Source: an optimization exercise on an open RTL-to-GDS flow (aim: small area and a short achievable clock period). Production flows keep margins and buffers that such runs may drop.
At most, simulation tests tie the RTL to the original design; equivalence was not proved.
The series may have gaps, and a smaller design here may also do less where the tests do not look.
The RTL of runs 2 to 5 was laid out without a check of its function.
Power figures rest on the tool's default switching activity, not on a simulated workload.

File: flow/config.mk
export PLATFORM = sky130hd
export DESIGN_NAME = npu
export DESIGN_NICKNAME = npu
export VERILOG_FILES = /design/flow/design.v
export SDC_FILE = /design/flow/constraint.sdc
export NUM_CORES = 4
export LEC_CHECK = 0
export CAP_MARGIN = 20
export CORE_MARGIN = 2
export CORE_UTILIZATION = 40
export PLACE_DENSITY = 0.6
export SLEW_MARGIN = 20
File: flow/constraint.sdc
create_clock -name core_clock -period 5.5 [get_ports {clk}]
set_input_delay 1.1000 -clock core_clock [delete_from_list [all_inputs] [get_ports {clk}]]
set_output_delay 1.1000 -clock core_clock [all_outputs]
set_load 0.01 [all_outputs]
File: flow/design.v
 module MAC #(
    parameter int bit_width = 8,
    parameter int acc_width = 24
 )(
  /*verilator lint_off UNUSED*/
    input logic   clk,
    input logic   control,
    input logic   reset,
    input logic [acc_width - 1:0]  acc_in,
    input logic [bit_width - 1:0]  data_in,
    input logic [bit_width - 1:0]  wt_path_in,
    output logic [acc_width - 1:0] acc_out,
    output logic [bit_width - 1:0] data_out,
    output logic [bit_width - 1:0] wt_path_out
  /*verilator lint_on UNUSED*/
 );
    logic [acc_width - 1:0] result;
    logic [acc_width - 1:0] acc_reg;
    always_ff @(posedge clk) begin
        if (reset) begin
            acc_out <= '0;
            wt_path_out <= '0;
   data_out<='0;
        end
        else if (!reset) begin
            acc_out <= acc_reg;
            wt_path_out <= wt_path_in;
            data_out <= data_in;
        end
    end
    always_comb begin
        result = data_in * wt_path_in;
        acc_reg = acc_in + result;
    end
 endmodule
module MMU #(
    parameter int depth = 3,
    parameter int bit_width = 8,
    parameter int acc_width = 24,
    parameter int size = 3
)(
  /*verilator lint_off UNUSED*/
    input logic				      clk,
    input logic				      control,
    input logic				      reset,
    input logic [(bit_width * depth) - 1 : 0] data_arr,
    input logic [(bit_width * depth) - 1 : 0] wt_arr,
    output logic [(acc_width * size) - 1 : 0] acc_out
);
    logic [bit_width - 1:0] data_out00, data_out01, data_out02;
    logic [bit_width - 1:0] data_out10, data_out11, data_out12;
    logic [bit_width - 1:0] data_out20, data_out21, data_out22;
    logic [bit_width - 1:0] wt_out00, wt_out01, wt_out02;
    logic [bit_width - 1:0] wt_out10, wt_out11, wt_out12;
    logic [bit_width - 1:0] wt_out20, wt_out21, wt_out22;
    logic [acc_width - 1:0] acc_out00, acc_out01, acc_out02;
    logic [acc_width - 1:0] acc_out10, acc_out11, acc_out12;
    logic [acc_width - 1:0] acc_out20, acc_out21, acc_out22;
   /*verilator lint_on UNUSED*/
    MAC #(.bit_width(bit_width), .acc_width(acc_width)) m00 (
        .clk(clk), .control(control), .reset(reset), .acc_in(24'b0), .acc_out(acc_out00), 
        .data_in(data_arr[7:0]), .wt_path_in(wt_arr[7:0]), .data_out(data_out00), .wt_path_out(wt_out00)
    );
    MAC #(.bit_width(bit_width), .acc_width(acc_width)) m10 (
        .clk(clk), .control(control), .reset(reset), .acc_in(24'b0), .acc_out(acc_out10), 
        .data_in(data_out00), .wt_path_in(wt_arr[15:8]), .data_out(data_out10), .wt_path_out(wt_out10)
    );
    MAC #(.bit_width(bit_width), .acc_width(acc_width)) m20 (
        .clk(clk), .control(control), .reset(reset), .acc_in(24'b0), .acc_out(acc_out20), 
        .data_in(data_out10), .wt_path_in(wt_arr[23:16]), .data_out(data_out20), .wt_path_out(wt_out20)
    );
    MAC #(.bit_width(bit_width), .acc_width(acc_width)) m01 (
        .clk(clk), .control(control), .reset(reset), .acc_in(acc_out00), .acc_out(acc_out01), 
        .data_in(data_arr[15:8]), .wt_path_in(wt_out00), .data_out(data_out01), .wt_path_out(wt_out01)
    );
    MAC #(.bit_width(bit_width), .acc_width(acc_width)) m11 (
        .clk(clk), .control(control), .reset(reset), .acc_in(acc_out10), .acc_out(acc_out11), 
        .data_in(data_out01), .wt_path_in(wt_out10), .data_out(data_out11), .wt_path_out(wt_out11)
    );
    MAC #(.bit_width(bit_width), .acc_width(acc_width)) m21 (
        .clk(clk), .control(control), .reset(reset), .acc_in(acc_out20), .acc_out(acc_out21), 
        .data_in(data_out11), .wt_path_in(wt_out20), .data_out(data_out21), .wt_path_out(wt_out21)
    );
    MAC #(.bit_width(bit_width), .acc_width(acc_width)) m02 (
        .clk(clk), .control(control), .reset(reset), .acc_in(acc_out01), .acc_out(acc_out02), 
        .data_in(data_arr[23:16]), .wt_path_in(wt_out01), .data_out(data_out02), .wt_path_out(wt_out02)
    );
    MAC #(.bit_width(bit_width), .acc_width(acc_width)) m12 (
        .clk(clk), .control(control), .reset(reset), .acc_in(acc_out11), .acc_out(acc_out12), 
        .data_in(data_out02), .wt_path_in(wt_out11), .data_out(data_out12), .wt_path_out(wt_out12)
    );
    MAC #(.bit_width(bit_width), .acc_width(acc_width)) m22 (
        .clk(clk), .control(control), .reset(reset), .acc_in(acc_out21), .acc_out(acc_out22), 
        .data_in(data_out12), .wt_path_in(wt_out21), .data_out(data_out22), .wt_path_out(wt_out22)
    );
    always_ff @(posedge clk) begin
        acc_out <= {acc_out22, acc_out12, acc_out02};
    end
endmodule
module multiplier (
    input  [7:0]        a,
    input  [7:0]        b,
    output logic [15:0] result
);
    assign result = a * b;
endmodule
module adder (
    input  [15:0]       a,
    input  [15:0]       b,
    output logic [15:0] result
);
    assign result = a + b;
endmodule
module pe (
    input		clk,
    input		rst,
    input [7:0]		input_data,
    input [7:0]		weight,
    input [15:0]	accum_in,
    output logic [15:0]	accum_out
);
    logic [15:0] mul_result;
    logic [15:0] add_result;
    multiplier mult (
        .a(input_data),
        .b(weight),
        .result(mul_result)
    );
    adder add (
        .a(mul_result),
        .b(accum_in),
        .result(add_result)
    );
    always @(posedge clk) begin
        if (rst) begin
            accum_out <= 0;
        end else if (!rst) begin
            accum_out <= add_result;
        end
    end
endmodule
module top_module (
    input		clk,
    input		rst,
    input logic [7:0]	data_pe0,
    input logic [7:0]	data_pe1,
    input logic [7:0]	data_pe2,
    input logic [7:0]	data_pe3,
    input logic [7:0]	data_pe4,
    input logic [7:0]	data_pe5,
    input logic [7:0]	data_pe6,
    input logic [7:0]	data_pe7,
    input logic [7:0]	data_pe8,
    input logic [7:0]	wt_pe0,
    input logic [7:0]	wt_pe1,
    input logic [7:0]	wt_pe2,
    input logic [7:0]	wt_pe3,
    input logic [7:0]	wt_pe4,
    input logic [7:0]	wt_pe5,
    input logic [7:0]	wt_pe6,
    input logic [7:0]	wt_pe7,
    input logic [7:0]	wt_pe8,
    output logic [15:0]	output_data,
    output logic	fin
);
    logic [15:0]		pe_out0;
    logic [15:0]		pe_out1;
    logic [15:0]		pe_out2;
    logic [15:0]		pe_out3;
    logic [15:0]		pe_out4;
    logic [15:0]		pe_out5;
    logic [15:0]		pe_out6;
    logic [15:0]		pe_out7;
    logic [15:0]		pe_out8;
    pe pe0 (
        .clk(clk),
        .rst(rst),
        .input_data(data_pe0),
        .weight(wt_pe0),
        .accum_in(16'b0),
        .accum_out(pe_out0)
    );
    pe pe1 (
        .clk(clk),
        .rst(rst),
        .input_data(data_pe1),
        .weight(wt_pe1),
        .accum_in(pe_out0),
        .accum_out(pe_out1)
    );
    pe pe2 (
        .clk(clk),
        .rst(rst),
        .input_data(data_pe2),
        .weight(wt_pe2),
        .accum_in(pe_out1),
        .accum_out(pe_out2)
    );
    pe pe3 (
        .clk(clk),
        .rst(rst),
        .input_data(data_pe3),
        .weight(wt_pe3),
        .accum_in(pe_out2),
        .accum_out(pe_out3)
    );
    pe pe4 (
        .clk(clk),
        .rst(rst),
        .input_data(data_pe4),
        .weight(wt_pe4),
        .accum_in(pe_out3),
        .accum_out(pe_out4)
    );
    pe pe5 (
        .clk(clk),
        .rst(rst),
        .input_data(data_pe5),
        .weight(wt_pe5),
        .accum_in(pe_out4),
        .accum_out(pe_out5)
    );
    pe pe6 (
        .clk(clk),
        .rst(rst),
        .input_data(data_pe6),
        .weight(wt_pe6),
        .accum_in(pe_out5),
        .accum_out(pe_out6)
    );
    pe pe7 (
        .clk(clk),
        .rst(rst),
        .input_data(data_pe7),
        .weight(wt_pe7),
        .accum_in(pe_out6),
        .accum_out(pe_out7)
    );
    pe pe8 (
        .clk(clk),
        .rst(rst),
        .input_data(data_pe8),
        .weight(wt_pe8),
        .accum_in(pe_out7),
        .accum_out(pe_out8)
    );
    always_ff @ (posedge clk) begin
       if (rst) begin
	  output_data <= 0;
	  fin <= 0;
       end
       else begin
	     output_data <= pe_out8;
	     fin <= 1'b1;
       end
    end
endmodule
module con_input (
    input	       clk, rst,
    input [23:0]       data,
    input [23:0]       wt,
    input	       send,
    output logic [7:0] data_pe0,
    output logic [7:0] data_pe1,
    output logic [7:0] data_pe2,
    output logic [7:0] data_pe3,
    output logic [7:0] data_pe4,
    output logic [7:0] data_pe5,
    output logic [7:0] data_pe6,
    output logic [7:0] data_pe7,
    output logic [7:0] data_pe8,
    output logic [7:0] wt_pe0,
    output logic [7:0] wt_pe1,
    output logic [7:0] wt_pe2,
    output logic [7:0] wt_pe3,
    output logic [7:0] wt_pe4,
    output logic [7:0] wt_pe5,
    output logic [7:0] wt_pe6,
    output logic [7:0] wt_pe7,
    output logic [7:0] wt_pe8
);
   logic [3:0] cnt;
   logic [7:0]	fdata_pe0;
   logic [7:0]	fdata_pe1;
   logic [7:0]	fdata_pe2;
   logic [7:0]	fdata_pe3;
   logic [7:0]	fdata_pe4;
   logic [7:0]	fdata_pe5;
   logic [7:0]	fdata_pe6;
   logic [7:0]	fdata_pe7;
   logic [7:0]	fdata_pe8;
   logic [7:0]	fwt_pe0;
   logic [7:0]	fwt_pe1;
   logic [7:0]	fwt_pe2;
   logic [7:0]	fwt_pe3;
   logic [7:0]	fwt_pe4;
   logic [7:0]	fwt_pe5;
   logic [7:0]	fwt_pe6;
   logic [7:0]	fwt_pe7;
   logic [7:0]	fwt_pe8;
   always_ff @ (posedge clk) begin
      if (rst) begin
         fdata_pe0 <= 0;
         fdata_pe1 <= 0;
         fdata_pe2 <= 0;
         fdata_pe3 <= 0;
         fdata_pe4 <= 0;
         fdata_pe5 <= 0;
         fdata_pe6 <= 0;
         fdata_pe7 <= 0;
         fdata_pe8 <= 0;
         fwt_pe0   <= 0;
         fwt_pe1   <= 0;
         fwt_pe2   <= 0;
         fwt_pe3   <= 0;
         fwt_pe4   <= 0;
         fwt_pe5   <= 0;
         fwt_pe6   <= 0;
         fwt_pe7   <= 0;
         fwt_pe8   <= 0;
         cnt <= 0;
         data_pe0 <= 0;
         data_pe1 <= 0;
         data_pe2 <= 0;
         data_pe3 <= 0;
         data_pe4 <= 0;
         data_pe5 <= 0;
         data_pe6 <= 0;
         data_pe7 <= 0;
         data_pe8 <= 0;
         wt_pe0    <= 0;
         wt_pe1    <= 0;
         wt_pe2    <= 0;
         wt_pe3    <= 0;
         wt_pe4    <= 0;
         wt_pe5    <= 0;
         wt_pe6    <= 0;
         wt_pe7    <= 0;
         wt_pe8    <= 0;
      end else begin
         if (send) begin
            if (cnt == 0) begin
               fdata_pe6 <= data[23:16];
               fdata_pe7 <= data[15:8];
               fdata_pe8 <= data[7:0];
               fwt_pe6 <= wt[23:16];
               fwt_pe7 <= wt[15:8];
               fwt_pe8 <= wt[7:0];
               cnt <= 1;
            end else if (cnt == 1) begin
               fdata_pe3 <= data[23:16];
               fdata_pe4 <= data[15:8];
               fdata_pe5 <= data[7:0];
               fwt_pe3 <= wt[23:16];
               fwt_pe4 <= wt[15:8];
               fwt_pe5 <= wt[7:0];
               cnt <= 2;
            end else if (cnt == 2) begin
               fdata_pe0 <= data[23:16];
               fdata_pe1 <= data[15:8];
               fdata_pe2 <= data[7:0];
               fwt_pe0 <= wt[23:16];
               fwt_pe1 <= wt[15:8];
               fwt_pe2 <= wt[7:0];
               cnt <= 3;
            end else if (cnt==3) begin
	       data_pe0 <= fdata_pe0;
	       data_pe1 <= fdata_pe1;
	       data_pe2 <= fdata_pe2;
	       data_pe3 <= fdata_pe3;
	       data_pe4 <= fdata_pe4;
	       data_pe5 <= fdata_pe5;
	       data_pe6 <= fdata_pe6;
	       data_pe7 <= fdata_pe7;
	       data_pe8 <= fdata_pe8;
	       wt_pe0 <= fwt_pe0;
	       wt_pe1 <= fwt_pe1;
	       wt_pe2 <= fwt_pe2;
	       wt_pe3 <= fwt_pe3;
	       wt_pe4 <= fwt_pe4;
	       wt_pe5 <= fwt_pe5;
	       wt_pe6 <= fwt_pe6;
	       wt_pe7 <= fwt_pe7;
	       wt_pe8 <= fwt_pe8;
	       cnt <= 4;
	    end else if (cnt==4) begin  
	       cnt <= 5;
	    end else if (cnt==5) begin
	       cnt <= 6;
	    end else if (cnt==6) begin
	       cnt <= 7;
            end else if (cnt==7) begin
	       cnt <=8;
            end else if (cnt==8) begin
	       cnt <= 9;
            end else if (cnt==9) begin
	       cnt <= 8;
            end else if (cnt==10) begin
	       cnt <= 9;
            end else if (cnt==11) begin
	       cnt <= 10;
            end else if (cnt==12) begin
	       cnt <= 11;
            end else if (cnt==13) begin
	       cnt <= 12;
            end else if (cnt==14) begin
	       cnt <= 15;
            end else begin
	       cnt <= 0;
	       data_pe0 <= 0;
	       data_pe1 <= 0;
	       data_pe2 <= 0;
	       data_pe3 <= 0;
	       data_pe4 <= 0;
	       data_pe5 <= 0;
	       data_pe6 <= 0;
	       data_pe7 <= 0;
	       data_pe8 <= 0;
	       wt_pe0 <= 0;
	       wt_pe1 <= 0;
	       wt_pe2 <= 0;
	       wt_pe3 <= 0;
	       wt_pe4 <= 0;
	       wt_pe5 <= 0;
	       wt_pe6 <= 0;
	       wt_pe7 <= 0;
	       wt_pe8 <= 0;
	    end
         end  
	 else begin
	    cnt <= 0;
	    data_pe0 <= 0;
            data_pe1 <= 0;
	    data_pe2 <= 0;
            data_pe3 <= 0;
            data_pe4 <= 0;
	    data_pe5 <= 0;
            data_pe6 <= 0;
	    data_pe7 <= 0;
            data_pe8 <= 0;
            wt_pe0 <= 0;
            wt_pe1 <= 0;
            wt_pe2 <= 0;
            wt_pe3 <= 0;
            wt_pe4 <= 0;
            wt_pe5 <= 0;
            wt_pe6 <= 0;
            wt_pe7 <= 0;
            wt_pe8 <= 0;
	 end  
      end
   end
endmodule
module conv(
	    /*verilator lint_off UNUSED*/
	    input		clk, rst,
	    input [23:0]	data,
	    input [23:0]	wt,
	    input		send,
	    output logic [15:0]	output_data,
	    output logic	fin
	    /*verilator lint_on UNUSED*/
	    );
/*verilator lint_off UNUSED*/
   logic [7:0]	data_pe0;
   logic [7:0]	data_pe1;
   logic [7:0]	data_pe2;
   logic [7:0]	data_pe3;
   logic [7:0]	data_pe4;
   logic [7:0]	data_pe5;
   logic [7:0]	data_pe6;
   logic [7:0]	data_pe7;
   logic [7:0]	data_pe8;
   logic [7:0]	wt_pe0;
   logic [7:0]	wt_pe1;
   logic [7:0]	wt_pe2;
   logic [7:0]	wt_pe3;
   logic [7:0]	wt_pe4;
   logic [7:0]	wt_pe5;
   logic [7:0]	wt_pe6;
   logic [7:0]	wt_pe7;
   logic [7:0]	wt_pe8;
   /*verilator lint_on UNUSED*/
   con_input in_buf (
		     .data_pe0		(data_pe0[7:0]),
		     .data_pe1		(data_pe1[7:0]),
		     .data_pe2		(data_pe2[7:0]),
		     .data_pe3		(data_pe3[7:0]),
		     .data_pe4		(data_pe4[7:0]),
		     .data_pe5		(data_pe5[7:0]),
		     .data_pe6		(data_pe6[7:0]),
		     .data_pe7		(data_pe7[7:0]),
		     .data_pe8		(data_pe8[7:0]),
		     .wt_pe0		(wt_pe0[7:0]),
		     .wt_pe1		(wt_pe1[7:0]),
		     .wt_pe2		(wt_pe2[7:0]),
		     .wt_pe3		(wt_pe3[7:0]),
		     .wt_pe4		(wt_pe4[7:0]),
		     .wt_pe5		(wt_pe5[7:0]),
		     .wt_pe6		(wt_pe6[7:0]),
		     .wt_pe7		(wt_pe7[7:0]),
		     .wt_pe8		(wt_pe8[7:0]),
		     .clk		(clk),
		     .rst		(rst),
		     .data		(data[23:0]),
		     .wt		(wt[23:0]),
		     .send		(send));
   top_module con (
		   .output_data		(output_data[15:0]),
		   .fin                 (fin),
		   .clk			(clk),
		   .rst			(rst),
		   .data_pe0		(data_pe0[7:0]),
		   .data_pe1		(data_pe1[7:0]),
		   .data_pe2		(data_pe2[7:0]),
		   .data_pe3		(data_pe3[7:0]),
		   .data_pe4		(data_pe4[7:0]),
		   .data_pe5		(data_pe5[7:0]),
		   .data_pe6		(data_pe6[7:0]),
		   .data_pe7		(data_pe7[7:0]),
		   .data_pe8		(data_pe8[7:0]),
		   .wt_pe0		(wt_pe0[7:0]),
		   .wt_pe1		(wt_pe1[7:0]),
		   .wt_pe2		(wt_pe2[7:0]),
		   .wt_pe3		(wt_pe3[7:0]),
		   .wt_pe4		(wt_pe4[7:0]),
		   .wt_pe5		(wt_pe5[7:0]),
		   .wt_pe6		(wt_pe6[7:0]),
		   .wt_pe7		(wt_pe7[7:0]),
		   .wt_pe8		(wt_pe8[7:0]));
endmodule  
module npu (
    input               clk,
    input               reset,
    input               cov,
    input  [23:0]       data,
    input  [23:0]       wt,
    output logic [71:0] mmu_out,
    output logic [15:0] conv_out,
    output logic        conv_fin
);
    MMU mmu (
        .clk(clk),
        .control(1'b0),
        .reset(reset),
        .data_arr(data),
        .wt_arr(wt),
        .acc_out(mmu_out)
    );
    conv con (
        .clk(clk),
        .rst(reset),
        .data(data),
        .wt(wt),
        .send(cov),
        .output_data(conv_out),
        .fin(conv_fin)
    );
endmodule
File: flow/run.sh
#!/bin/bash
# synth_recipe.tcl (not shown) runs the flow's synth.tcl, then flattens the netlist and writes it again
# the make line also repeats each setting of config.mk as NAME=value (left out here)
make -C /OpenROAD-flow-scripts/flow DESIGN_CONFIG=/design/flow/config.mk WORK_HOME=/design/flow/orfs CLKGATE_MAP_FILE= SYNTH_SCRIPT=/design/flow/synth_recipe.tcl finish
==> out/qor.txt, run 1 <==
Total GRT Usage - 19.4%
Worst-Skew Late Latency - 0.70 ns
RSZ-0062 raised after global routing - false
Hold WC Path Type - reg2reg
crit path kind - in2reg
Comb power frac - 25.6%
post-synth top area share - 25.6%
Layout Nets - 9200
LEAKAGE - 35.9 nW
row count - 149
simple-gate share of the synthesized area - 18.0%
Final ANT Viol Nets - 0
total power - 16.7 mW
first-pass GRT wire length - 263000 µm
Initial Util - 40.2%
dpl hpwl - 126000 µm
Syn Inst Count - 7497
crit path to - mmu.m02.acc_out[13]$_SDFF_PP0_
hold path cells - 0
Crit Path Max Fanout - 7
Worst IR Drop VDD - 0.254 mV
status - timing/DRC/antenna clean
CP Launch Point - data[20]
critical path's top delay family - adder cells
Global Route met1 Usage - 26.8%
top_reg_cell synth - dfxtp_1
CP peak stage delay - 0.62 ns
Seq/Total Area, Yosys - 23.2%
part of the power in registers - 36.8%
synth top area cells - fa_1 26%, dfxtp_1 23%, ha_1 13%
flop-to-flop setup slack - 0.63 ns
drc violations - 0
IO buf count - 124
hold worst-path end - mmu.acc_out[27]$_DFF_P_
most frequent cells in the layout - 1576 x inv_1, 847 x fa_1, 836 x nand2_1, 765 x dfxtp_1, 684 x and2_1
clk root buf - clkbuf_16
Cell Chain, Critical Path - clkdlybuf4s50_1, buf_4, nand2_1, fa_1, inv_1, fa_1, ha_1, inv_1, fa_1, inv_1, ha_1, nor2b_1, o31a_1, o21ai_1, a21oi_1, o2111a_1, or4_1
initial DRC count - 2648
Die H - 411 µm
Clk pwr share - 37.6%
Fmax - 195 MHz
combinational family with the most area after synthesis - adder cells
FFs w/ async S/R, synth - 0%
Num CTS Buffers - 89
Max-Slew Margin vs Limit - 31.5%
Worst Setup End Kind - flip-flop
Die W - 411 µm
post-DR vias/cell - 4.82
Reg area - 15300 µm²
min Tclk post-route - 5.12 ns
FF+latch count, synth - 765
CP Depth - 17
R2R Path End - con.con.pe8.accum_out[14]$_SDFF_PP0_
worst-case clock buffer depth - 3
synthesized-area fraction occupied by adder cells - 38.2%
Mapped Area - 66100 µm²
clk sinks - 765
Synth area leader - fa_1
PwrDens - 226 nW/µm²
Area growth syn-to-layout - 11.7%
Reg-to-Reg Start - con.in_buf.data_pe8[5]$_SDFFE_PP0P_
Synth Area in Compound Gates - 7.82%
XOR/XNOR share of the synthesized area - 1.80%
Int Pwr - 11.5 mW
GP Congestion - 0.857
Sw Share - 30.7%
I/O pin total - 140
Worst EP required - 6.07 ns
met2 track demand over resource - 32.0%
Syn. warnings - 5
net switching power - 5.11 mW
fraction of layout cells with a size suffix above 1 - 5.06%
synthesized area per cell - 8.82 µm²
crit path DAT - 5.69 ns
initial antenna violation count - 8
Max Slew Vio Count - 0
drt total wl - 160000 µm
Hold Crit Start - mmu.m12.acc_out[3]$_SDFF_PP0_
routing usage on met3 - 2.17%
busiest layer in global routing - met2
most common cell after layout, fill and taps aside - inv_1
endpoints failing setup - 0
Reg2Reg Depth - 15
CP Launch Type - input port
buffers plus inverters on the worst setup path - 5
largest net degree at the start of global routing - 178
PostCTS Resize Cnt - 0
global route overflow - 0
clk_skew - 0.0217 ns
Worst-path clk slew - 0.06 ns
CP max-delay cell - clkdlybuf4s50_1
H-tree Lvls - 3
number of global-route vias before repair - 49300
Synth cell types - 73
max cap viols - 0
CTS tree - done
hold-fix buffers at CTS - 0
final hold viol count - 0
EDFF count, synth - 0
Die Area - 169000 µm²
Worst Tran Pin Value - 1.03 ns
setup repair bufs after CTS - 0
post-synthesis mux area share - 0.414%
total iterations of the first detailed-routing run - 5
final period utilization - 93.1%
footprint of the multi-input gates - 43900 µm²
hold_ws - 0.318 ns
run 1: kinds of logic after synthesis:
family / Yosys count
AND/OR/NAND/NOR: 2413
buffers and inverters: 1848
adder cells (fa/ha/maj): 1511
AO/OA/AOI/OAI: 798
flip-flops: 765
XOR/XNOR: 136
multiplexers: 25
other: 1
run 1: routing by layer:
metal | share of wire (%) | up-vias
li1 | - | 23200
met1 | 48 | 23500
met2 | 46 | 850
met3 | 4.0 | 175
met4 | 2.1 | 2
met5 | 0.0081 | -
run 1: sequential cells by signal (all words and copies together) (netlist names), 18 cells and up:
name and flops:
mmu.m01.acc_out 18, mmu.m22.acc_out 19, mmu.acc_out 57, mmu.m21.acc_out 18, mmu.m02.acc_out 19, mmu.m11.acc_out 18, mmu.m12.acc_out 19
run 1: metrics by stage:
step           TNS, ns  area [µm²]  std cells  setup WS [ns]  util, %
2_1_floorplan        0       66200       7511          0.271        -
3_3_place_gp     -2.43       70800       9736         -0.251     43.0
3_5_place_dp     -3.39       70800       9736         -0.271     43.0
4_1_cts              0       73900       9903          0.477     44.9
5_1_grt              0       73900       9904          0.190     44.9
6_report             0       73900       9909          0.381     44.9
run 1: power by group through the flow:
stage	registers [mW]	clock network, mW	logic (mW)
floorplan	6.18	0	2.86
CTS	6.13	6.44	4.31
detailed placement	6.25	0	4.27
finish	6.13	6.26	4.27
global placement	6.25	0	4.23
global route	6.16	6.65	4.86
run 1: final cells by class:
type / count / area share [%]
clock buffer: 114 / 3.31
sequential: 765 / 20.7
timing repair buffer: 307 / 3.92
clock inverter: 53 / 0.884
antenna: 6 / 0.0203
inverter: 1577 / 8.01
multi-input combinational: 4898 / 59.4
tap: 2189 / 3.71
run 1: cells in the mapped netlist, drive strengths merged, types with 42 or more instances:
library cell / instances
nand3: 44
dfxtp: 765
a21o: 49
inv: 1577
ha: 664
xor2: 45
nor2: 401
nand2: 837
and2: 685
nor3: 79
o21ai: 103
clkbuf: 231
a21oi: 276
a22oi: 144
xnor2: 91
a211oi: 42
nor2b: 234
fa: 847
run 1: worst register-to-register path: cells and delay by family, from the launching register on:
kind	cells	cell delay (ns)
fa+ha+maj	5	2.30
simple gates	3	0.75
compound gates	3	0.70
flops	1	0.64
mux	1	0.24
buf+inv	3	0.14
==> run_1/final_placement.png <==
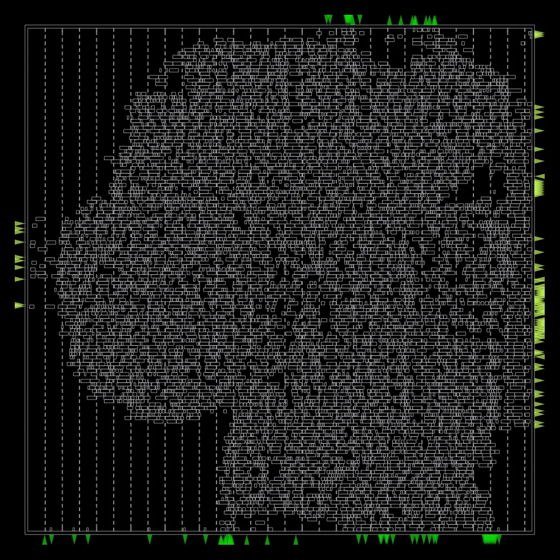
Fillers: 15900
core area: 165000 µm²

==> run_1/final_routing.png <==
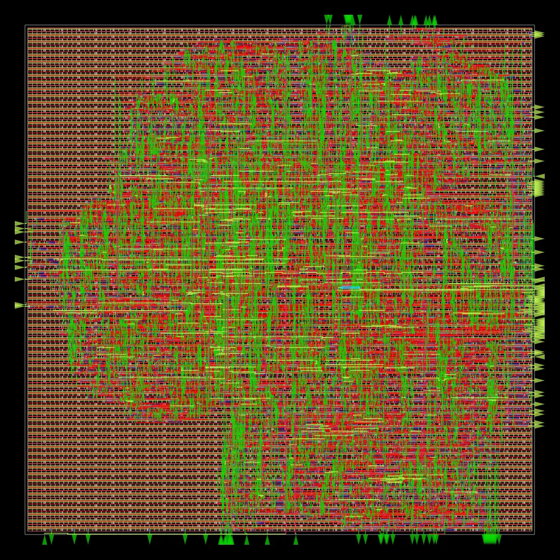
met2 routed WL: 74000 µm
top layer in use: met5
DR vias: 47700
DRT met1 WL: 76000 µm
Avg WL per Cell: 16.1 µm

==> run_1/drive_strength.png <==
The bar under the picture is 100 µm long.
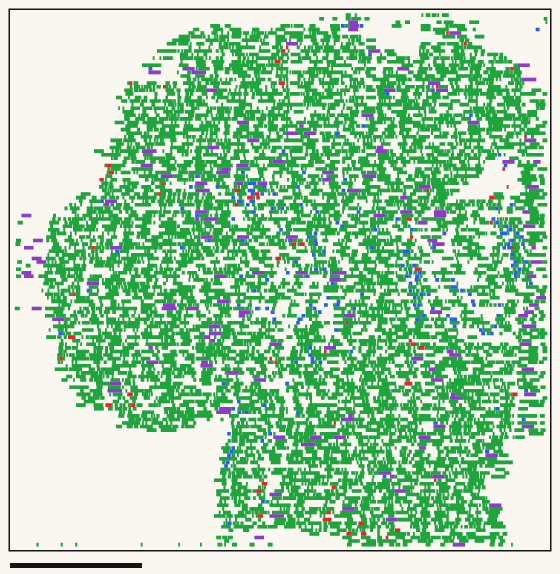
drive 6 and up -> purple  # cells 145, share 1.9%, most used clkbuf_16
drive 3 to 4 -> blue  # cells 182, share 2.4%, most used buf_4
drive 2 -> red  # cells 63, share 0.82%, most used mux2_2
drive 1 or less -> green  # cells 7324, share 95%, most used inv_1

## Run 2: files that changed since run 1, shown whole
==> flow/design.v <==
module npu (
    input               clk,
    input               reset,
    input               cov,
    input  [23:0]       data,
    input  [23:0]       wt,
    output logic [71:0] mmu_out,
    output logic [15:0] conv_out,
    output logic        conv_fin
);
    logic [23:0] rD, rW;           
    logic        fin;              
    logic        rk2;              
    logic        kw;               
    wire         rk = ~fin;        
    always_ff @(posedge clk) begin
        rD  <= data;
        rW  <= wt;
        fin <= ~reset;
        rk2 <= rk;
        kw  <= reset | rk | rk2;
    end
    assign conv_fin = fin;
    logic [7:0]  A1;               
    logic [9:0]  S, S1, S2;        
    logic [23:0] W1, W2;           
    logic [17:0] m0, m1, m2;
    always_ff @(posedge clk) begin
        A1 <= (reset | rk) ? 8'd0 : rD[7:0];
        S  <= A1 + (rk ? 8'd0 : rD[15:8]) + data[23:16];
        S1 <= S;
        S2 <= S1;
        W1 <= rW;
        W2 <= W1;
    end
    wire [7:0] w0 = kw ? 8'd0 : W2[7:0];
    wire [7:0] w1 = kw ? 8'd0 : W2[15:8];
    wire [7:0] w2 = kw ? 8'd0 : W2[23:16];
    always_ff @(posedge clk) begin
        m0 <= w0 * S;
        m1 <= w1 * S1;
        m2 <= w2 * S2;
    end
    assign mmu_out = {6'd0, m2, 6'd0, m1, 6'd0, m0};
    logic [1:0]  cnt;
    logic        v, v1, v2;
    logic [15:0] P0, P1, P2, P3, P4, P5, P6, P7, P8;
    always_ff @(posedge clk) begin
        if (reset | ~cov) begin
            cnt <= 2'd0;
            v   <= 1'b0;
        end else if (!v) begin
            cnt <= cnt + 2'd1;
            if (cnt == 2'd3) v <= 1'b1;
        end
        v1 <= v & ~reset;
        v2 <= v1;
    end
    wire [15:0] pa = rD[23:16] * rW[23:16];
    wire [15:0] pb = rD[15:8]  * rW[15:8];
    wire [15:0] pc = rD[7:0]   * rW[7:0];
    wire        ld = cov & ~v;
    always_ff @(posedge clk) begin
        if (ld && cnt == 2'd1) begin P6 <= pa; P7 <= pb; P8 <= pc; end
        if (ld && cnt == 2'd2) begin P3 <= pa; P4 <= pb; P5 <= pc; end
        if (ld && cnt == 2'd3) begin P0 <= pa; P1 <= pb; P2 <= pc; end
    end
    logic [15:0] q1, q2, q3, q4, q5, q6, q7, q8;
    wire  [15:0] q0 = v2 ? P0 : 16'd0;
    always_ff @(posedge clk) begin
        q1 <= rk ? 16'd0 : q0 + (v1 ? P1 : 16'd0);
        q2 <= rk ? 16'd0 : q1 + (v1 ? P2 : 16'd0);
        q3 <= rk ? 16'd0 : q2 + (v1 ? P3 : 16'd0);
        q4 <= rk ? 16'd0 : q3 + (v1 ? P4 : 16'd0);
        q5 <= rk ? 16'd0 : q4 + (v1 ? P5 : 16'd0);
        q6 <= rk ? 16'd0 : q5 + (v1 ? P6 : 16'd0);
        q7 <= rk ? 16'd0 : q6 + (v1 ? P7 : 16'd0);
        q8 <= rk ? 16'd0 : q7 + (v1 ? P8 : 16'd0);
    end
    assign conv_out = q8;
endmodule
==> run_2/gate_families.png <==
The bar under the picture is 100 µm long.
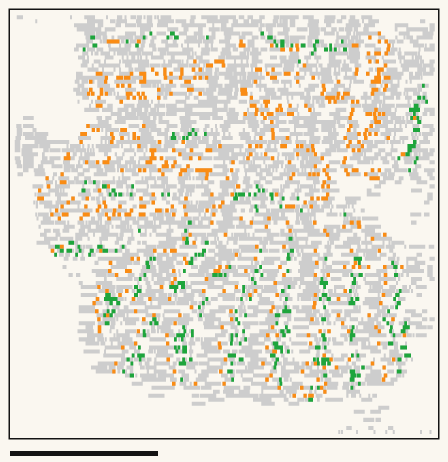
inverting AOI/OAI gates -> green  # cells 334, where all over the die
AND and OR gates -> orange  # cells 548

==> run_2/final_placement.png <==
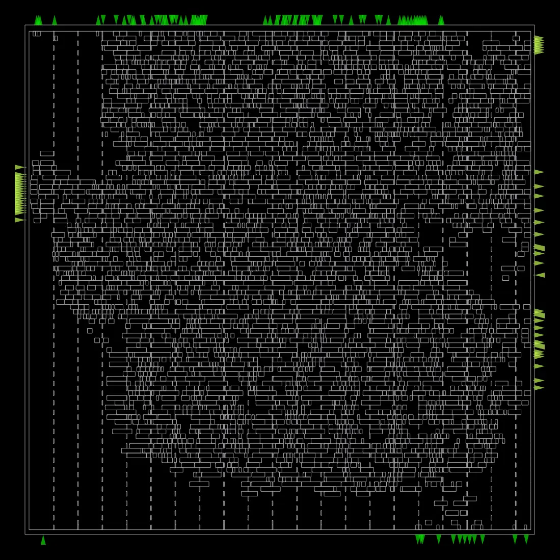
Seq cells: 468
Tapcells: 1060
Seq/total area: 29.2%
core area: 80500 µm²

==> out/qor.txt, run 2 <==
status - timing/DRC/antenna clean (unchanged)
largest net degree at the start of global routing - 69 (was 178)
Syn. warnings - 1 (was 5)
Mapped Area - 32500 µm² (was 66100 µm²)
DR vias - 22300 (was 47700)
post-route cell area - 37100 µm² (was 73900 µm²)
CP Launch Type - flip-flop (was input port)
worst-case clock buffer depth - 3 (unchanged)
Die H - 289 µm (was 411 µm)
net switching power - 3.89 mW (was 5.11 mW)
Initial Util - 40.4% (was 40.2%)
synthesized area per cell - 10.0 µm² (was 8.82 µm²)
H-tree Lvls - 2 (was 3)
GP Congestion - 0.834 (was 0.857)
Post-synth top cells - 505 x and2_1, 397 x inv_1, 352 x ha_1 (was 1577 x inv_1, 847 x fa_1, 837 x nand2_1)
FFs w/ async S/R, synth - 0% (unchanged)
synth top area cells - dfxtp_1 20%, fa_1 17%, ha_1 14% (was fa_1 26%, dfxtp_1 23%, ha_1 13%)
clk_skew - 0.0242 ns (was 0.0217 ns)
crit path kind - reg2reg (was in2reg)
Cell Area, Placed - 35200 µm² (was 70800 µm²)
buffers plus inverters on the worst setup path - 3 (was 5)
CP max-delay cell - fa_1 (was clkdlybuf4s50_1)
CTS tree - done (unchanged)
global route overflow - 0 (unchanged)
setup TNS - 0 ns (unchanged)
top-count cell post-synth - and2_1 (was inv_1)
clk sinks - 468 (was 765)
total iterations of the first detailed-routing run - 5 (unchanged)
Comb power frac - 29.8% (was 25.6%)
Worst-path clk slew - 0.06 ns (about the same)
post-DR vias/cell - 4.92 (was 4.82)
endpoints failing setup - 0 (unchanged)
Synth area leader - dfxtp_1 (was fa_1)
fraction of layout cells with a size suffix above 1 - 4.80% (was 5.06%)
setup repair bufs after CTS - 0 (unchanged)
most common cell after layout, fill and taps aside - and2_1 (was inv_1)
Max-Slew Margin vs Limit - 35.5% (was 31.5%)
Max Slew Vio Count - 0 (unchanged)
I/O pin total - 140 (unchanged)
first-pass GRT wire length - 119000 µm (was 263000 µm)
most used cell, CP - fa_1
min Tclk post-route - 5.19 ns (was 5.12 ns)
IO buf count - 121 (was 124)
Sw Share - 34.4% (was 30.7%)
most frequent cells in the layout - 502 x and2_1, 397 x inv_1, 352 x ha_1, 322 x dfxtp_1, 269 x fa_1 (was 1576 x inv_1, 847 x fa_1, 836 x nand2_1, 765 x dfxtp_1, 684 x and2_1)
Seq/Total Area, Yosys - 33.2% (was 23.2%)
max cap viols - 0 (unchanged)
Worst-Skew Late Latency - 0.63 ns (was 0.70 ns)
PwrDens - 305 nW/µm² (was 226 nW/µm²)
Cell Chain, Critical Path - nor2b_2, nand2_1, fa_1, fa_1, inv_1, fa_1, inv_1, fa_1, inv_1, ha_1, nor2b_1, a311o_2, a32o_2, or4_4, a2111o_1, o311ai_1 (was clkdlybuf4s50_1, buf_4, nand2_1, fa_1, inv_1, fa_1, ha_1, inv_1, fa_1, inv_1, ha_1, nor2b_1, o31a_1, o21ai_1, a21oi_1, o2111a_1, or4_1)
EDFF count, synth - 144 (was 0)
Hold WC Path Type - reg2reg (unchanged)
dpl hpwl - 57400 µm (was 126000 µm)
Area growth syn-to-layout - 14.0% (was 11.7%)
Die Area - 83600 µm² (was 169000 µm²)
Final ANT Viol Nets - 0 (unchanged)
final hold viol count - 0 (unchanged)
critical path's top delay family - adder cells (unchanged)
initial DRC count - 1163 (was 2648)
Clk pwr share - 32.2% (was 37.6%)
CP peak stage delay - 0.56 ns (was 0.62 ns)
top_reg_cell synth - dfxtp_1 (unchanged)
Worst IR Drop VDD - 0.269 mV (was 0.254 mV)
Avg WL per Cell - 16.3 µm (was 16.1 µm)
RSZ-0062 raised after global routing - false (unchanged)
crit path DAT - 5.71 ns (was 5.69 ns)
number of global-route vias before repair - 22400 (was 49300)
Layout Nets - 4106 (was 9200)
part of the power in registers - 38.1% (was 36.8%)
Fmax - 193 MHz (was 195 MHz)
Synth cell types - 68 (was 73)
total power - 11.3 mW (was 16.7 mW)
final core occ - 46.0% (was 44.9%)
Worst Tran Pin Value - 0.960 ns (was 1.03 ns)
LEAKAGE - 17.5 nW (was 35.9 nW)
drc violations - 0 (unchanged)
Syn Inst Count - 3250 (was 7497)
post-synth top area share - 19.9% (was 25.6%)
Total GRT Usage - 18.2% (was 19.4%)
drt total wl - 74200 µm (was 160000 µm)
initial antenna violation count - 15 (was 8)
FF+latch count, synth - 468 (was 765)
Worst Setup End Kind - flip-flop (unchanged)
Fillers - 7637 (was 15900)
Num CTS Buffers - 55 (was 89)
final period utilization - 94.4% (was 93.1%)
Worst EP required - 6.02 ns (was 6.07 ns)
clk root buf - clkbuf_16 (unchanged)
Int Pwr - 7.42 mW (was 11.5 mW)
row count - 104 (was 149)
Die W - 289 µm (was 411 µm)
Crit Path Max Fanout - 8 (was 7)
run 2: final timing paths:
kind,end,slack (ns),from,depth (start not counted)
max,m0[16]$_DFF_P_,0.31,kw$_DFF_P_,16
min,W2[7]$_DFF_P_,0.32,W1[7]$_DFF_P_,0
max reg2reg,m0[16]$_DFF_P_,0.31,kw$_DFF_P_,16
min reg2reg,W2[7]$_DFF_P_,0.32,W1[7]$_DFF_P_,0
run 2: routing by layer:
metal  vias to the layer above  share of wire, %  GRT usage (%)
met5                         -                 0              0
met4                         0               2.8           5.59
met3                       110               4.1           2.39
met2                       383                46           29.5
met1                     10900                48           25.2
li1                      11000                 -              -
run 2: cell type report:
cell class                      count  area, µm²  share of cell area (%)
Sequential cell                   468      10800                    29.2
Inverter                          399       1500                    4.04
Multi-Input combinational cell   2335      20000                    53.9
Clock inverter                     29        320                   0.864
Clock buffer                       75       1500                    4.05
Antenna cell                        1       2.50                 0.00675
Tap cell                         1060       1330                    3.58
Timing Repair Buffer              175       1620                    4.36
run 2: cells by family (layout without fill, tap and decap cells):
family | Yosys count | after routing | synth area share (%)
simple gates | 1090 | 1090 | 18.0
mux | 9 | 9 | 0.281
other cells | 1 | 19 | 0.0115
buf+inv | 464 | 678 | 5.56
flops | 468 | 468 | 33.2
xor+xnor | 152 | 152 | 4.09
compound gates | 445 | 445 | 8.74
fa+ha+maj | 621 | 621 | 30.1
run 2: power groups by stage:
stage	registers, mW	clock network (mW)	logic (mW)
after CTS	4.31	3.75	3.42
final	4.30	3.64	3.37
after floorplan	4.27	0	1.72
after detailed placement	4.38	0	3.39
after global placement	4.38	0	3.39
after global routing	4.34	3.88	3.73
run 2: timing repair:
item | in CTS | in global routing
setup endpoints to repair | 0 | 3
hold buffers | 0 | 0
gates resized for setup | 0 | 5
run 2: stage by stage:
stage	cells	hold WS, ns	worst slack, ns
4_1_cts	4541	0.319	0.138
3_5_place_dp	4437	0.312	0.231
3_3_place_gp	4437	0.310	0.305
2_1_floorplan	3267	0.310	0.165
6_report	4542	0.318	0.309
5_1_grt	4542	0.321	0.0507
--- run 3 (diff from run 2) ---
--- a/flow/config.mk
+++ b/flow/config.mk
@@ -6,7 +6,9 @@
 export NUM_CORES = 4
 export LEC_CHECK = 0
+export ABC_CLOCK_PERIOD_IN_PS = 3500
 export CAP_MARGIN = 20
 export CORE_MARGIN = 2
 export CORE_UTILIZATION = 40
 export PLACE_DENSITY = 0.6
+export SETUP_SLACK_MARGIN = 2.0
 export SLEW_MARGIN = 20
==> run_3/gate_families.png <==
The bar under the picture is 100 µm long.
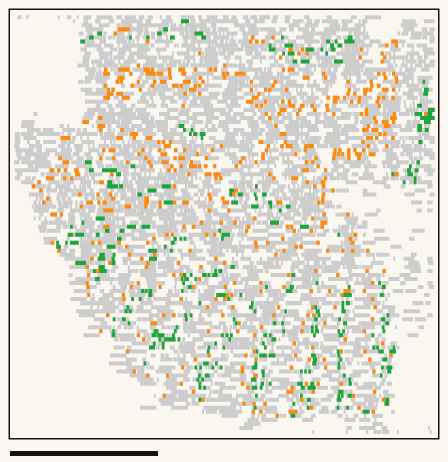
inverting AOI/OAI gates -> green  # cells 334, where all over the die
AND and OR gates -> orange  # cells 548, where all over the die

==> run_3/clock_map.png <==
The bar under the picture is 100 µm long.
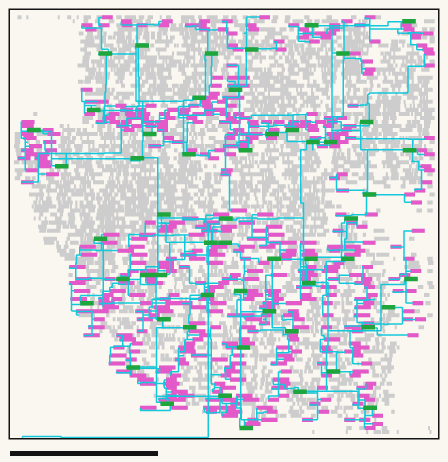
cells driving clock nets -> green  # count 54
clock wires -> cyan  # length 6830 µm
flip-flops -> magenta  # count 468
routed clock nets = 55

==> out/qor.txt, run 3 <==
Max-Slew Margin vs Limit - 30.8% (was 35.5%)
endpoints failing setup - 0 (unchanged)
global route overflow - 0 (unchanged)
core area - 80500 µm² (unchanged)
Syn. warnings - 1 (unchanged)
initial DRC count - 1088 (was 1163)
flop-to-flop setup slack - 0.66 ns (was 0.31 ns)
Total GRT Usage - 19.1% (was 18.2%)
Reg-to-Reg Start - kw$_DFF_P_ (unchanged)
Fillers - 7373 (was 7637)
synthesized area per cell - 10.0 µm² (unchanged)
CP Launch Type - flip-flop (unchanged)
synth top area cells - dfxtp_1 20%, fa_1 17%, ha_1 14% (unchanged)
Hold Crit Start - W1[20]$_DFF_P_ (was W1[7]$_DFF_P_)
Fmax - 207 MHz (was 193 MHz)
Worst EP required - 6.02 ns (about the same)
drt total wl - 79500 µm (was 74200 µm)
Post-synth top cells - 505 x and2_1, 397 x inv_1, 352 x ha_1 (unchanged)
clk root buf - clkbuf_16 (unchanged)
Avg WL per Cell - 17.1 µm (was 16.3 µm)
row count - 104 (unchanged)
max cap viols - 0 (unchanged)
top-count cell post-synth - and2_1 (unchanged)
EDFF count, synth - 144 (unchanged)
initial antenna violation count - 13 (was 15)
GP Congestion - 0.844 (was 0.834)
FF+latch count, synth - 468 (unchanged)
Seq/Total Area, Yosys - 33.2% (unchanged)
number of global-route vias before repair - 23200 (was 22400)
hold-fix buffers at CTS - 0 (unchanged)
total power - 12.9 mW (was 11.3 mW)
clk sinks - 468 (unchanged)
hold worst-path end - W2[20]$_DFF_P_ (was W2[7]$_DFF_P_)
most common cell after layout, fill and taps aside - and2_1 (unchanged)
fraction of layout cells with a size suffix above 1 - 15.6% (was 4.80%)
H-tree Lvls - 2 (unchanged)
Die Area - 83600 µm² (unchanged)
Worst-Skew Late Latency - 0.64 ns (was 0.63 ns)
Worst Tran Pin Value - 1.04 ns (was 0.960 ns)
drc violations - 0 (unchanged)
worst-case clock buffer depth - 3 (unchanged)
clk_skew - 0.0403 ns (was 0.0242 ns)
hold path cells - 0 (unchanged)
Die W - 289 µm (unchanged)
CP peak stage delay - 0.49 ns (was 0.56 ns)
Synth cell types - 68 (unchanged)
buffers plus inverters on the worst setup path - 3 (unchanged)
Worst-path clk slew - 0.07 ns (was 0.06 ns)
top_reg_cell synth - dfxtp_1 (unchanged)
IO buf count - 121 (unchanged)
total iterations of the first detailed-routing run - 7 (was 5)
post-synth top area share - 19.9% (unchanged)
Crit Path Max Fanout - 8 (unchanged)
Final ANT Viol Nets - 0 (unchanged)
setup TNS - 0 ns (unchanged)
R2R Path End - m0[16]$_DFF_P_ (unchanged)
most used cell, CP - fa_1 (unchanged)
DR vias - 22900 (was 22300)
Max Slew Vio Count - 0 (unchanged)
Worst IR Drop VDD - 0.416 mV (was 0.269 mV)
RSZ-0062 raised after global routing - true (was false)
Hold WC Path Type - reg2reg (unchanged)
post-DR vias/cell - 4.92 (about the same)
min Tclk post-route - 4.84 ns (was 5.19 ns)
most frequent cells in the layout - 478 x and2_1, 379 x inv_1, 318 x ha_1, 278 x dfxtp_1, 256 x fa_1 (was 502 x and2_1, 397 x inv_1, 352 x ha_1, 322 x dfxtp_1, 269 x fa_1)
Num CTS Buffers - 54 (was 55)
first-pass GRT wire length - 125000 µm (was 119000 µm)
FFs w/ async S/R, synth - 0% (unchanged)
Die H - 289 µm (unchanged)
Reg2Reg Depth - 17 (was 16)
I/O pin total - 140 (unchanged)
Synth area leader - dfxtp_1 (unchanged)
CP max-delay cell - fa_1 (unchanged)
dpl hpwl - 58700 µm (was 57400 µm)
Worst Setup End Kind - flip-flop (unchanged)
critical path's top delay family - adder cells (unchanged)
crit path DAT - 5.35 ns (was 5.71 ns)
LEAKAGE - 18.5 nW (was 17.5 nW)
Mapped Area - 32500 µm² (unchanged)
CTS tree - done (unchanged)
Area growth syn-to-layout - 22.6% (was 14.0%)
largest net degree at the start of global routing - 64 (was 69)
final period utilization - 88.0% (was 94.4%)
Layout Nets - 4225 (was 4106)
Cell Chain, Critical Path - nor2b_4, buf_12, and2_4, fa_2, fa_1, inv_1, fa_1, fa_1, inv_1, ha_4, a21oi_4, nor2b_4, a311o_2, a32o_2, or4_4, a2111o_1, o311ai_1 (was nor2b_2, nand2_1, fa_1, fa_1, inv_1, fa_1, inv_1, fa_1, inv_1, ha_1, nor2b_1, a311o_2, a32o_2, or4_4, a2111o_1, o311ai_1)
Syn Inst Count - 3250 (unchanged)
status - timing/DRC/antenna clean (unchanged)
PwrDens - 324 nW/µm² (was 305 nW/µm²)
final hold viol count - 0 (unchanged)
crit path kind - reg2reg (unchanged)
Initial Util - 40.4% (unchanged)
## run 3: worst max-delay path by stage
stage | start | endpoint | slack [ns] | cells after the start
5_1_grt | kw$_DFF_P_ | m0[16]$_DFF_P_ | 0.56 | 17
3_3_place_gp | kw$_DFF_P_ | m2[17]$_DFF_P_ | 0.52 | 17
2_1_floorplan | kw$_DFF_P_ | m0[16]$_DFF_P_ | 0.64 | 18
3_5_place_dp | kw$_DFF_P_ | m2[17]$_DFF_P_ | 0.44 | 17
6_report | kw$_DFF_P_ | m0[16]$_DFF_P_ | 0.66 | 17
4_1_cts | kw$_DFF_P_ | m0[16]$_DFF_P_ | 0.69 | 16
## run 3: timing repair
action / in CTS / in global routing
cloned: 2 / 3
endpoints found under the setup margin: 136 / 128
gates resized for setup: 168 / 162
buffers inserted: 71 / 60
pin swaps: 51 / 75
## run 3: report_power, final
group | switching [mW] | internal [mW]
sequential | 0.251 | 4.05
clock | 1.58 | 2.25
combinational | 2.59 | 2.20
total | 4.42 | 8.50
## run 3: layer usage
layer | up-vias | global-route usage (%) | part of all wire, %
met3 | 91 | 2.62 | 4.1
met4 | 0 | 5.34 | 2.3
met2 | 382 | 31.6 | 47
met5 | - | 0 | 0
li1 | 11300 | - | -
met1 | 11200 | 26.2 | 46
## run 3: per-stage QoR
stage          util [%]  instances  setup slack [ns]  hold WS [ns]  instance area (µm²)
6_report           49.5       4659             0.662         0.308                39900
3_5_place_dp       44.1       4421             0.444         0.312                35500
3_3_place_gp       44.1       4421             0.525         0.310                35500
5_1_grt            49.5       4658             0.560         0.318                39900
2_1_floorplan         -       3267             0.640         0.310                33000
4_1_cts            48.1       4595             0.694         0.311                38700
## run 3: cells by family (layout without fill, tap and decap cells)
family / after synthesis / count (layout) / share of synthesized area [%]
xor+xnor: 152 / 152 / 4.09
simple gates: 1090 / 1093 / 18.0
compound gates: 445 / 445 / 8.74
buf+inv: 464 / 792 / 5.56
flops: 468 / 468 / 33.2
other cells: 1 / 19 / 0.0115
fa+ha+maj: 621 / 621 / 30.1
mux: 9 / 9 / 0.281
## run 3: cell type report
cell class              count  area [µm²]  area share, %
multi-input cells        2338       21400           53.7
flip-flops and latches    468       11000           27.4
repair buffers            292        2790           6.98
inverters                 399        1500           3.76
clock buffers              63        1430           3.57
well taps                1060        1330           3.32
clock inverters            38         473           1.19
diodes                      1        2.50        0.00627
--- run 4 (diff from run 3) ---
--- a/flow/config.mk
+++ b/flow/config.mk
@@ -6,9 +6,9 @@
 export NUM_CORES = 4
 export LEC_CHECK = 0
-export ABC_CLOCK_PERIOD_IN_PS = 3500
+export ABC_CLOCK_PERIOD_IN_PS = 3000
 export CAP_MARGIN = 20
 export CORE_MARGIN = 2
 export CORE_UTILIZATION = 40
 export PLACE_DENSITY = 0.6
-export SETUP_SLACK_MARGIN = 2.0
+export SETUP_SLACK_MARGIN = 2.5
 export SLEW_MARGIN = 20
==> out/qor.txt, run 4 <==
Max-Slew Margin vs Limit - 35.2% (was 30.8%)
Worst-Skew Late Latency - 0.62 ns (was 0.64 ns)
synth top area cells - dfxtp_1 20%, fa_1 17%, ha_1 14% (unchanged)
Crit Path Max Fanout - 7 (was 8)
GP Congestion - 0.816 (was 0.844)
number of global-route vias before repair - 23000 (was 23200)
most common cell after layout, fill and taps aside - and2_1 (unchanged)
Mapped Area - 32500 µm² (unchanged)
busiest layer in global routing - met2 (unchanged)
met2 track demand over resource - 31.0% (was 31.6%)
Worst Tran Pin Value - 0.971 ns (was 1.04 ns)
synthesized area per cell - 10.0 µm² (unchanged)
most frequent cells in the layout - 469 x and2_1, 360 x inv_1, 313 x ha_1, 277 x dfxtp_1, 248 x fa_1 (was 478 x and2_1, 379 x inv_1, 318 x ha_1, 278 x dfxtp_1, 256 x fa_1)
initial antenna violation count - 22 (was 13)
Placement Setup Slack - 0.406 ns (was 0.444 ns)
FF+latch count, synth - 468 (unchanged)
post-synthesis mux area share - 0.281% (unchanged)
CP Launch Point - kw$_DFF_P_ (unchanged)
top_reg_cell synth - dfxtp_1 (unchanged)
Hold WC Path Type - reg2reg (unchanged)
post-DR vias/cell - 4.97 (was 4.92)
Syn. warnings - 1 (unchanged)
Synth area leader - dfxtp_1 (unchanged)
Avg WL per Cell - 17.3 µm (was 17.1 µm)
LEAKAGE - 18.8 nW (was 18.5 nW)
EDFF count, synth - 144 (unchanged)
hold path cells - 0 (unchanged)
clk_skew - 0.0160 ns (was 0.0403 ns)
Worst Setup End Kind - flip-flop (unchanged)
final period utilization - 88.3% (was 88.0%)
Max Slew Vio Count - 0 (unchanged)
Total GRT Usage - 19.1% (about the same)
min Tclk post-route - 4.86 ns (was 4.84 ns)
routing usage on met3 - 2.98% (was 2.62%)
Reg-to-Reg Start - kw$_DFF_P_ (unchanged)
setup TNS - 0 ns (unchanged)
global route overflow - 0 (unchanged)
clk root buf - clkbuf_16 (unchanged)
H-tree Lvls - 2 (unchanged)
drc violations - 0 (unchanged)
FFs w/ async S/R, synth - 0% (unchanged)
top-count cell post-synth - and2_1 (unchanged)
crit path kind - reg2reg (unchanged)
Seq/Total Area, Yosys - 33.2% (unchanged)
Post-synth top cells - 505 x and2_1, 397 x inv_1, 352 x ha_1 (unchanged)
status - timing/DRC/antenna clean (unchanged)
combinational family with the most area after synthesis - adder cells (unchanged)
drt total wl - 81100 µm (was 79500 µm)
post-synth top area share - 19.9% (unchanged)
PwrDens - 321 nW/µm² (was 324 nW/µm²)
simple-gate share of the synthesized area - 18.0% (unchanged)
I/O pin total - 140 (unchanged)
Die W - 289 µm (unchanged)
IO buf count - 121 (unchanged)
core area - 80500 µm² (unchanged)
DR vias - 23400 (was 22900)
synthesized-area fraction occupied by adder cells - 30.1% (unchanged)
max cap viols - 0 (unchanged)
Die Area - 83600 µm² (unchanged)
fraction of layout cells with a size suffix above 1 - 17.9% (was 15.6%)
PnR worst setup slack - 0.644 ns (was 0.662 ns)
Initial Util - 40.4% (unchanged)
Worst IR Drop VDD - 0.334 mV (was 0.416 mV)
final hold viol count - 0 (unchanged)
Layout Nets - 4259 (was 4225)
dpl hpwl - 58200 µm (was 58700 µm)
Worst-path clk slew - 0.06 ns (was 0.07 ns)
total power - 13.0 mW (was 12.9 mW)
XOR/XNOR share of the synthesized area - 4.09% (unchanged)
CP Launch Type - flip-flop (unchanged)
Reg area - 10900 µm² (was 11000 µm²)
Global Route met1 Usage - 26.4% (was 26.2%)
first-pass GRT wire length - 125000 µm (about the same)
hold-fix buffers at CTS - 0 (unchanged)
Synth cell types - 68 (unchanged)
Synth Area in Compound Gates - 8.74% (unchanged)
hold_ws - 0.320 ns (was 0.308 ns)
RSZ-0062 raised after global routing - true (unchanged)
largest net degree at the start of global routing - 80 (was 64)
crit path DAT - 5.38 ns (was 5.35 ns)
Die H - 289 µm (unchanged)
Syn Inst Count - 3250 (unchanged)
Reg2Reg Depth - 17 (unchanged)
run 4: cell counts after synthesis:
Identical to the previous run, type by type.
run 4: worst max-delay path, cell delays in order, from the launching register on:
cell and delay (ns):
dfxtp_4 0.35, buf_12 0.14, nor2b_4 0.21, nand2_1 0.10
fa_1 0.47, fa_1 0.56, inv_2 0.04, fa_1 0.47
inv_1 0.05, fa_1 0.49, inv_2 0.04, ha_4 0.21
nor2b_4 0.12, a311o_2 0.34, a32o_2 0.29, or4_4 0.43
a2111o_1 0.37, o311ai_1 0.08
run 4: path summary, 6_finish.rpt:
kind,to,slack [ns]
max,m0[16]$_DFF_P_,0.64
min,W2[19]$_DFF_P_,0.32
max reg2reg,m0[16]$_DFF_P_,0.64
min reg2reg,W2[19]$_DFF_P_,0.32
run 4: what timing repair did:
item	CTS	global route
endpoints found under the setup margin	208	175
buffers inserted	88	71
gates resized for setup	218	200
gates cloned	2	5
pin swaps	66	87
run 4: through the flow:
step	util, %	cell area (µm²)	std cells
after floorplan	-	33100	3267
after global placement	44.2	35600	4423
after detailed placement	44.2	35600	4423
after CTS	48.5	39100	4616
after global routing	50.2	40500	4695
final	50.2	40500	4698
run 4: kinds of logic after synthesis:
logic type / Yosys count
other: 1
xor gates and xnor gates: 152
buffers and inverters: 464
AOI/OAI and AO/OA: 445
adders and majority gates: 621
muxes: 9
DFF: 468
and+or+nand+nor: 1090
run 4: cell type report:
type                            count  share of cell area (%)
Sequential cell                   468                    27.1
Tap cell                         1060                    3.28
Inverter                          399                    3.71
Multi-Input combinational cell   2339                    53.6
Timing Repair Buffer              323                    7.66
Clock buffer                       75                    3.74
Antenna cell                        6                  0.0371
Clock inverter                     28                   0.888
run 4: power breakdown:
| part | internal, mW | switching (mW) | total (mW) |
|---|---|---|---|
| sequential | 4.05 | 0.247 | 4.30 |
| combinational | 2.26 | 2.68 | 4.94 |
| clock | 2.23 | 1.54 | 3.77 |
| total | 8.55 | 4.46 | 13.0 |
run 4: routing by layer:
layer | wire [µm] | vias to the layer above
li1 | - | 11300
met1 | 37500 | 11500
met5 | 0 | -
met4 | 2020 | 0
met3 | 3970 | 109
met2 | 37600 | 442
==> run_4/final_placement.png <==
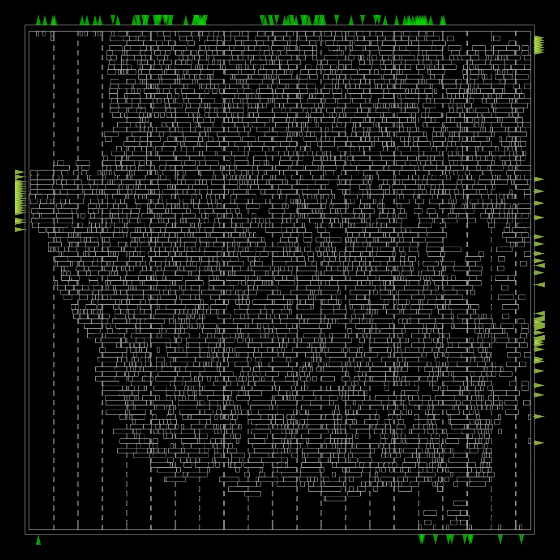
Fillers: 7361
final std cells w/o fill: 4698
final core occ: 50.2%
Seq/total area: 27.1%

==> run_4/wire_density.png <==
29 x 29 tiles, from dark blue (low) to red (high), scaled to the fullest tile. Values are wire area over tile area, all layers added.
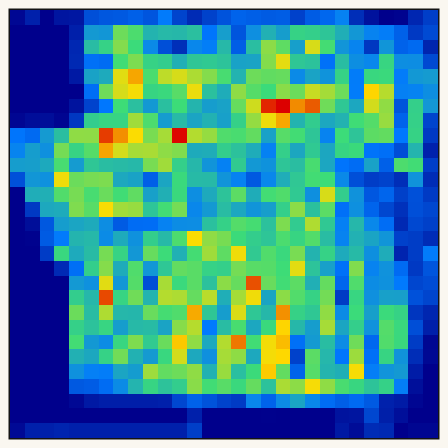
tiles over half the peak = 26%
mean over tiles = 0.15
emptiest ninth of the die = bottom left
nearly empty tiles = 14%
fullest tile = 0.45

## Run 5: large edit since run 4, in outline
flow/design.v: 81 -> 839 lines; modules unchanged: 0
  npu: edited, 81 -> 839 lines
--- a/flow/config.mk
+++ b/flow/config.mk
@@ -6,9 +6,9 @@
 export NUM_CORES = 4
 export LEC_CHECK = 0
-export ABC_CLOCK_PERIOD_IN_PS = 3000
+export ABC_CLOCK_PERIOD_IN_PS = 2500
 export CAP_MARGIN = 20
 export CORE_MARGIN = 2
 export CORE_UTILIZATION = 40
 export PLACE_DENSITY = 0.6
-export SETUP_SLACK_MARGIN = 2.5
+export SETUP_SLACK_MARGIN = 3.0
 export SLEW_MARGIN = 20
==> out/qor.txt, run 5 <==
crit path kind - in2reg (was reg2reg)
part of the power in registers - 35.4% (was 33.1%)
H-tree Lvls - 3 (was 2)
CP peak stage delay - 0.50 ns (was 0.56 ns)
buffers plus inverters on the worst setup path - 2 (was 4)
Max-Slew Margin vs Limit - 44.6% (was 35.2%)
Layout Nets - 4335 (was 4259)
top-count cell post-synth - dfxtp_1 (was and2_1)
Die Area - 93900 µm² (was 83600 µm²)
drc violations - 0 (unchanged)
Sw Share - 33.6% (was 34.3%)
first-pass GRT wire length - 143000 µm (was 125000 µm)
Total GRT Usage - 19.1% (about the same)
clk_skew - 0.0202 ns (was 0.0160 ns)
R2R Path End - P5[15]$_DFFE_PP_ (was m0[16]$_DFF_P_)
Cell Area, Placed - 39500 µm² (was 35600 µm²)
Die W - 306 µm (was 289 µm)
hold_ws - 0.433 ns (was 0.320 ns)
clk root buf - clkbuf_16 (unchanged)
hold worst-path end - we0_1_neg$_DFF_P_ (was W2[19]$_DFF_P_)
drt total wl - 93100 µm (was 81100 µm)
top_reg_cell synth - dfxtp_1 (unchanged)
Synth cell types - 79 (was 68)
Placement Setup Slack - 1.19 ns (was 0.406 ns)
Comb power frac - 36.2% (was 38.0%)
worst-case clock buffer depth - 3 (unchanged)
min Tclk post-route - 3.10 ns (was 4.86 ns)
Crit Path Max Fanout - 3 (was 7)
CTS tree - done (unchanged)
Area growth syn-to-layout - 25.9% (was 24.4%)
initial antenna violation count - 7 (was 22)
FFs w/ async S/R, synth - 0% (unchanged)
GP Congestion - 0.856 (was 0.816)
max reg flops - 24
CP Launch Point - data[17] (was kw$_DFF_P_)
EDFF count, synth - 144 (unchanged)
Syn Inst Count - 3627 (was 3250)
synthesized area per cell - 10.1 µm² (was 10.0 µm²)
max cap viols - 0 (unchanged)
Post-synth top cells - 540 x dfxtp_1, 286 x ha_1, 286 x inv_1 (was 505 x and2_1, 397 x inv_1, 352 x ha_1)
Seq/Total Area, Yosys - 41.4% (was 33.2%)
number of global-route vias before repair - 26300 (was 23000)
Hold WC Path Type - reg2reg (unchanged)
Final ANT Viol Nets - 0 (unchanged)
status - timing/DRC/antenna clean (unchanged)
I/O pin total - 140 (unchanged)
Avg WL per Cell - 18.3 µm (was 17.3 µm)
most common cell after layout, fill and taps aside - dfxtp_1 (was and2_1)
clk sinks - 684 (was 468)
Worst-path clk slew - 0.06 ns (about the same)
net switching power - 6.00 mW (was 4.46 mW)
core area - 90300 µm² (was 80500 µm²)
PnR worst setup slack - 2.40 ns (was 0.644 ns)
setup TNS - 0 ns (unchanged)
hold path cells - 0 (unchanged)
RSZ-0062 raised after global routing - true (unchanged)
Worst-Skew Late Latency - 0.62 ns (about the same)
crit path DAT - 3.57 ns (was 5.38 ns)
Int Pwr - 11.8 mW (was 8.55 mW)
post-DR vias/cell - 5.29 (was 4.97)
Worst Setup End Kind - flip-flop (unchanged)
Reg2Reg Depth - 9 (was 17)
Clk pwr share - 28.4% (was 29.0%)
Max Slew Vio Count - 0 (unchanged)
global route overflow - 0 (unchanged)
endpoints failing setup - 0 (unchanged)
most frequent cells in the layout - 513 x dfxtp_1, 255 x inv_1, 235 x nand2_1, 228 x nor2_1, 210 x ha_1 (was 469 x and2_1, 360 x inv_1, 313 x ha_1, 277 x dfxtp_1, 248 x fa_1)
Initial Util - 40.5% (was 40.4%)
Cell Chain, Critical Path - buf_12, fa_1, ha_2, inv_2, fa_2, nand2b_4, a21boi_4, a311o_1, and3_4, nor3b_2, a2111o_1, mux2i_1 (was buf_12, nor2b_4, nand2_1, fa_1, fa_1, inv_2, fa_1, inv_1, fa_1, inv_2, ha_4, nor2b_4, a311o_2, a32o_2, or4_4, a2111o_1, o311ai_1)
IO buf count - 121 (unchanged)
Worst IR Drop VDD - 0.239 mV (was 0.334 mV)
final hold viol count - 0 (unchanged)
PwrDens - 387 nW/µm² (was 321 nW/µm²)
flop-to-flop setup slack - 2.65 ns (was 0.64 ns)
final period utilization - 56.4% (was 88.3%)
Fillers - 8046 (was 7361)
largest net degree at the start of global routing - 49 (was 80)
total power - 17.8 mW (was 13.0 mW)
Die H - 306 µm (was 289 µm)
post-route cell area - 46100 µm² (was 40500 µm²)
critical path's top delay family - adder cells (unchanged)
Mapped Area - 36600 µm² (was 32500 µm²)
synth top area cells - dfxtp_1 30%, edfxtp_1 12%, ha_1 9.8% (was dfxtp_1 20%, fa_1 17%, ha_1 14%)
FF+latch count, synth - 684 (was 468)
Synth area leader - dfxtp_1 (unchanged)
Worst Tran Pin Value - 0.829 ns (was 0.971 ns)
DR vias - 26900 (was 23400)
hold-fix buffers at CTS - 0 (unchanged)
CP max-delay cell - fa_1 (unchanged)
final core occ - 51.0% (was 50.2%)
Placed Cells - 4768 (was 4423)
footprint of the multi-input gates - 22400 µm² (was 21700 µm²)
Fmax - 323 MHz (was 206 MHz)
Syn. warnings - 1 (unchanged)
Hold Crit Start - rW[5]$_DFF_P_ (was W1[19]$_DFF_P_)
dpl hpwl - 62000 µm (was 58200 µm)
Top reg by flops - rW
fraction of layout cells with a size suffix above 1 - 22.3% (was 17.9%)
post-synth top area share - 29.6% (was 19.9%)
CP Launch Type - input port (was flip-flop)
total iterations of the first detailed-routing run - 10 (was 5)
initial DRC count - 2180 (was 1226)
Reg area - 15200 µm² (was 10900 µm²)
Worst EP required - 5.97 ns (was 6.03 ns)
LEAKAGE - 19.4 nW (was 18.8 nW)
Num CTS Buffers - 79 (was 56)
Reg-to-Reg Start - cp0_0[7]$_DFF_P_ (was kw$_DFF_P_)
==> run 5: cell types whose count changed after synthesis, sizes merged, moves of 66 or more <==
cell,previous run,this run
clkbuf,46,165
and2,505,220
xnor2,92,188
ha,352,286
fa,269,159
dfxtp,324,540
inv,397,288
a222oi,0,89
==> run 5: cells by family (layout without fill, tap and decap cells) <==
kind of cell               count (synthesis)  after routing  share of synthesized area, %
AOI/OAI and AO/OA                        734            734                          14.0
xor gates and xnor gates                 268            268                          6.42
adders and majority gates                445            445                          18.5
buffers and inverters                    490            743                          5.25
DFF                                      684            684                          41.4
muxes                                     63             63                          1.77
other                                      1             19                        0.0103
and+or+nand+nor                          942            945                          12.7
==> run 5: worst max-delay path by stage <==
stage | end | slack [ns] | cells after the start
finish | pp0_1[9]$_SDFF_PP0_ | 2.40 | 12
global route | pp0_0[5]$_SDFF_PP0_ | 2.35 | 14
CTS | pp0_1[9]$_SDFF_PP0_ | 2.40 | 12
detailed placement | pp0_0[9]$_SDFF_PP0_ | 1.19 | 12
global placement | pp0_0[9]$_SDFF_PP0_ | 1.24 | 13
floorplan | pp0_0[9]$_SDFF_PP0_ | 2.03 | 11
==> run 5: repair_timing <==
item                                    4_1_cts  5_1_grt
pin swaps                                   157      196
gates resized for setup                     550      303
gates cloned                                  9        8
endpoints found under the setup margin      413      256
setup buffers                                92       57
==> run 5: layout make-up <==
| class | count | area share (%) |
|---|---|---|
| Multi-Input combinational cell | 2473 | 48.7 |
| Sequential cell | 684 | 33.0 |
| Timing Repair Buffer | 312 | 7.28 |
| Clock buffer | 114 | 5.00 |
| Tap cell | 1176 | 3.20 |
| Inverter | 289 | 2.39 |
| Clock inverter | 28 | 0.494 |
| Antenna cell | 1 | 0.00543 |
==> run 5: layer usage <==
layer | global-route usage, % | part of all wire (%) | vias to the layer above
met3 | 3.67 | 6.1 | 164
met5 | 0 | 0.057 | -
met4 | 6.33 | 2.8 | 8
li1 | - | - | 13000
met2 | 30.7 | 46 | 808
met1 | 25.8 | 45 | 12900
==> run 5: power groups by stage <==
stage | Clock (mW) | Sequential [mW] | Combinational [mW]
2_1_floorplan | 0 | 6.21 | 3.54
3_3_place_gp | 0 | 6.40 | 4.99
3_5_place_dp | 0 | 6.40 | 5.01
4_1_cts | 5.21 | 6.29 | 5.81
5_1_grt | 5.41 | 6.36 | 7.02
6_report | 5.07 | 6.31 | 6.46
==> run_5/final_placement.png <==
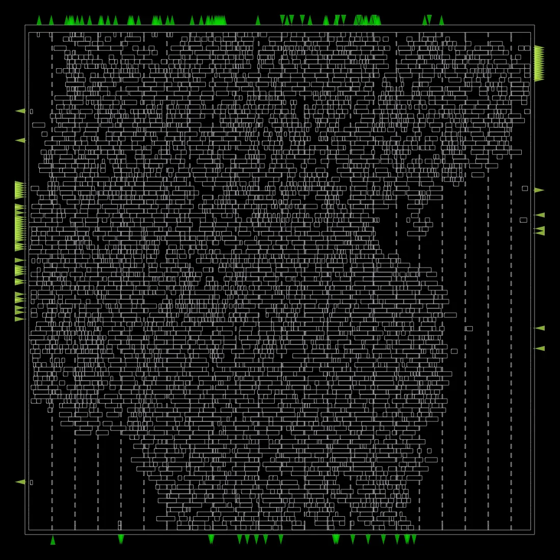
row count: 110
Seq cells: 684
final std cells w/o fill: 5077

==> run_5/wire_density.png <==
31 x 31 tiles, from dark blue (low) to red (high), scaled to the fullest tile. Values are wire area over tile area, all layers added.
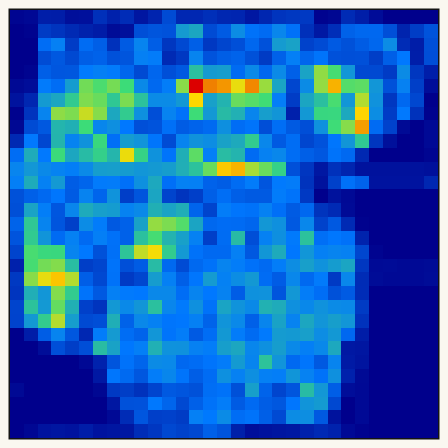
mean over tiles = 0.16
tiles over half the peak = 6.1%
nearly empty tiles = 17%
fullest tile = 0.75

## Run 6: large edit since run 5, in outline
flow/design.v: 839 -> 800 lines; modules unchanged: 0
  npu: edited, 839 -> 800 lines
--- a/flow/config.mk
+++ b/flow/config.mk
@@ -6,5 +6,4 @@
 export NUM_CORES = 4
 export LEC_CHECK = 0
-export ABC_CLOCK_PERIOD_IN_PS = 2500
 export CAP_MARGIN = 20
 export CORE_MARGIN = 2
==> run_6/final_routing.png <==
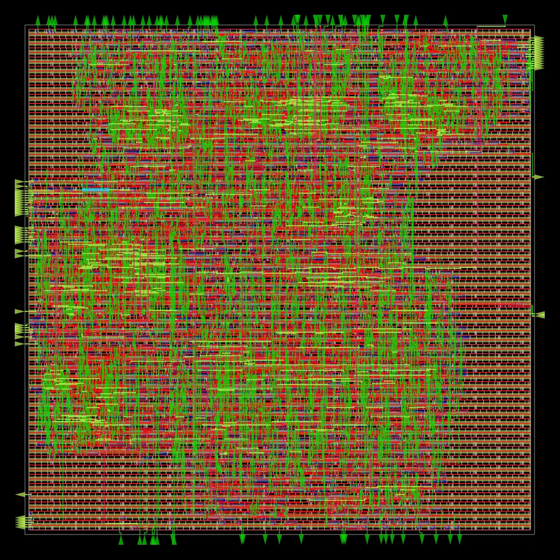
met2 routed WL: 43800 µm
drt total wl: 94200 µm
DR vias: 26000
Avg WL per Cell: 19.2 µm
Total GRT Usage: 20.4%

==> out/qor.txt, run 6 <==
top-count cell post-synth - dfxtp_1 (unchanged)
Worst IR Drop VDD - 0.237 mV (was 0.239 mV)
non-clk buf share - 7.88% (was 7.28%)
clk root buf - clkbuf_16 (unchanged)
number of global-route vias before repair - 25600 (was 26300)
Reg area - 14400 µm² (was 15200 µm²)
Max Slew Vio Count - 0 (unchanged)
hold_ws - 0.322 ns (was 0.433 ns)
Fmax - 327 MHz (was 323 MHz)
Syn Inst Count - 3452 (was 3627)
Reg-to-Reg Start - we2_0_three$_SDFF_PP0_ (was cp0_0[7]$_DFF_P_)
Worst Tran Pin Value - 0.810 ns (was 0.829 ns)
layout buffer count excluding clock buffers - 342 (was 312)
largest net degree at the start of global routing - 47 (was 49)
Area growth syn-to-layout - 27.8% (was 25.9%)
most used cell, CP - xnor2_1
CP Launch Point - we2_0_three$_SDFF_PP0_ (was data[17])
R2R Path End - m2[16]$_DFF_P_ (was P5[15]$_DFFE_PP_)
GP Congestion - 0.871 (was 0.856)
clk sinks - 637 (was 684)
Synth area leader - dfxtp_1 (unchanged)
Worst EP required - 6.05 ns (was 5.97 ns)
most frequent cells in the layout - 419 x dfxtp_1, 258 x inv_1, 202 x nor2_1, 187 x xnor2_1, 179 x and2_1 (was 513 x dfxtp_1, 255 x inv_1, 235 x nand2_1, 228 x nor2_1, 210 x ha_1)
RSZ-0062 raised after global routing - true (unchanged)
Die W - 299 µm (was 306 µm)
Synth cell types - 84 (was 79)
clock network area share - 5.47% (was 5.50%)
Crit Path Max Fanout - 6 (was 3)
Hold WC Path Type - reg2reg (unchanged)
I/O pin total - 140 (unchanged)
fraction of layout cells with a size suffix above 1 - 25.8% (was 22.3%)
clk_skew - 0.0198 ns (was 0.0202 ns)
synth top area cells - dfxtp_1 28%, edfxtp_1 12%, ha_1 9.5% (was dfxtp_1 30%, edfxtp_1 12%, ha_1 9.8%)
core area - 86500 µm² (was 90300 µm²)
Tapcells - 1155 (was 1176)
worst-case clock buffer depth - 3 (unchanged)
CTS tree - done (unchanged)
final core occ - 51.4% (was 51.0%)
EDFF count, synth - 144 (unchanged)
Seq/total area - 32.3% (was 33.0%)
Final ANT Viol Nets - 0 (unchanged)
Non-clock inverters - 304 (was 289)
Post-synth top cells - 493 x dfxtp_1, 297 x inv_1, 265 x ha_1 (was 540 x dfxtp_1, 286 x ha_1, 286 x inv_1)
Worst-Skew Late Latency - 0.62 ns (about the same)
n_diodes - 4 (was 1)
CP peak stage delay - 0.48 ns (was 0.50 ns)
Max-Slew Margin vs Limit - 46.0% (was 44.6%)
H-tree Lvls - 3 (unchanged)
setup TNS - 0 ns (unchanged)
CP Depth - 12 (unchanged)
initial antenna violation count - 7 (unchanged)
status - timing/DRC/antenna clean (unchanged)
Mapped Area - 34800 µm² (was 36600 µm²)
initial DRC count - 2023 (was 2180)
Die Area - 89400 µm² (was 93900 µm²)
first-pass GRT wire length - 145000 µm (was 143000 µm)
post-synth top area share - 28.4% (was 29.6%)
flop-to-flop setup slack - 2.45 ns (was 2.65 ns)
comb_multi_in - 2321 (was 2473)
FF+latch count, synth - 637 (was 684)
Die H - 299 µm (was 306 µm)
endpoints failing setup - 0 (unchanged)
Num CTS Buffers - 73 (was 79)
critical path's top delay family - compound AO/OA/AOI/OAI gates (was adder cells)
drc violations - 0 (unchanged)
final hold viol count - 0 (unchanged)
Cell Area, Placed - 37900 µm² (was 39500 µm²)
hold-fix buffers at CTS - 0 (unchanged)
synthesized area per cell - 10.1 µm² (about the same)
total iterations of the first detailed-routing run - 10 (unchanged)
Cell Chain, Critical Path - buf_6, a22o_1, a221oi_2, xnor2_1, fa_1, ha_4, buf_12, buf_4, nand4_1, o211ai_1, a311o_1, xnor2_1 (was buf_12, fa_1, ha_2, inv_2, fa_2, nand2b_4, a21boi_4, a311o_1, and3_4, nor3b_2, a2111o_1, mux2i_1)
min Tclk post-route - 3.05 ns (was 3.10 ns)
final period utilization - 55.5% (was 56.4%)
dpl hpwl - 62200 µm (was 62000 µm)
buffers plus inverters on the worst setup path - 3 (was 2)
Initial Util - 40.3% (was 40.5%)
# clk buffers - 100 (was 114)
CP max-delay cell - fa_1 (unchanged)
crit path DAT - 3.60 ns (was 3.57 ns)
crit path to - m2[16]$_DFF_P_ (was pp0_1[9]$_SDFF_PP0_)
Worst-path clk slew - 0.06 ns (about the same)
Seq cells - 637 (was 684)
most common cell after layout, fill and taps aside - dfxtp_1 (unchanged)
Seq/Total Area, Yosys - 40.8% (was 41.4%)
post-route cell area - 44500 µm² (was 46100 µm²)
top_reg_cell synth - dfxtp_1 (unchanged)
PwrDens - 370 nW/µm² (was 387 nW/µm²)
Area-dominant class - multi-input combinational cells (unchanged)
post-DR vias/cell - 5.31 (was 5.29)
Layout Nets - 4149 (was 4335)
global route overflow - 0 (unchanged)
max cap viols - 0 (unchanged)
Largest regs - rW1: 24 flops, rW: 24 flops
Syn. warnings - 1 (unchanged)
Worst Setup End Kind - flip-flop (unchanged)
FFs w/ async S/R, synth - 0% (unchanged)
IO buf count - 121 (unchanged)
row count - 108 (was 110)
multi-input combinational area share - 48.5% (was 48.7%)
footprint of the multi-input gates - 21600 µm² (was 22400 µm²)
Fillers - 7743 (was 8046)
crit path kind - reg2reg (was in2reg)
CP Launch Type - flip-flop (was input port)
Reg2Reg Depth - 12 (was 9)
LEAKAGE - 18.5 nW (was 19.4 nW)
==> run_6/wire_density.png <==
30 x 30 tiles, from dark blue (low) to red (high), scaled to the fullest tile. Values are wire area over tile area, all layers added.
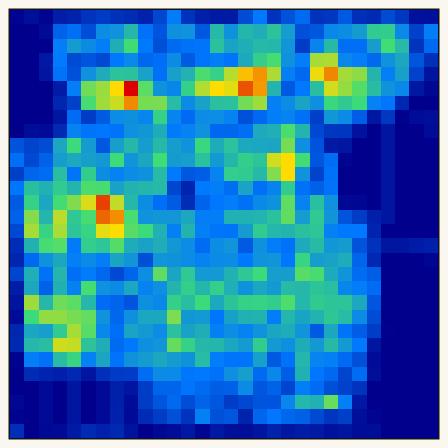
fullest tile = 0.65
nearly empty tiles = 15%
mean over tiles = 0.17
tiles over half the peak = 9.6%

-- run 6: cell types whose count changed in the layout (fill, tap and decap cells not counted), sizes merged, moves of 20 or more --
cell,delta
a21oi,-21
a221oi,+51
a222oi,-52
a22o,+58
and2,-24
buf,+22
dfxtp,-47
ha,-21
mux2i,-32
nand2,-52
nand2b,-21
o21ai,-20
xnor2,+31
-- run 6: stage by stage --
stage / power, mW / std cells / setup WS [ns]
5_1_grt: 17.2 / 4898 / 2.31
6_report: 16.5 / 4898 / 2.45
3_3_place_gp: 10.3 / 4560 / 1.46
4_1_cts: 16.0 / 4827 / 2.38
3_5_place_dp: 10.3 / 4560 / 1.43
2_1_floorplan: 8.79 / 3469 / 2.38
-- run 6: routing by layer --
metal,GRT usage [%],share of wire (%)
met2,32.6,46
met5,0,0.014
met3,2.36,5.3
met1,29.1,46
met4,6.29,2.2
-- run 6: power breakdown --
| part | internal [mW] | switching, mW |
|---|---|---|
| registers | 5.67 | 0.547 |
| clock network | 2.91 | 2.02 |
| logic | 2.41 | 2.89 |
| total | 11.0 | 5.46 |
-- run 6: cells by family (layout without fill, tap and decap cells) --
family | after synthesis | after routing | synth area share, %
AND/OR/NAND/NOR | 807 | 810 | 11.5
AO/OA/AOI/OAI | 754 | 754 | 15.4
flip-flops | 637 | 637 | 40.8
buffers and inverters | 514 | 781 | 5.79
adder cells (fa/ha/maj) | 422 | 422 | 18.5
XOR/XNOR | 285 | 285 | 7.17
multiplexers | 32 | 32 | 0.970
other | 1 | 22 | 0.0108
-- run 6: worst min-delay path by stage --
stage / start / to / slack, ns / cells after the start
floorplan: rW[0]$_DFF_P_ / rW1[0]$_DFF_P_ / 0.31 / 0
global placement: rW[18]$_DFF_P_ / rW1[18]$_DFF_P_ / 0.31 / 0
detailed placement: rW[20]$_DFF_P_ / rW1[20]$_DFF_P_ / 0.31 / 0
CTS: rW[23]$_DFF_P_ / rW1[23]$_DFF_P_ / 0.32 / 0
global route: rW[23]$_DFF_P_ / rW1[23]$_DFF_P_ / 0.32 / 0
finish: rW[23]$_DFF_P_ / rW1[23]$_DFF_P_ / 0.32 / 0
-- run 6: timing repair --
item,CTS,global route
cloned,12,6
pin swaps,194,184
buffers inserted,120,61
gates resized for setup,547,296
endpoints found under the setup margin,393,234
--- run 7 (diff from run 6) ---
--- a/flow/config.mk
+++ b/flow/config.mk
@@ -10,4 +10,4 @@
 export CORE_UTILIZATION = 40
 export PLACE_DENSITY = 0.6
-export SETUP_SLACK_MARGIN = 3.0
+export SETUP_SLACK_MARGIN = 2.2
 export SLEW_MARGIN = 20
==> out/qor.txt, run 7 <==
fraction of layout cells with a size suffix above 1 - 9.06% (was 25.8%)
final period utilization - 59.0% (was 55.5%)
hold-fix buffers at CTS - 0 (unchanged)
crit path DAT - 3.74 ns (was 3.60 ns)
post-route cell area - 40200 µm² (was 44500 µm²)
clk_skew - 0.0169 ns (was 0.0198 ns)
crit path kind - reg2reg (unchanged)
CP max-delay cell - dfxtp_1 (was fa_1)
most common cell after layout, fill and taps aside - dfxtp_1 (unchanged)
top-count cell post-synth - dfxtp_1 (unchanged)
worst-case clock buffer depth - 3 (unchanged)
Post-synth top cells - 493 x dfxtp_1, 297 x inv_1, 265 x ha_1 (unchanged)
final hold viol count - 0 (unchanged)
Avg WL per Cell - 18.1 µm (was 19.2 µm)
Cell Area, Placed - 36800 µm² (was 37900 µm²)
Mapped Area - 34800 µm² (unchanged)
Largest regs - rW1: 24 flops, rW: 24 flops (unchanged)
Die W - 299 µm (unchanged)
Syn. warnings - 1 (unchanged)
setup repair bufs after CTS - 9 (was 120)
Syn Inst Count - 3452 (unchanged)
R2R Path End - m1[17]$_DFF_P_ (was m2[16]$_DFF_P_)
Fmax - 308 MHz (was 327 MHz)
Max-Slew Margin vs Limit - 36.9% (was 46.0%)
Num CTS Buffers - 73 (unchanged)
Reg2Reg Depth - 14 (was 12)
core area - 86500 µm² (unchanged)
Die H - 299 µm (unchanged)
LEAKAGE - 16.9 nW (was 18.5 nW)
GP Congestion - 0.877 (was 0.871)
post-synth top area share - 28.4% (unchanged)
Layout Nets - 3963 (was 4149)
drt total wl - 85400 µm (was 94200 µm)
setup TNS - 0 ns (unchanged)
most frequent cells in the layout - 453 x dfxtp_1, 295 x inv_1, 257 x ha_1, 217 x xnor2_1, 217 x nor2_1 (was 419 x dfxtp_1, 258 x inv_1, 202 x nor2_1, 187 x xnor2_1, 179 x and2_1)
Final ANT Viol Nets - 0 (unchanged)
hold worst-path end - rW1[14]$_DFF_P_ (was rW1[23]$_DFF_P_)
Reg-to-Reg Start - U1[9]$_DFF_P_ (was we2_0_three$_SDFF_PP0_)
Fillers - 8139 (was 7743)
Synth area leader - dfxtp_1 (unchanged)
Crit Path Max Fanout - 6 (unchanged)
max cap viols - 0 (unchanged)
clk sinks - 637 (unchanged)
hold path cells - 0 (unchanged)
Cell Chain, Critical Path - a22o_1, a221oi_1, xnor2_1, ha_1, inv_1, ha_1, inv_1, ha_1, or3_1, o21ai_0, a211oi_2, o31ai_1, buf_4, a31oi_1 (was buf_6, a22o_1, a221oi_2, xnor2_1, fa_1, ha_4, buf_12, buf_4, nand4_1, o211ai_1, a311o_1, xnor2_1)
initial DRC count - 2156 (was 2023)
CP peak stage delay - 0.40 ns (was 0.48 ns)
CTS tree - done (unchanged)
combinational family with the most area after synthesis - adder cells (unchanged)
number of global-route vias before repair - 24000 (was 25600)
PostCTS Resize Cnt - 62 (was 547)
Worst-path clk slew - 0.06 ns (about the same)
FFs w/ async S/R, synth - 0% (unchanged)
H-tree Lvls - 3 (unchanged)
synth top area cells - dfxtp_1 28%, edfxtp_1 12%, ha_1 9.5% (unchanged)
critical path's top delay family - compound AO/OA/AOI/OAI gates (unchanged)
status - timing/DRC/antenna clean (unchanged)
final std cells w/o fill - 4713 (was 4898)
synthesized-area fraction occupied by adder cells - 18.5% (unchanged)
drc violations - 0 (unchanged)
min Tclk post-route - 3.25 ns (was 3.05 ns)
flop-to-flop setup slack - 2.25 ns (was 2.45 ns)
first-pass GRT wire length - 135000 µm (was 145000 µm)
Worst EP required - 5.99 ns (was 6.05 ns)
XOR/XNOR share of the synthesized area - 7.17% (unchanged)
Hold Crit Start - rW[14]$_DFF_P_ (was rW[23]$_DFF_P_)
CP Launch Type - flip-flop (unchanged)
endpoints failing setup - 0 (unchanged)
simple-gate share of the synthesized area - 11.5% (unchanged)
post-DR vias/cell - 5.25 (was 5.31)
global route overflow - 0 (unchanged)
Synth cell types - 84 (unchanged)
clk root buf - clkbuf_16 (unchanged)
Area growth syn-to-layout - 15.4% (was 27.8%)
Total GRT Usage - 18.9% (was 20.4%)
DR vias - 24700 (was 26000)
EDFF count, synth - 144 (unchanged)
total iterations of the first detailed-routing run - 9 (was 10)
Hold WC Path Type - reg2reg (unchanged)
Initial Util - 40.3% (unchanged)
initial antenna violation count - 7 (unchanged)
Max Slew Vio Count - 0 (unchanged)
IO buf count - 121 (unchanged)
CP Depth - 14 (was 12)
dpl hpwl - 61600 µm (was 62200 µm)
Seq/Total Area, Yosys - 40.8% (unchanged)
RSZ-0062 raised after global routing - true (unchanged)
most used cell, CP - ha_1 (was xnor2_1)
Worst-Skew Late Latency - 0.62 ns (about the same)
post-synthesis mux area share - 0.970% (unchanged)
Die Area - 89400 µm² (unchanged)
PwrDens - 386 nW/µm² (was 370 nW/µm²)
largest net degree at the start of global routing - 50 (was 47)
buffers plus inverters on the worst setup path - 3 (unchanged)
total power - 15.5 mW (was 16.5 mW)
Worst IR Drop VDD - 0.249 mV (was 0.237 mV)
I/O pin total - 140 (unchanged)
Worst Tran Pin Value - 0.940 ns (was 0.810 ns)
Worst Setup End Kind - flip-flop (unchanged)
Placed Cells - 4558 (was 4560)
synthesized area per cell - 10.1 µm² (unchanged)
top_reg_cell synth - dfxtp_1 (unchanged)
row count - 108 (unchanged)
FF+latch count, synth - 637 (unchanged)
Synth Area in Compound Gates - 15.4% (unchanged)
==> run 7: cell types whose count changed in the layout (fill, tap and decap cells not counted), sizes merged, moves of 5 or more <==
cell           change
clkbuf            -22
bufinv             +5
clkdlybuf4s15      -8
bufbuf             -9
dlygate4sd2       -69
buf              -184
clkdlybuf4s50     +94
dlymetal6s2s       +9
==> run 7: layer usage <==
layer / routed length, µm / share of wire (%) / track usage (%)
met3: 4220 / 4.9 / 2.14
met5: 0 / 0 / 0
met4: 1370 / 1.6 / 5.08
met1: 40500 / 47 / 27.2
met2: 39300 / 46 / 30.1
==> run 7: worst max path at each step <==
stage                                start                to  slack, ns
floorplan           we0_0_three$_SDFF_PP0_    m0[16]$_DFF_P_       2.20
global placement                  data[10]  cp1_0[6]$_DFF_P_       1.33
detailed placement                   wt[9]  cp1_0[9]$_DFF_P_       1.28
CTS                            fin$_DFF_P_          conv_fin       2.09
global route        we1_1_three$_SDFF_PP0_    m1[17]$_DFF_P_       2.10
finish                       U1[9]$_DFF_P_    m1[17]$_DFF_P_       2.25
==> run 7: through the flow <==
stage                     util (%)  hold WS (ns)  worst slack (ns)
after CTS                     46.0         0.327              2.09
after floorplan                  -         0.310              2.20
final                         46.5         0.325              2.25
after detailed placement      42.6         0.312              1.28
after global routing          46.5         0.329              2.10
after global placement        42.6         0.311              1.33
==> run 7: layout make-up <==
type	count	area, µm²	area share (%)
Clock inverter	43	569	1.42
Antenna cell	4	10.0	0.0249
Timing Repair Buffer	159	1580	3.94
Inverter	304	1150	2.86
Multi-Input combinational cell	2318	19100	47.4
Clock buffer	93	2110	5.25
Tap cell	1155	1450	3.60
Sequential cell	637	14300	35.5
==> run 7: logic make-up (layout without fill, tap and decap cells) <==
| family | Yosys count | in the layout |
|---|---|---|
| adder cells (fa/ha/maj) | 422 | 422 |
| flip-flops | 637 | 637 |
| AO/OA/AOI/OAI | 754 | 754 |
| multiplexers | 32 | 32 |
| AND/OR/NAND/NOR | 807 | 807 |
| buffers and inverters | 514 | 599 |
| other | 1 | 22 |
| XOR/XNOR | 285 | 285 |
==> run 7: power breakdown <==
| group | switching, mW | internal [mW] | leakage (nW) |
|---|---|---|---|
| Clock | 2.03 | 3.26 | 1.32 |
| Sequential | 0.557 | 5.66 | 5.39 |
| Combinational | 2.40 | 1.61 | 10.2 |
| Total | 4.99 | 10.5 | 16.9 |
==> run_7/wire_density.png <==
30 x 30 tiles, from dark blue (low) to red (high), scaled to the fullest tile. Values are wire area over tile area, all layers added.
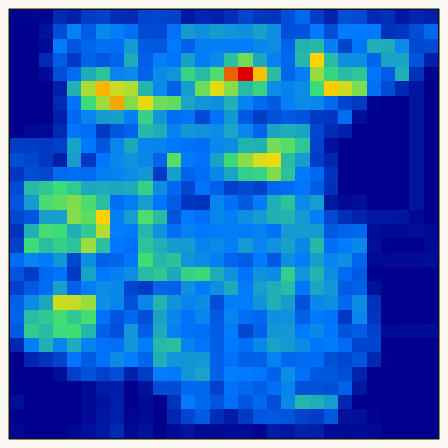
fullest tile = 0.70
nearly empty tiles = 17%
tiles over half the peak = 5.9%
mean over tiles = 0.15

==> run_7/clock_map.png <==
The bar under the picture is 100 µm long.
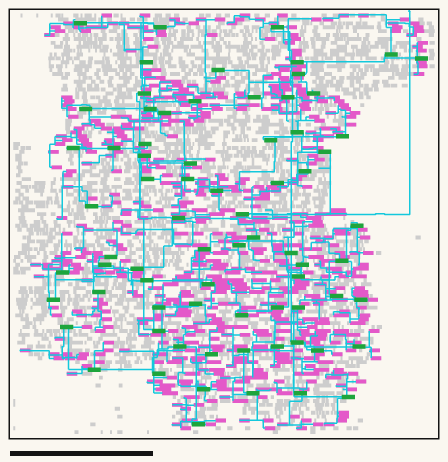
cells driving clock nets -> green  # count 73
flip-flops -> magenta  # count 637
clock wires -> cyan  # length 8160 µm
routed clock nets = 74

--- run 8 (diff from run 7) ---
--- a/flow/config.mk
+++ b/flow/config.mk
@@ -9,5 +9,7 @@
 export CORE_MARGIN = 2
 export CORE_UTILIZATION = 40
+export CTS_BUF_LIST = sky130_fd_sc_hd__clkbuf_4 sky130_fd_sc_hd__clkbuf_8
 export PLACE_DENSITY = 0.6
-export SETUP_SLACK_MARGIN = 2.2
+export SETUP_SLACK_MARGIN = 3.0
 export SLEW_MARGIN = 20
+export TNS_END_PERCENT = 5
==> out/qor.txt, run 8 <==
max cap viols - 0 (unchanged)
synth top area cells - dfxtp_1 28%, edfxtp_1 12%, ha_1 9.5% (unchanged)
Num CTS Buffers - 109 (was 73)
post-synth top area share - 28.4% (unchanged)
GP Congestion - 0.881 (was 0.877)
Largest regs - rW1: 24 flops, rW: 24 flops (unchanged)
Hold Crit Start - rW[20]$_DFF_P_ (was rW[14]$_DFF_P_)
fraction of layout cells with a size suffix above 1 - 16.9% (was 9.06%)
clk sinks - 637 (unchanged)
LEAKAGE - 17.4 nW (was 16.9 nW)
dpl hpwl - 60800 µm (was 61600 µm)
Reg2Reg Depth - 12 (was 14)
final std cells w/o fill - 4857 (was 4713)
Crit Path Max Fanout - 4 (was 6)
initial DRC count - 1757 (was 2156)
Syn Inst Count - 3452 (unchanged)
core area - 86500 µm² (unchanged)
PwrDens - 368 nW/µm² (was 386 nW/µm²)
EDFF count, synth - 144 (unchanged)
clk root buf - clkbuf_8 (was clkbuf_16)
row count - 108 (unchanged)
Area growth syn-to-layout - 18.9% (was 15.4%)
most used cell, CP - a221oi_2 (was ha_1)
hold path cells - 0 (unchanged)
Worst IR Drop VDD - 0.226 mV (was 0.249 mV)
endpoints failing setup - 0 (unchanged)
total iterations of the first detailed-routing run - 8 (was 9)
PnR worst setup slack - 2.39 ns (was 2.25 ns)
Die H - 299 µm (unchanged)
Max-Slew Margin vs Limit - 33.1% (was 36.9%)
IO buf count - 121 (unchanged)
Worst Setup End Kind - flip-flop (unchanged)
Synth cell types - 84 (unchanged)
top-count cell post-synth - dfxtp_1 (unchanged)
drt total wl - 86000 µm (was 85400 µm)
RSZ-0062 raised after global routing - true (unchanged)
setup TNS - 0 ns (unchanged)
post-DR vias/cell - 5.17 (was 5.25)
Seq/Total Area, Yosys - 40.8% (unchanged)
flop-to-flop setup slack - 2.39 ns (was 2.25 ns)
Layout Nets - 4070 (was 3963)
first-pass GRT wire length - 136000 µm (was 135000 µm)
synthesized area per cell - 10.1 µm² (unchanged)
H-tree Lvls - 3 (unchanged)
most frequent cells in the layout - 431 x dfxtp_1, 283 x inv_1, 228 x ha_1, 216 x xnor2_1, 212 x nor2_1 (was 453 x dfxtp_1, 295 x inv_1, 257 x ha_1, 217 x xnor2_1, 217 x nor2_1)
Max Slew Vio Count - 0 (unchanged)
min Tclk post-route - 3.11 ns (was 3.25 ns)
CP max-delay cell - fa_1 (was dfxtp_1)
Mapped Area - 34800 µm² (unchanged)
Initial Util - 40.3% (unchanged)
FF+latch count, synth - 637 (unchanged)
Final ANT Viol Nets - 0 (unchanged)
Worst-Skew Late Latency - 0.76 ns (was 0.62 ns)
Cell Chain, Critical Path - a22o_1, a221oi_2, xnor2_1, fa_1, ha_4, a21o_1, a21oi_2, o21a_1, a21oi_4, a221oi_2, a31oi_1, xor2_1 (was a22o_1, a221oi_1, xnor2_1, ha_1, inv_1, ha_1, inv_1, ha_1, or3_1, o21ai_0, a211oi_2, o31ai_1, buf_4, a31oi_1)
CTS tree - done (unchanged)
Fmax - 322 MHz (was 308 MHz)
Hold WC Path Type - reg2reg (unchanged)
Worst EP required - 6.09 ns (was 5.99 ns)
final hold viol count - 0 (unchanged)
top_reg_cell synth - dfxtp_1 (unchanged)
Worst-path clk slew - 0.06 ns (about the same)
crit path DAT - 3.70 ns (was 3.74 ns)
Placement Setup Slack - 1.36 ns (was 1.28 ns)
R2R Path End - m0[16]$_DFF_P_ (was m1[17]$_DFF_P_)
final period utilization - 56.5% (was 59.0%)
Reg-to-Reg Start - U0[6]$_DFF_P_ (was U1[9]$_DFF_P_)
final core occ - 47.9% (was 46.5%)
Synth area leader - dfxtp_1 (unchanged)
initial antenna violation count - 9 (was 7)
most common cell after layout, fill and taps aside - dfxtp_1 (unchanged)
worst-case clock buffer depth - 3 (unchanged)
status - timing/DRC/antenna clean (unchanged)
-- run 8: cells by family after synthesis --
kind of cell               synth area share [%]
xor gates and xnor gates                   7.17
buffers and inverters                      5.79
DFF                                        40.8
muxes                                     0.970
and+or+nand+nor                            11.5
other                                    0.0108
AOI/OAI and AO/OA                          15.4
adders and majority gates                  18.5
-- run 8: worst max-delay path by stage --
stage	start	to	slack (ns)
2_1_floorplan	data[8]	T3[9]$_SDFF_PP0_	2.38
6_report	U0[6]$_DFF_P_	m0[16]$_DFF_P_	2.39
5_1_grt	U0[6]$_DFF_P_	m0[16]$_DFF_P_	2.24
4_1_cts	data[9]	T3[10]$_SDFF_PP0_	2.36
3_5_place_dp	wt[9]	cp1_0[9]$_DFF_P_	1.36
3_3_place_gp	wt[9]	cp1_0[9]$_DFF_P_	1.39
-- run 8: per-stage QoR --
stage,instance area (µm²),hold WS [ns]
after floorplan,35300,0.310
final,41400,0.304
after global placement,37100,0.311
after CTS,40800,0.297
after detailed placement,37100,0.312
after global routing,41400,0.285
-- run 8: layer usage --
metal	wire length (µm)	track usage (%)
met1	40600	26.8
met5	13	0
met4	2050	6.10
met2	38700	29.8
met3	4550	3.20
-- run 8: layout make-up --
type | instances | area, µm²
clock inverter | 31 | 299
fill | 8049 | 45100
multi-input combinational | 2318 | 19800
clock buffer | 176 | 2150
sequential | 637 | 14300
inverter | 304 | 1150
antenna | 6 | 15.0
tap | 1155 | 1450
timing repair buffer | 230 | 2220
-- run 8: power breakdown --
part | switching [mW] | total, mW | internal (mW) | leakage [nW]
sequential | 0.546 | 6.22 | 5.68 | 5.40
combinational | 2.51 | 4.31 | 1.80 | 10.7
clock | 2.02 | 4.70 | 2.68 | 1.29
-- run 8: critical path: cells and delay by family, from the launching register on --
| kind | cells | cell delay [ns] |
|---|---|---|
| AOI/OAI and AO/OA | 8 | 1.49 |
| adders and majority gates | 2 | 0.84 |
| DFF | 1 | 0.35 |
| xor gates and xnor gates | 2 | 0.31 |
-- run 8: timing repair --
item	in CTS	in global routing
gates cloned	1	1
pin swaps	78	49
endpoints found under the setup margin	409	409
buffers inserted	60	28
resized for setup	275	109
==> run_8/gate_families.png <==
The bar under the picture is 100 µm long.
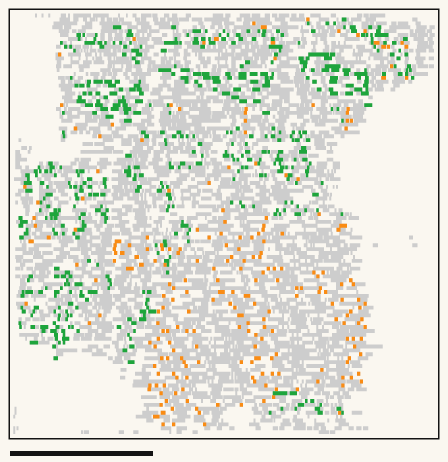
inverting AOI/OAI gates -> green  # cells 559, where all over the die
AND and OR gates -> orange  # cells 242

==> run_8/final_routing.png <==
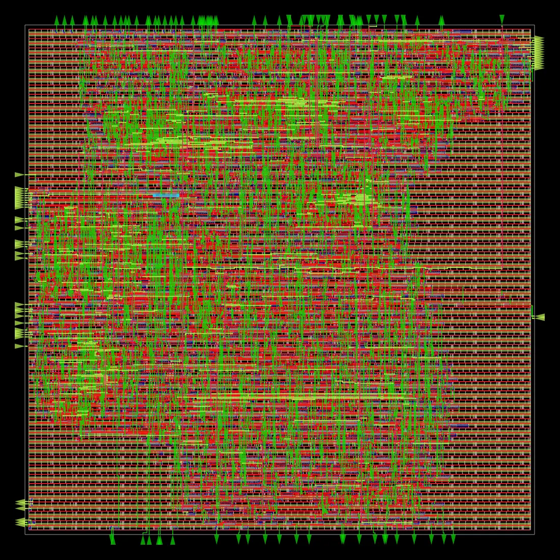
Total GRT Usage: 19.0%
DR vias: 25100

--- run 9 (diff from run 8) ---
--- a/flow/config.mk
+++ b/flow/config.mk
@@ -9,5 +9,4 @@
 export CORE_MARGIN = 2
 export CORE_UTILIZATION = 40
-export CTS_BUF_LIST = sky130_fd_sc_hd__clkbuf_4 sky130_fd_sc_hd__clkbuf_8
 export PLACE_DENSITY = 0.6
 export SETUP_SLACK_MARGIN = 3.0
==> run_9/drive_strength.png <==
The bar under the picture is 100 µm long.
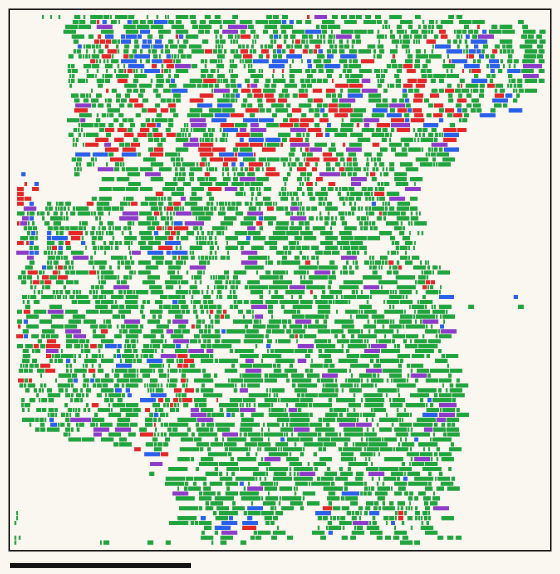
drive 2 -> red  # cells 254, share 7.1%, most used a221oi_2
drive 3 to 4 -> blue  # cells 162, share 4.5%, most used buf_4
drive 6 and up -> purple  # cells 119, share 3.3%, most used clkbuf_16
drive 1 or less -> green  # cells 3062, share 85%, most used dfxtp_1

==> out/qor.txt, run 9 <==
Reg area - 14300 µm² (about the same)
# clk buffers - 109 (was 176)
Largest regs - rW1: 24 flops, rW: 24 flops (unchanged)
n_diodes - 6 (unchanged)
Worst-Skew Late Latency - 0.62 ns (was 0.76 ns)
worst-case clock buffer depth - 3 (unchanged)
Die Area - 89400 µm² (unchanged)
Initial Util - 40.3% (unchanged)
global route overflow - 0 (unchanged)
hold path cells - 0 (unchanged)
Synth area leader - dfxtp_1 (unchanged)
LEAKAGE - 17.2 nW (was 17.4 nW)
Seq/Total Area, Yosys - 40.8% (unchanged)
comb_multi_in - 2318 (unchanged)
Avg WL per Cell - 18.0 µm (was 17.7 µm)
post-synth top area share - 28.4% (unchanged)
crit path kind - reg2reg (unchanged)
R2R Path End - m0[16]$_DFF_P_ (unchanged)
Tapcells - 1155 (unchanged)
largest net degree at the start of global routing - 53 (unchanged)
synth top area cells - dfxtp_1 28%, edfxtp_1 12%, ha_1 9.5% (unchanged)
Max Slew Vio Count - 0 (unchanged)
Placed Cells - 4554 (unchanged)
Syn. warnings - 1 (unchanged)
max cap viols - 0 (unchanged)
synthesized area per cell - 10.1 µm² (unchanged)
RSZ-0062 raised after global routing - true (unchanged)
Crit Path Max Fanout - 4 (unchanged)
Layout Nets - 4010 (was 4070)
FF+latch count, synth - 637 (unchanged)
most common cell after layout, fill and taps aside - dfxtp_1 (unchanged)
Worst IR Drop VDD - 0.211 mV (was 0.226 mV)
Synth cell types - 84 (unchanged)
Hold Crit Start - rW[22]$_DFF_P_ (was rW[20]$_DFF_P_)
hold_ws - 0.312 ns (was 0.304 ns)
hold worst-path end - rW1[22]$_DFF_P_ (was rW1[20]$_DFF_P_)
layout buffer count excluding clock buffers - 207 (was 230)
IO buf count - 121 (unchanged)
Area growth syn-to-layout - 18.8% (was 18.9%)
most frequent cells in the layout - 430 x dfxtp_1, 285 x inv_1, 222 x ha_1, 213 x nor2_1, 212 x xnor2_1 (was 431 x dfxtp_1, 283 x inv_1, 228 x ha_1, 216 x xnor2_1, 212 x nor2_1)
Post-synth top cells - 493 x dfxtp_1, 297 x inv_1, 265 x ha_1 (unchanged)
GP Congestion - 0.881 (unchanged)
number of global-route vias before repair - 23800 (was 24200)
Syn Inst Count - 3452 (unchanged)
clk root buf - clkbuf_16 (was clkbuf_8)
row count - 108 (unchanged)
drc violations - 0 (unchanged)
Worst Setup End Kind - flip-flop (unchanged)
Area-dominant class - multi-input combinational cells (unchanged)
CP Launch Type - flip-flop (unchanged)
Fmax - 323 MHz (was 322 MHz)
total power - 15.4 mW (was 15.2 mW)
crit path DAT - 3.60 ns (was 3.70 ns)
clock network area share - 5.86% (was 5.92%)
DR vias - 24900 (was 25100)
Seq cells - 637 (unchanged)
final hold viol count - 0 (unchanged)
top-count cell post-synth - dfxtp_1 (unchanged)
Fillers - 7993 (was 8049)
top_reg_cell synth - dfxtp_1 (unchanged)
Non-clock inverters - 304 (unchanged)
H-tree Lvls - 3 (unchanged)
flop-to-flop setup slack - 2.40 ns (was 2.39 ns)
CTS tree - done (unchanged)
hold-fix buffers at CTS - 0 (unchanged)
Num CTS Buffers - 72 (was 109)
Worst Tran Pin Value - 0.993 ns (was 1.00 ns)
Max-Slew Margin vs Limit - 33.8% (was 33.1%)
core area - 86500 µm² (unchanged)
post-DR vias/cell - 5.23 (was 5.17)
Mapped Area - 34800 µm² (unchanged)
final period utilization - 56.3% (was 56.5%)
EDFF count, synth - 144 (unchanged)
clk_skew - 0.0354 ns (was 0.0599 ns)
drt total wl - 85500 µm (was 86000 µm)
Final ANT Viol Nets - 0 (unchanged)
PwrDens - 372 nW/µm² (was 368 nW/µm²)
Reg-to-Reg Start - U0[3]$_DFF_P_ (was U0[6]$_DFF_P_)
dpl hpwl - 60800 µm (unchanged)
status - timing/DRC/antenna clean (unchanged)
Die H - 299 µm (unchanged)
footprint of the multi-input gates - 20000 µm² (was 19800 µm²)
Hold WC Path Type - reg2reg (unchanged)
I/O pin total - 140 (unchanged)
Total GRT Usage - 18.8% (was 19.0%)
total iterations of the first detailed-routing run - 8 (unchanged)
Worst EP required - 6.00 ns (was 6.09 ns)
fraction of layout cells with a size suffix above 1 - 14.9% (was 16.9%)
initial antenna violation count - 9 (unchanged)
Worst-path clk slew - 0.06 ns (about the same)
first-pass GRT wire length - 134000 µm (was 136000 µm)
Reg2Reg Depth - 12 (unchanged)
Die W - 299 µm (unchanged)
multi-input combinational area share - 48.3% (was 47.8%)
setup TNS - 0 ns (unchanged)
Seq/total area - 34.6% (about the same)
endpoints failing setup - 0 (unchanged)
final std cells w/o fill - 4758 (was 4857)
min Tclk post-route - 3.10 ns (was 3.11 ns)
clk sinks - 637 (unchanged)
non-clk buf share - 4.87% (was 5.36%)
initial DRC count - 1756 (was 1757)
FFs w/ async S/R, synth - 0% (unchanged)
==> run_9/wire_density.png <==
30 x 30 tiles, from dark blue (low) to red (high), scaled to the fullest tile. Values are wire area over tile area, all layers added.
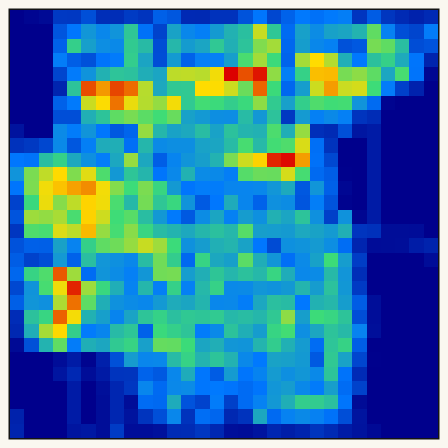
nearly empty tiles = 18%
tiles over half the peak = 16%
densest ninth of the die = left middle
fullest tile = 0.53

==> run 9: changes by cell type in the layout (fill, tap and decap cells not counted), sizes merged, moves of 6 or more <==
cell | before | now
dlymetal6s2s | 8 | 2
clkinv | 22 | 15
buf | 118 | 99
clkbuf | 182 | 112
==> run 9: worst max-delay path: stages (launching register included) <==
cell	delay, ns
dfxtp_4	0.37
a22o_1	0.24
a221oi_2	0.21
xnor2_1	0.13
fa_1	0.58
ha_4	0.22
a21o_1	0.17
a21oi_2	0.19
o21a_1	0.23
a21oi_4	0.05
a221oi_2	0.28
a31oi_1	0.15
xor2_1	0.16
==> run 9: per-stage QoR <==
step	instance area (µm²)	util (%)	worst slack, ns
after global routing	41300	47.8	2.28
after global placement	37100	42.9	1.39
after CTS	40800	47.1	2.38
final	41400	47.8	2.40
after detailed placement	37100	42.9	1.36
after floorplan	35300	-	2.38
==> run 9: how the worst max path moves through the flow <==
stage | endpoint | slack, ns | startpoint
finish | m0[16]$_DFF_P_ | 2.40 | U0[3]$_DFF_P_
global route | m0[16]$_DFF_P_ | 2.28 | U0[3]$_DFF_P_
CTS | m0[16]$_DFF_P_ | 2.38 | U0[3]$_DFF_P_
detailed placement | cp1_0[9]$_DFF_P_ | 1.36 | wt[9]
global placement | cp1_0[9]$_DFF_P_ | 1.39 | wt[9]
floorplan | T3[9]$_SDFF_PP0_ | 2.38 | data[8]
==> run 9: repair_timing <==
| action | 4_1_cts | 5_1_grt |
|---|---|---|
| hold endpoints to repair | 0 | 0 |
| gates cloned | 2 | 0 |
| resized for setup | 337 | 107 |
| buffers inserted | 44 | 21 |
| endpoints found under the setup margin | 443 | 460 |
| pin swaps | 74 | 86 |
==> run 9: cells by family after synthesis <==
kind of cell / after synthesis / share of synthesized area [%]
simple gates: 807 / 11.5
compound gates: 754 / 15.4
flops: 637 / 40.8
buf+inv: 514 / 5.79
fa+ha+maj: 422 / 18.5
xor+xnor: 285 / 7.17
mux: 32 / 0.970
other cells: 1 / 0.0108
==> run 9: report_power, final <==
part / internal (mW) / switching (mW)
Sequential: 5.67 / 0.575
Combinational: 1.77 / 2.48
Clock: 2.97 / 1.93
Total: 10.4 / 4.99
==> run 9: metal layers <==
metal  track usage [%]  vias up  wire length [µm]
met5                 0        -                13
met4              5.65        2              1900
met3              2.99      129              4510
met2              29.6      637             38700
met1              26.7    12000             40300
li1                  -    12100                 -
--- run 10 (diff from run 9) ---
--- a/flow/config.mk
+++ b/flow/config.mk
@@ -9,4 +9,6 @@
 export CORE_MARGIN = 2
 export CORE_UTILIZATION = 40
+export CTS_CLUSTER_DIAMETER = 120
+export CTS_CLUSTER_SIZE = 30
 export PLACE_DENSITY = 0.6
 export SETUP_SLACK_MARGIN = 3.0
==> run_10/final_placement.png <==
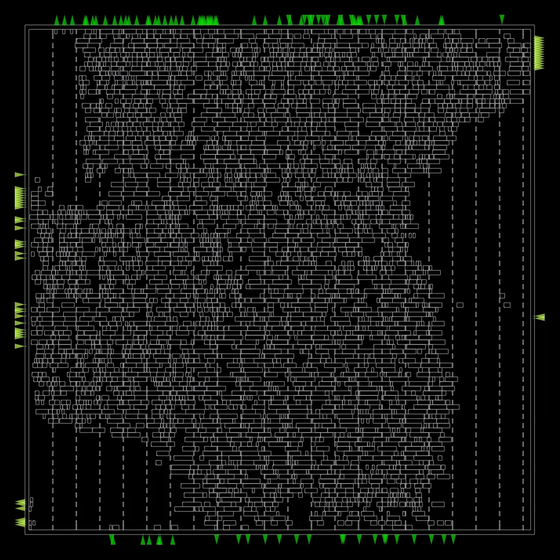
final core occ: 46.5%
Tapcells: 1155
final std cells w/o fill: 4722

==> run_10/clock_map.png <==
The bar under the picture is 100 µm long.
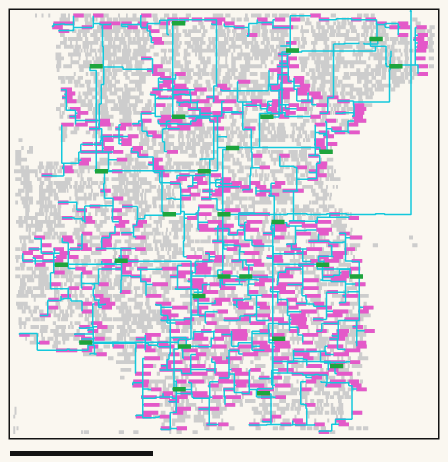
cells driving clock nets -> green  # count 27
clock wires -> cyan  # length 7460 µm
flip-flops -> magenta  # count 637
routed clock nets = 28

==> out/qor.txt, run 10 <==
PwrDens - 329 nW/µm² (was 372 nW/µm²)
global route overflow - 0 (unchanged)
row count - 108 (unchanged)
most frequent cells in the layout - 423 x dfxtp_1, 280 x inv_1, 226 x ha_1, 214 x xnor2_1, 210 x nor2_1 (was 430 x dfxtp_1, 285 x inv_1, 222 x ha_1, 213 x nor2_1, 212 x xnor2_1)
Max-Slew Margin vs Limit - 34.0% (was 33.8%)
Worst EP required - 6.02 ns (was 6.00 ns)
total power - 13.2 mW (was 15.4 mW)
final period utilization - 56.1% (was 56.3%)
first-pass GRT wire length - 133000 µm (was 134000 µm)
dpl hpwl - 60800 µm (unchanged)
Worst-path clk slew - 0.12 ns (was 0.06 ns)
hold worst-path end - rW1[19]$_DFF_P_ (was rW1[22]$_DFF_P_)
final hold viol count - 0 (unchanged)
DR vias - 24800 (was 24900)
worst-case clock buffer depth - 3 (unchanged)
Synth area leader - dfxtp_1 (unchanged)
crit path DAT - 3.60 ns (about the same)
hold_ws - 0.339 ns (was 0.312 ns)
Hold WC Path Type - reg2reg (unchanged)
I/O pin total - 140 (unchanged)
endpoints failing setup - 0 (unchanged)
Post-synth top cells - 493 x dfxtp_1, 297 x inv_1, 265 x ha_1 (unchanged)
drt total wl - 84700 µm (was 85500 µm)
post-DR vias/cell - 5.25 (was 5.23)
FFs w/ async S/R, synth - 0% (unchanged)
total iterations of the first detailed-routing run - 9 (was 8)
clk sinks - 637 (unchanged)
LEAKAGE - 16.7 nW (was 17.2 nW)
Reg2Reg Depth - 14 (was 12)
Hold Crit Start - rW[19]$_DFF_P_ (was rW[22]$_DFF_P_)
Final ANT Viol Nets - 0 (unchanged)
initial antenna violation count - 10 (was 9)
Avg WL per Cell - 17.9 µm (was 18.0 µm)
Layout Nets - 4011 (was 4010)
hold path cells - 0 (unchanged)
Crit Path Max Fanout - 3 (was 4)
Syn Inst Count - 3452 (unchanged)
CTS tree - done (unchanged)
Placement Setup Slack - 1.36 ns (unchanged)
Fmax - 324 MHz (was 323 MHz)
Cell Area, Placed - 37100 µm² (unchanged)
largest net degree at the start of global routing - 53 (unchanged)
H-tree Lvls - 1 (was 3)
max cap viols - 0 (unchanged)
initial DRC count - 1909 (was 1756)
Worst Setup End Kind - flip-flop (unchanged)
Worst Tran Pin Value - 0.990 ns (was 0.993 ns)
Die W - 299 µm (unchanged)
top-count cell post-synth - dfxtp_1 (unchanged)
most common cell after layout, fill and taps aside - dfxtp_1 (unchanged)
Reg-to-Reg Start - U0[6]$_DFF_P_ (was U0[3]$_DFF_P_)
synth top area cells - dfxtp_1 28%, edfxtp_1 12%, ha_1 9.5% (unchanged)
core area - 86500 µm² (unchanged)
Synth cell types - 84 (unchanged)
setup TNS - 0 ns (unchanged)
GP Congestion - 0.881 (unchanged)
RSZ-0062 raised after global routing - true (unchanged)
Num CTS Buffers - 27 (was 72)
EDFF count, synth - 144 (unchanged)
top_reg_cell synth - dfxtp_1 (unchanged)
clk root buf - clkbuf_16 (unchanged)
R2R Path End - m0[16]$_DFF_P_ (unchanged)
Largest regs - rW1: 24 flops, rW: 24 flops (unchanged)
Mapped Area - 34800 µm² (unchanged)
Die H - 299 µm (unchanged)
hold-fix buffers at CTS - 0 (unchanged)
Placed Cells - 4554 (unchanged)
number of global-route vias before repair - 23500 (was 23800)
Syn. warnings - 1 (unchanged)
PnR worst setup slack - 2.41 ns (was 2.40 ns)
post-synth top area share - 28.4% (unchanged)
synthesized area per cell - 10.1 µm² (unchanged)
flop-to-flop setup slack - 2.41 ns (was 2.40 ns)
IO buf count - 121 (unchanged)
Worst IR Drop VDD - 0.273 mV (was 0.211 mV)
fraction of layout cells with a size suffix above 1 - 14.6% (was 14.9%)
post-route cell area - 40200 µm² (was 41400 µm²)
CP Launch Type - flip-flop (unchanged)
Seq/Total Area, Yosys - 40.8% (unchanged)
drc violations - 0 (unchanged)
clk_skew - 0.0156 ns (was 0.0354 ns)
Worst-Skew Late Latency - 0.62 ns (about the same)
crit path kind - reg2reg (unchanged)
Total GRT Usage - 18.5% (was 18.8%)
Area growth syn-to-layout - 15.6% (was 18.8%)
Max Slew Vio Count - 0 (unchanged)
Initial Util - 40.3% (unchanged)
FF+latch count, synth - 637 (unchanged)
status - timing/DRC/antenna clean (unchanged)
min Tclk post-route - 3.09 ns (was 3.10 ns)
Die Area - 89400 µm² (unchanged)
-- run 10: cell counts after synthesis --
Identical to the previous run, type by type.
-- run 10: what timing repair did --
item,in CTS,in global routing
cloned,2,0
setup buffers,69,42
gates resized for setup,355,109
endpoints found under the hold margin,0,0
setup endpoints to repair,440,403
pin swaps,90,91
-- run 10: cells by family after synthesis --
| group | count (synthesis) | share of synthesized area (%) |
|---|---|---|
| compound gates | 754 | 15.4 |
| xor+xnor | 285 | 7.17 |
| fa+ha+maj | 422 | 18.5 |
| buf+inv | 514 | 5.79 |
| flops | 637 | 40.8 |
| mux | 32 | 0.970 |
| other cells | 1 | 0.0108 |
| simple gates | 807 | 11.5 |
-- run 10: final cells by class --
cell class                      instances  area, µm²
Clock buffer                           38        727
Sequential cell                       637      14400
Fill cell                            8119      46200
Multi-Input combinational cell       2318      20000
Timing Repair Buffer                  253       2430
Clock inverter                          9        108
Antenna cell                            8       20.0
Tap cell                             1155       1450
Inverter                              304       1150
-- run 10: worst max path at each step --
stage	cells after the start	end	start
after floorplan	11	T3[9]$_SDFF_PP0_	data[8]
after global placement	10	cp1_0[9]$_DFF_P_	wt[9]
after detailed placement	10	cp1_0[9]$_DFF_P_	wt[9]
after CTS	10	P5[11]$_DFFE_PP_	rD0[2]$_DFF_P_
after global routing	12	m0[16]$_DFF_P_	we0_1_three$_SDFF_PP0_
final	14	m0[16]$_DFF_P_	U0[6]$_DFF_P_
-- run 10: critical path, cell delays in order (launching register included) --
cell      delay, ns
dfxtp_4        0.37
buf_4          0.13
buf_6          0.12
a22o_1         0.21
a221oi_2       0.23
xnor2_1        0.12
fa_1           0.51
inv_2          0.05
ha_4           0.25
a21o_1         0.21
a21oi_4        0.19
nor2_2         0.06
a221oi_2       0.22
a31oi_1        0.14
xor2_1         0.18
-- run 10: where the power goes --
part           internal, mW  switching, mW
clock                 0.974           1.56
combinational          1.91           2.58
sequential             5.67          0.541
total                  8.55           4.68
-- run 10: per-layer routing --
metal | share of wire [%] | vias up | global-route usage (%)
met1 | 48 | 12000 | 27.0
met3 | 4.6 | 86 | 1.91
li1 | - | 12000 | -
met5 | 0.015 | - | 0
met4 | 2.0 | 2 | 4.25
met2 | 46 | 604 | 29.7
--- run 11 (diff from run 10) ---
--- a/flow/config.mk
+++ b/flow/config.mk
@@ -8,8 +8,6 @@
 export CAP_MARGIN = 20
 export CORE_MARGIN = 2
-export CORE_UTILIZATION = 40
-export CTS_CLUSTER_DIAMETER = 120
-export CTS_CLUSTER_SIZE = 30
-export PLACE_DENSITY = 0.6
+export CORE_UTILIZATION = 60
+export PLACE_DENSITY = 0.75
 export SETUP_SLACK_MARGIN = 3.0
 export SLEW_MARGIN = 20
==> run_11/clock_map.png <==
The bar under the picture is 50 µm long.
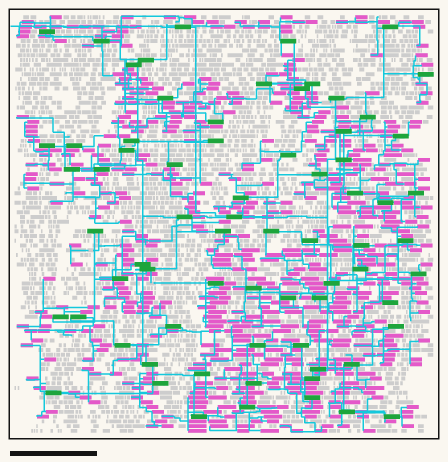
clock wires -> cyan  # length 7710 µm
flip-flops -> magenta  # count 637
cells driving clock nets -> green  # count 71
flops lie = all over the die
routed clock nets = 72

==> out/qor.txt, run 11 <==
status - timing/DRC/antenna clean (unchanged)
core area - 57500 µm² (was 86500 µm²)
top-count cell post-synth - dfxtp_1 (unchanged)
Hold Crit Start - rW[23]$_DFF_P_ (was rW[19]$_DFF_P_)
XOR/XNOR share of the synthesized area - 7.17% (unchanged)
crit path DAT - 3.44 ns (was 3.60 ns)
CP Launch Type - flip-flop (unchanged)
Crit Path Max Fanout - 4 (was 3)
Synth area leader - dfxtp_1 (unchanged)
Worst Setup End Kind - flip-flop (unchanged)
IO buf count - 121 (unchanged)
synthesized area per cell - 10.1 µm² (unchanged)
largest net degree at the start of global routing - 83 (was 53)
Syn Inst Count - 3452 (unchanged)
Total GRT Usage - 29.7% (was 18.5%)
setup TNS - 0 ns (unchanged)
Synth Area in Compound Gates - 15.4% (unchanged)
FF+latch count, synth - 637 (unchanged)
Die Area - 60000 µm² (was 89400 µm²)
Mapped Area - 34800 µm² (unchanged)
RSZ-0062 raised after global routing - true (unchanged)
dpl hpwl - 61900 µm (was 60800 µm)
LEAKAGE - 17.5 nW (was 16.7 nW)
top_reg_cell synth - dfxtp_1 (unchanged)
Layout Nets - 4051 (was 4011)
Avg WL per Cell - 20.3 µm (was 17.9 µm)
Global Route met1 Usage - 40.3% (was 27.0%)
hold worst-path end - rW1[23]$_DFF_P_ (was rW1[19]$_DFF_P_)
Die H - 245 µm (was 299 µm)
most frequent cells in the layout - 433 x dfxtp_1, 287 x inv_1, 228 x ha_1, 213 x nor2_1, 210 x xnor2_1 (was 423 x dfxtp_1, 280 x inv_1, 226 x ha_1, 214 x xnor2_1, 210 x nor2_1)
Final ANT Viol Nets - 0 (unchanged)
Worst Tran Pin Value - 1.10 ns (was 0.990 ns)
max cap viols - 0 (unchanged)
drt total wl - 89600 µm (was 84700 µm)
routing usage on met3 - 4.35% (was 1.91%)
R2R Path End - P5[12]$_DFFE_PP_ (was m0[16]$_DFF_P_)
Hold WC Path Type - reg2reg (unchanged)
initial DRC count - 2400 (was 1909)
I/O pin total - 140 (unchanged)
FFs w/ async S/R, synth - 0% (unchanged)
fraction of layout cells with a size suffix above 1 - 15.6% (was 14.6%)
combinational family with the most area after synthesis - adder cells (unchanged)
GP Congestion - 0.933 (was 0.881)
Largest regs - rW1: 24 flops, rW: 24 flops (unchanged)
number of global-route vias before repair - 26000 (was 23500)
hold path cells - 0 (unchanged)
met2 track demand over resource - 48.4% (was 29.7%)
Worst EP required - 5.83 ns (was 6.02 ns)
Initial Util - 60.6% (was 40.3%)
DR vias - 26000 (was 24800)
footprint of the multi-input gates - 19800 µm² (was 20000 µm²)
row count - 88 (was 108)
first-pass GRT wire length - 141000 µm (was 133000 µm)
Reg area - 14300 µm² (was 14400 µm²)
Max Slew Vio Count - 0 (unchanged)
most common cell after layout, fill and taps aside - dfxtp_1 (unchanged)
Worst IR Drop VDD - 0.339 mV (was 0.273 mV)
drc violations - 0 (unchanged)
simple-gate share of the synthesized area - 11.5% (unchanged)
Worst-Skew Late Latency - 0.62 ns (about the same)
endpoints failing setup - 0 (unchanged)
Reg-to-Reg Start - cp0_1[4]$_DFF_P_ (was U0[6]$_DFF_P_)
Post-synth top cells - 493 x dfxtp_1, 297 x inv_1, 265 x ha_1 (unchanged)
Synth cell types - 84 (unchanged)
final period utilization - 56.6% (was 56.1%)
CTS tree - done (unchanged)
H-tree Lvls - 3 (was 1)
final hold viol count - 0 (unchanged)
clk sinks - 637 (unchanged)
Area growth syn-to-layout - 18.4% (was 15.6%)
busiest layer in global routing - met2 (unchanged)
initial antenna violation count - 4 (was 10)
post-synthesis mux area share - 0.970% (unchanged)
Fmax - 322 MHz (was 324 MHz)
post-synth top area share - 28.4% (unchanged)
Syn. warnings - 1 (unchanged)
final core occ - 71.7% (was 46.5%)
Reg2Reg Depth - 7 (was 14)
EDFF count, synth - 144 (unchanged)
synth top area cells - dfxtp_1 28%, edfxtp_1 12%, ha_1 9.5% (unchanged)
CP peak stage delay - 0.60 ns (was 0.51 ns)
buffers plus inverters on the worst setup path - 0 (was 3)
worst-case clock buffer depth - 3 (unchanged)
==> run_11/final_placement.png <==
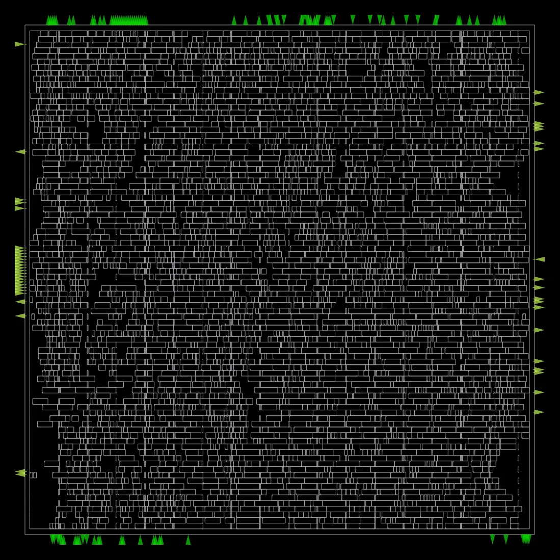
Fillers: 4123
Seq cells: 637

## run 11: metal layers
metal	wire length, µm	part of all wire (%)	up-vias
li1	-	-	12200
met5	13	0.015	-
met4	2980	3.3	2
met3	6040	6.7	194
met2	42200	47	958
met1	38400	43	12700
## run 11: cell type report
| type | instances | share of cell area [%] |
|---|---|---|
| sequential | 637 | 34.7 |
| clock buffer | 85 | 4.69 |
| antenna | 3 | 0.0182 |
| clock inverter | 46 | 1.54 |
| inverter | 304 | 2.80 |
| multi-input combinational | 2318 | 48.1 |
| timing repair buffer | 249 | 5.83 |
| tap | 765 | 2.32 |
## run 11: cell families after synthesis
logic type / Yosys count
simple gates: 807
compound gates: 754
flops: 637
buf+inv: 514
fa+ha+maj: 422
xor+xnor: 285
mux: 32
other cells: 1
## run 11: worst max path at each step
stage | startpoint | to | slack, ns | cells past startpoint
after floorplan | data[8] | T3[9]$_SDFF_PP0_ | 2.38 | 11
after global placement | data[11] | T3[10]$_SDFF_PP0_ | 1.35 | 9
after detailed placement | wt[8] | cp1_0[9]$_DFF_P_ | 1.24 | 10
after CTS | data[16] | U0[11]$_DFF_P_ | 2.31 | 13
after global routing | U0[7]$_DFF_P_ | m0[12]$_DFF_P_ | 2.24 | 12
final | cp0_1[4]$_DFF_P_ | P5[12]$_DFFE_PP_ | 2.39 | 7
## run 11: what timing repair did
action,in CTS,in global routing
resized for setup,264,155
pin swaps,57,50
hold endpoints to repair,0,0
hold buffers,0,0
gates cloned,2,5
setup buffers,55,51
setup endpoints to repair,470,423
## run 11: per-stage QoR
step / std cells / total power [mW] / hold slack [ns] / instance area, µm² / setup WS (ns)
finish: 4407 / 15.6 / 0.327 / 41200 / 2.39
global placement: 4160 / 10.0 / 0.311 / 36600 / 1.35
CTS: 4348 / 15.5 / 0.326 / 40300 / 2.31
global route: 4407 / 16.4 / 0.336 / 41200 / 2.24
detailed placement: 4160 / 10.1 / 0.312 / 36600 / 1.24
floorplan: 3469 / 8.64 / 0.310 / 35300 / 2.38
## run 11: power breakdown
group | switching (mW) | total [mW] | leakage, nW | internal [mW]
clock | 2.02 | 5.14 | 1.23 | 3.12
sequential | 0.584 | 6.25 | 5.40 | 5.67
combinational | 2.48 | 4.26 | 10.9 | 1.78
total | 5.09 | 15.6 | 17.5 | 10.6

==> screenshots <==
Drive-strength map.
Plate I
The bar under the picture is 100 µm long.
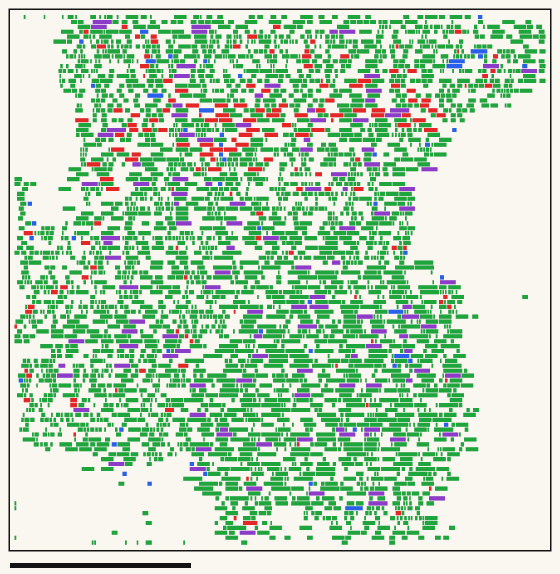
Plate II
The bar under the picture is 100 µm long.
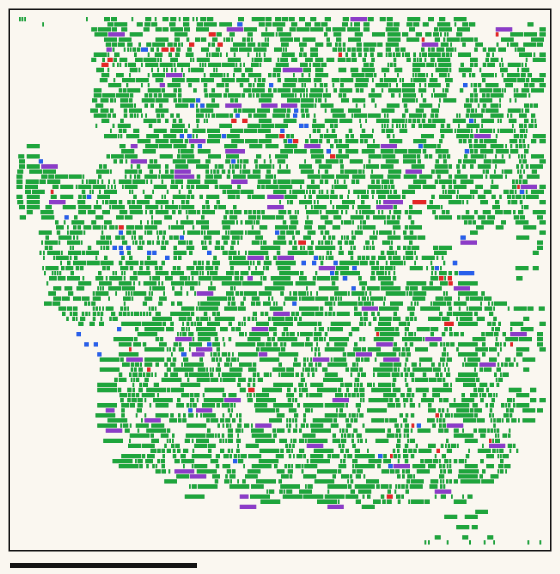
Plate III
The bar under the picture is 100 µm long.
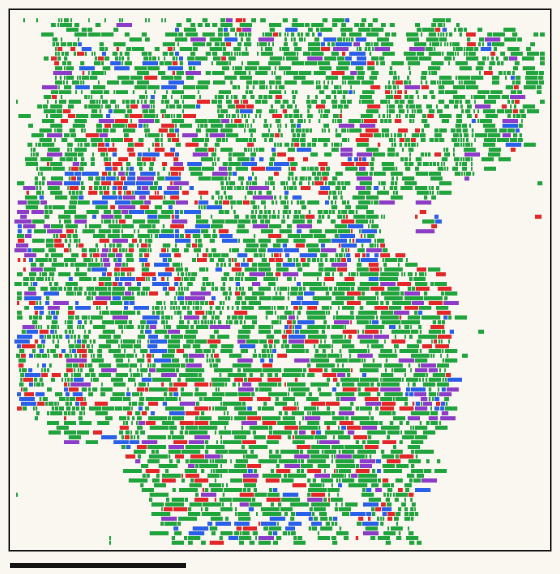
Plate IV
The bar under the picture is 50 µm long.
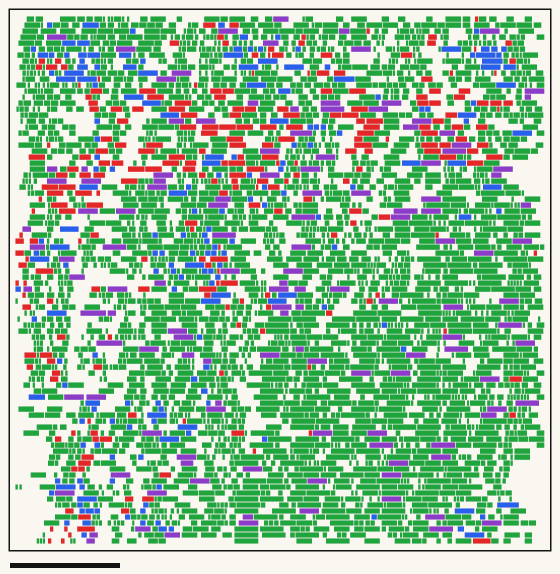
run 11: Plate IV
run 2: Plate II
run 7: Plate I
run 5: Plate III
Of these, smallest die: Plate IV


## Gallery

Placement view.
panel A
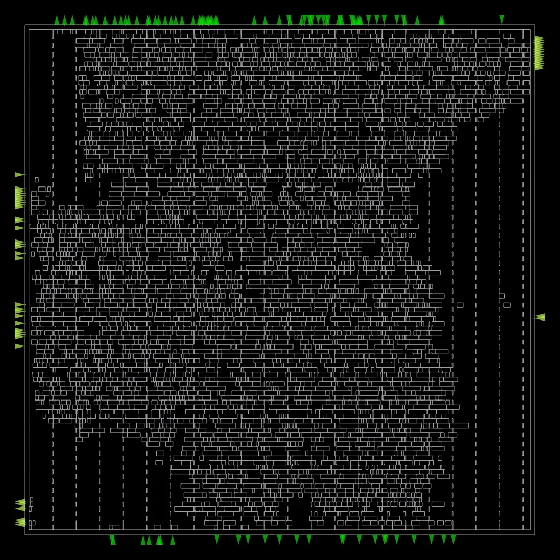
panel B
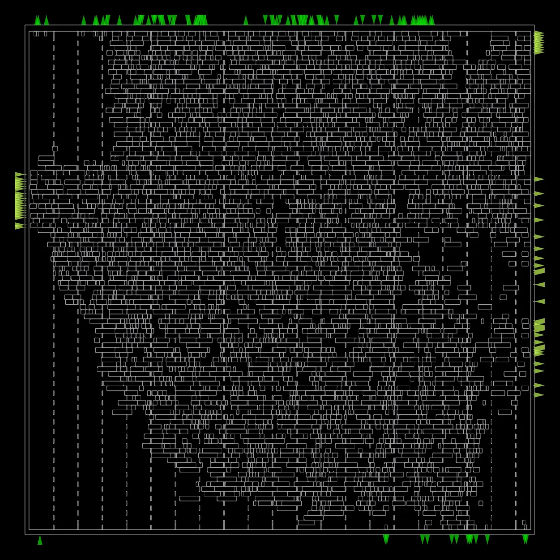
run 3: panel B
run 8: panel A
Of these, most sequential cells: panel A

what the ideal ports hide:
In the flow no input, the clock included, has a driving cell. The finished layouts below were timed again as built, in two steps. Step 1: set_driving_cell puts a clkbuf_16 on clk and a buf_2 on each other input, an assumption about the parent block. Step 2, shift: input delay + t, output delay - t, t = (earliest + latest rising clock arrival at the registers) / 2. This alone moves slack from input paths to output paths. Slacks: no drivers / after step 1 / after step 2; pairs: no drivers / after step 1.
run	shift t [ns]	setup WS [ns]	hold WS [ns]	slew at the worst register clock pin (ns)
run 1	0.766	0.381 / 0.404 / -0.362	0.318 / 0.318 / 0.318	0.07 / 0.07
run 2	0.684	0.309 / 0.309 / 0.309	0.318 / 0.318 / 0.318	0.07 / 0.07
run 3	0.678	0.662 / 0.662 / 0.662	0.308 / 0.308 / 0.308	0.07 / 0.07
run 4	0.675	0.644 / 0.644 / 0.644	0.320 / 0.320 / 0.320	0.07 / 0.07
run 5	0.671	2.400 / 2.367 / 1.695	0.433 / 0.433 / 0.433	0.06 / 0.06
run 6	0.678	2.446 / 2.446 / 2.081	0.322 / 0.322 / 0.322	0.06 / 0.06
run 7	0.671	2.253 / 2.253 / 1.659	0.325 / 0.325 / 0.325	0.06 / 0.06
run 8	0.789	2.392 / 2.392 / 1.960	0.304 / 0.304 / 0.304	0.07 / 0.07
run 9	0.672	2.403 / 2.403 / 1.968	0.312 / 0.312 / 0.312	0.06 / 0.06
run 10	0.677	2.414 / 2.414 / 1.978	0.339 / 0.339 / 0.339	0.12 / 0.12
run 11	0.669	2.390 / 2.390 / 1.866	0.327 / 0.327 / 0.327	0.07 / 0.07
Met with ideal ports but missed after step 2: setup timing in run 1. For run 1, which loses most, drivers alone change the setup slack by +0.023 ns; drivers and shift together by -0.743 ns.
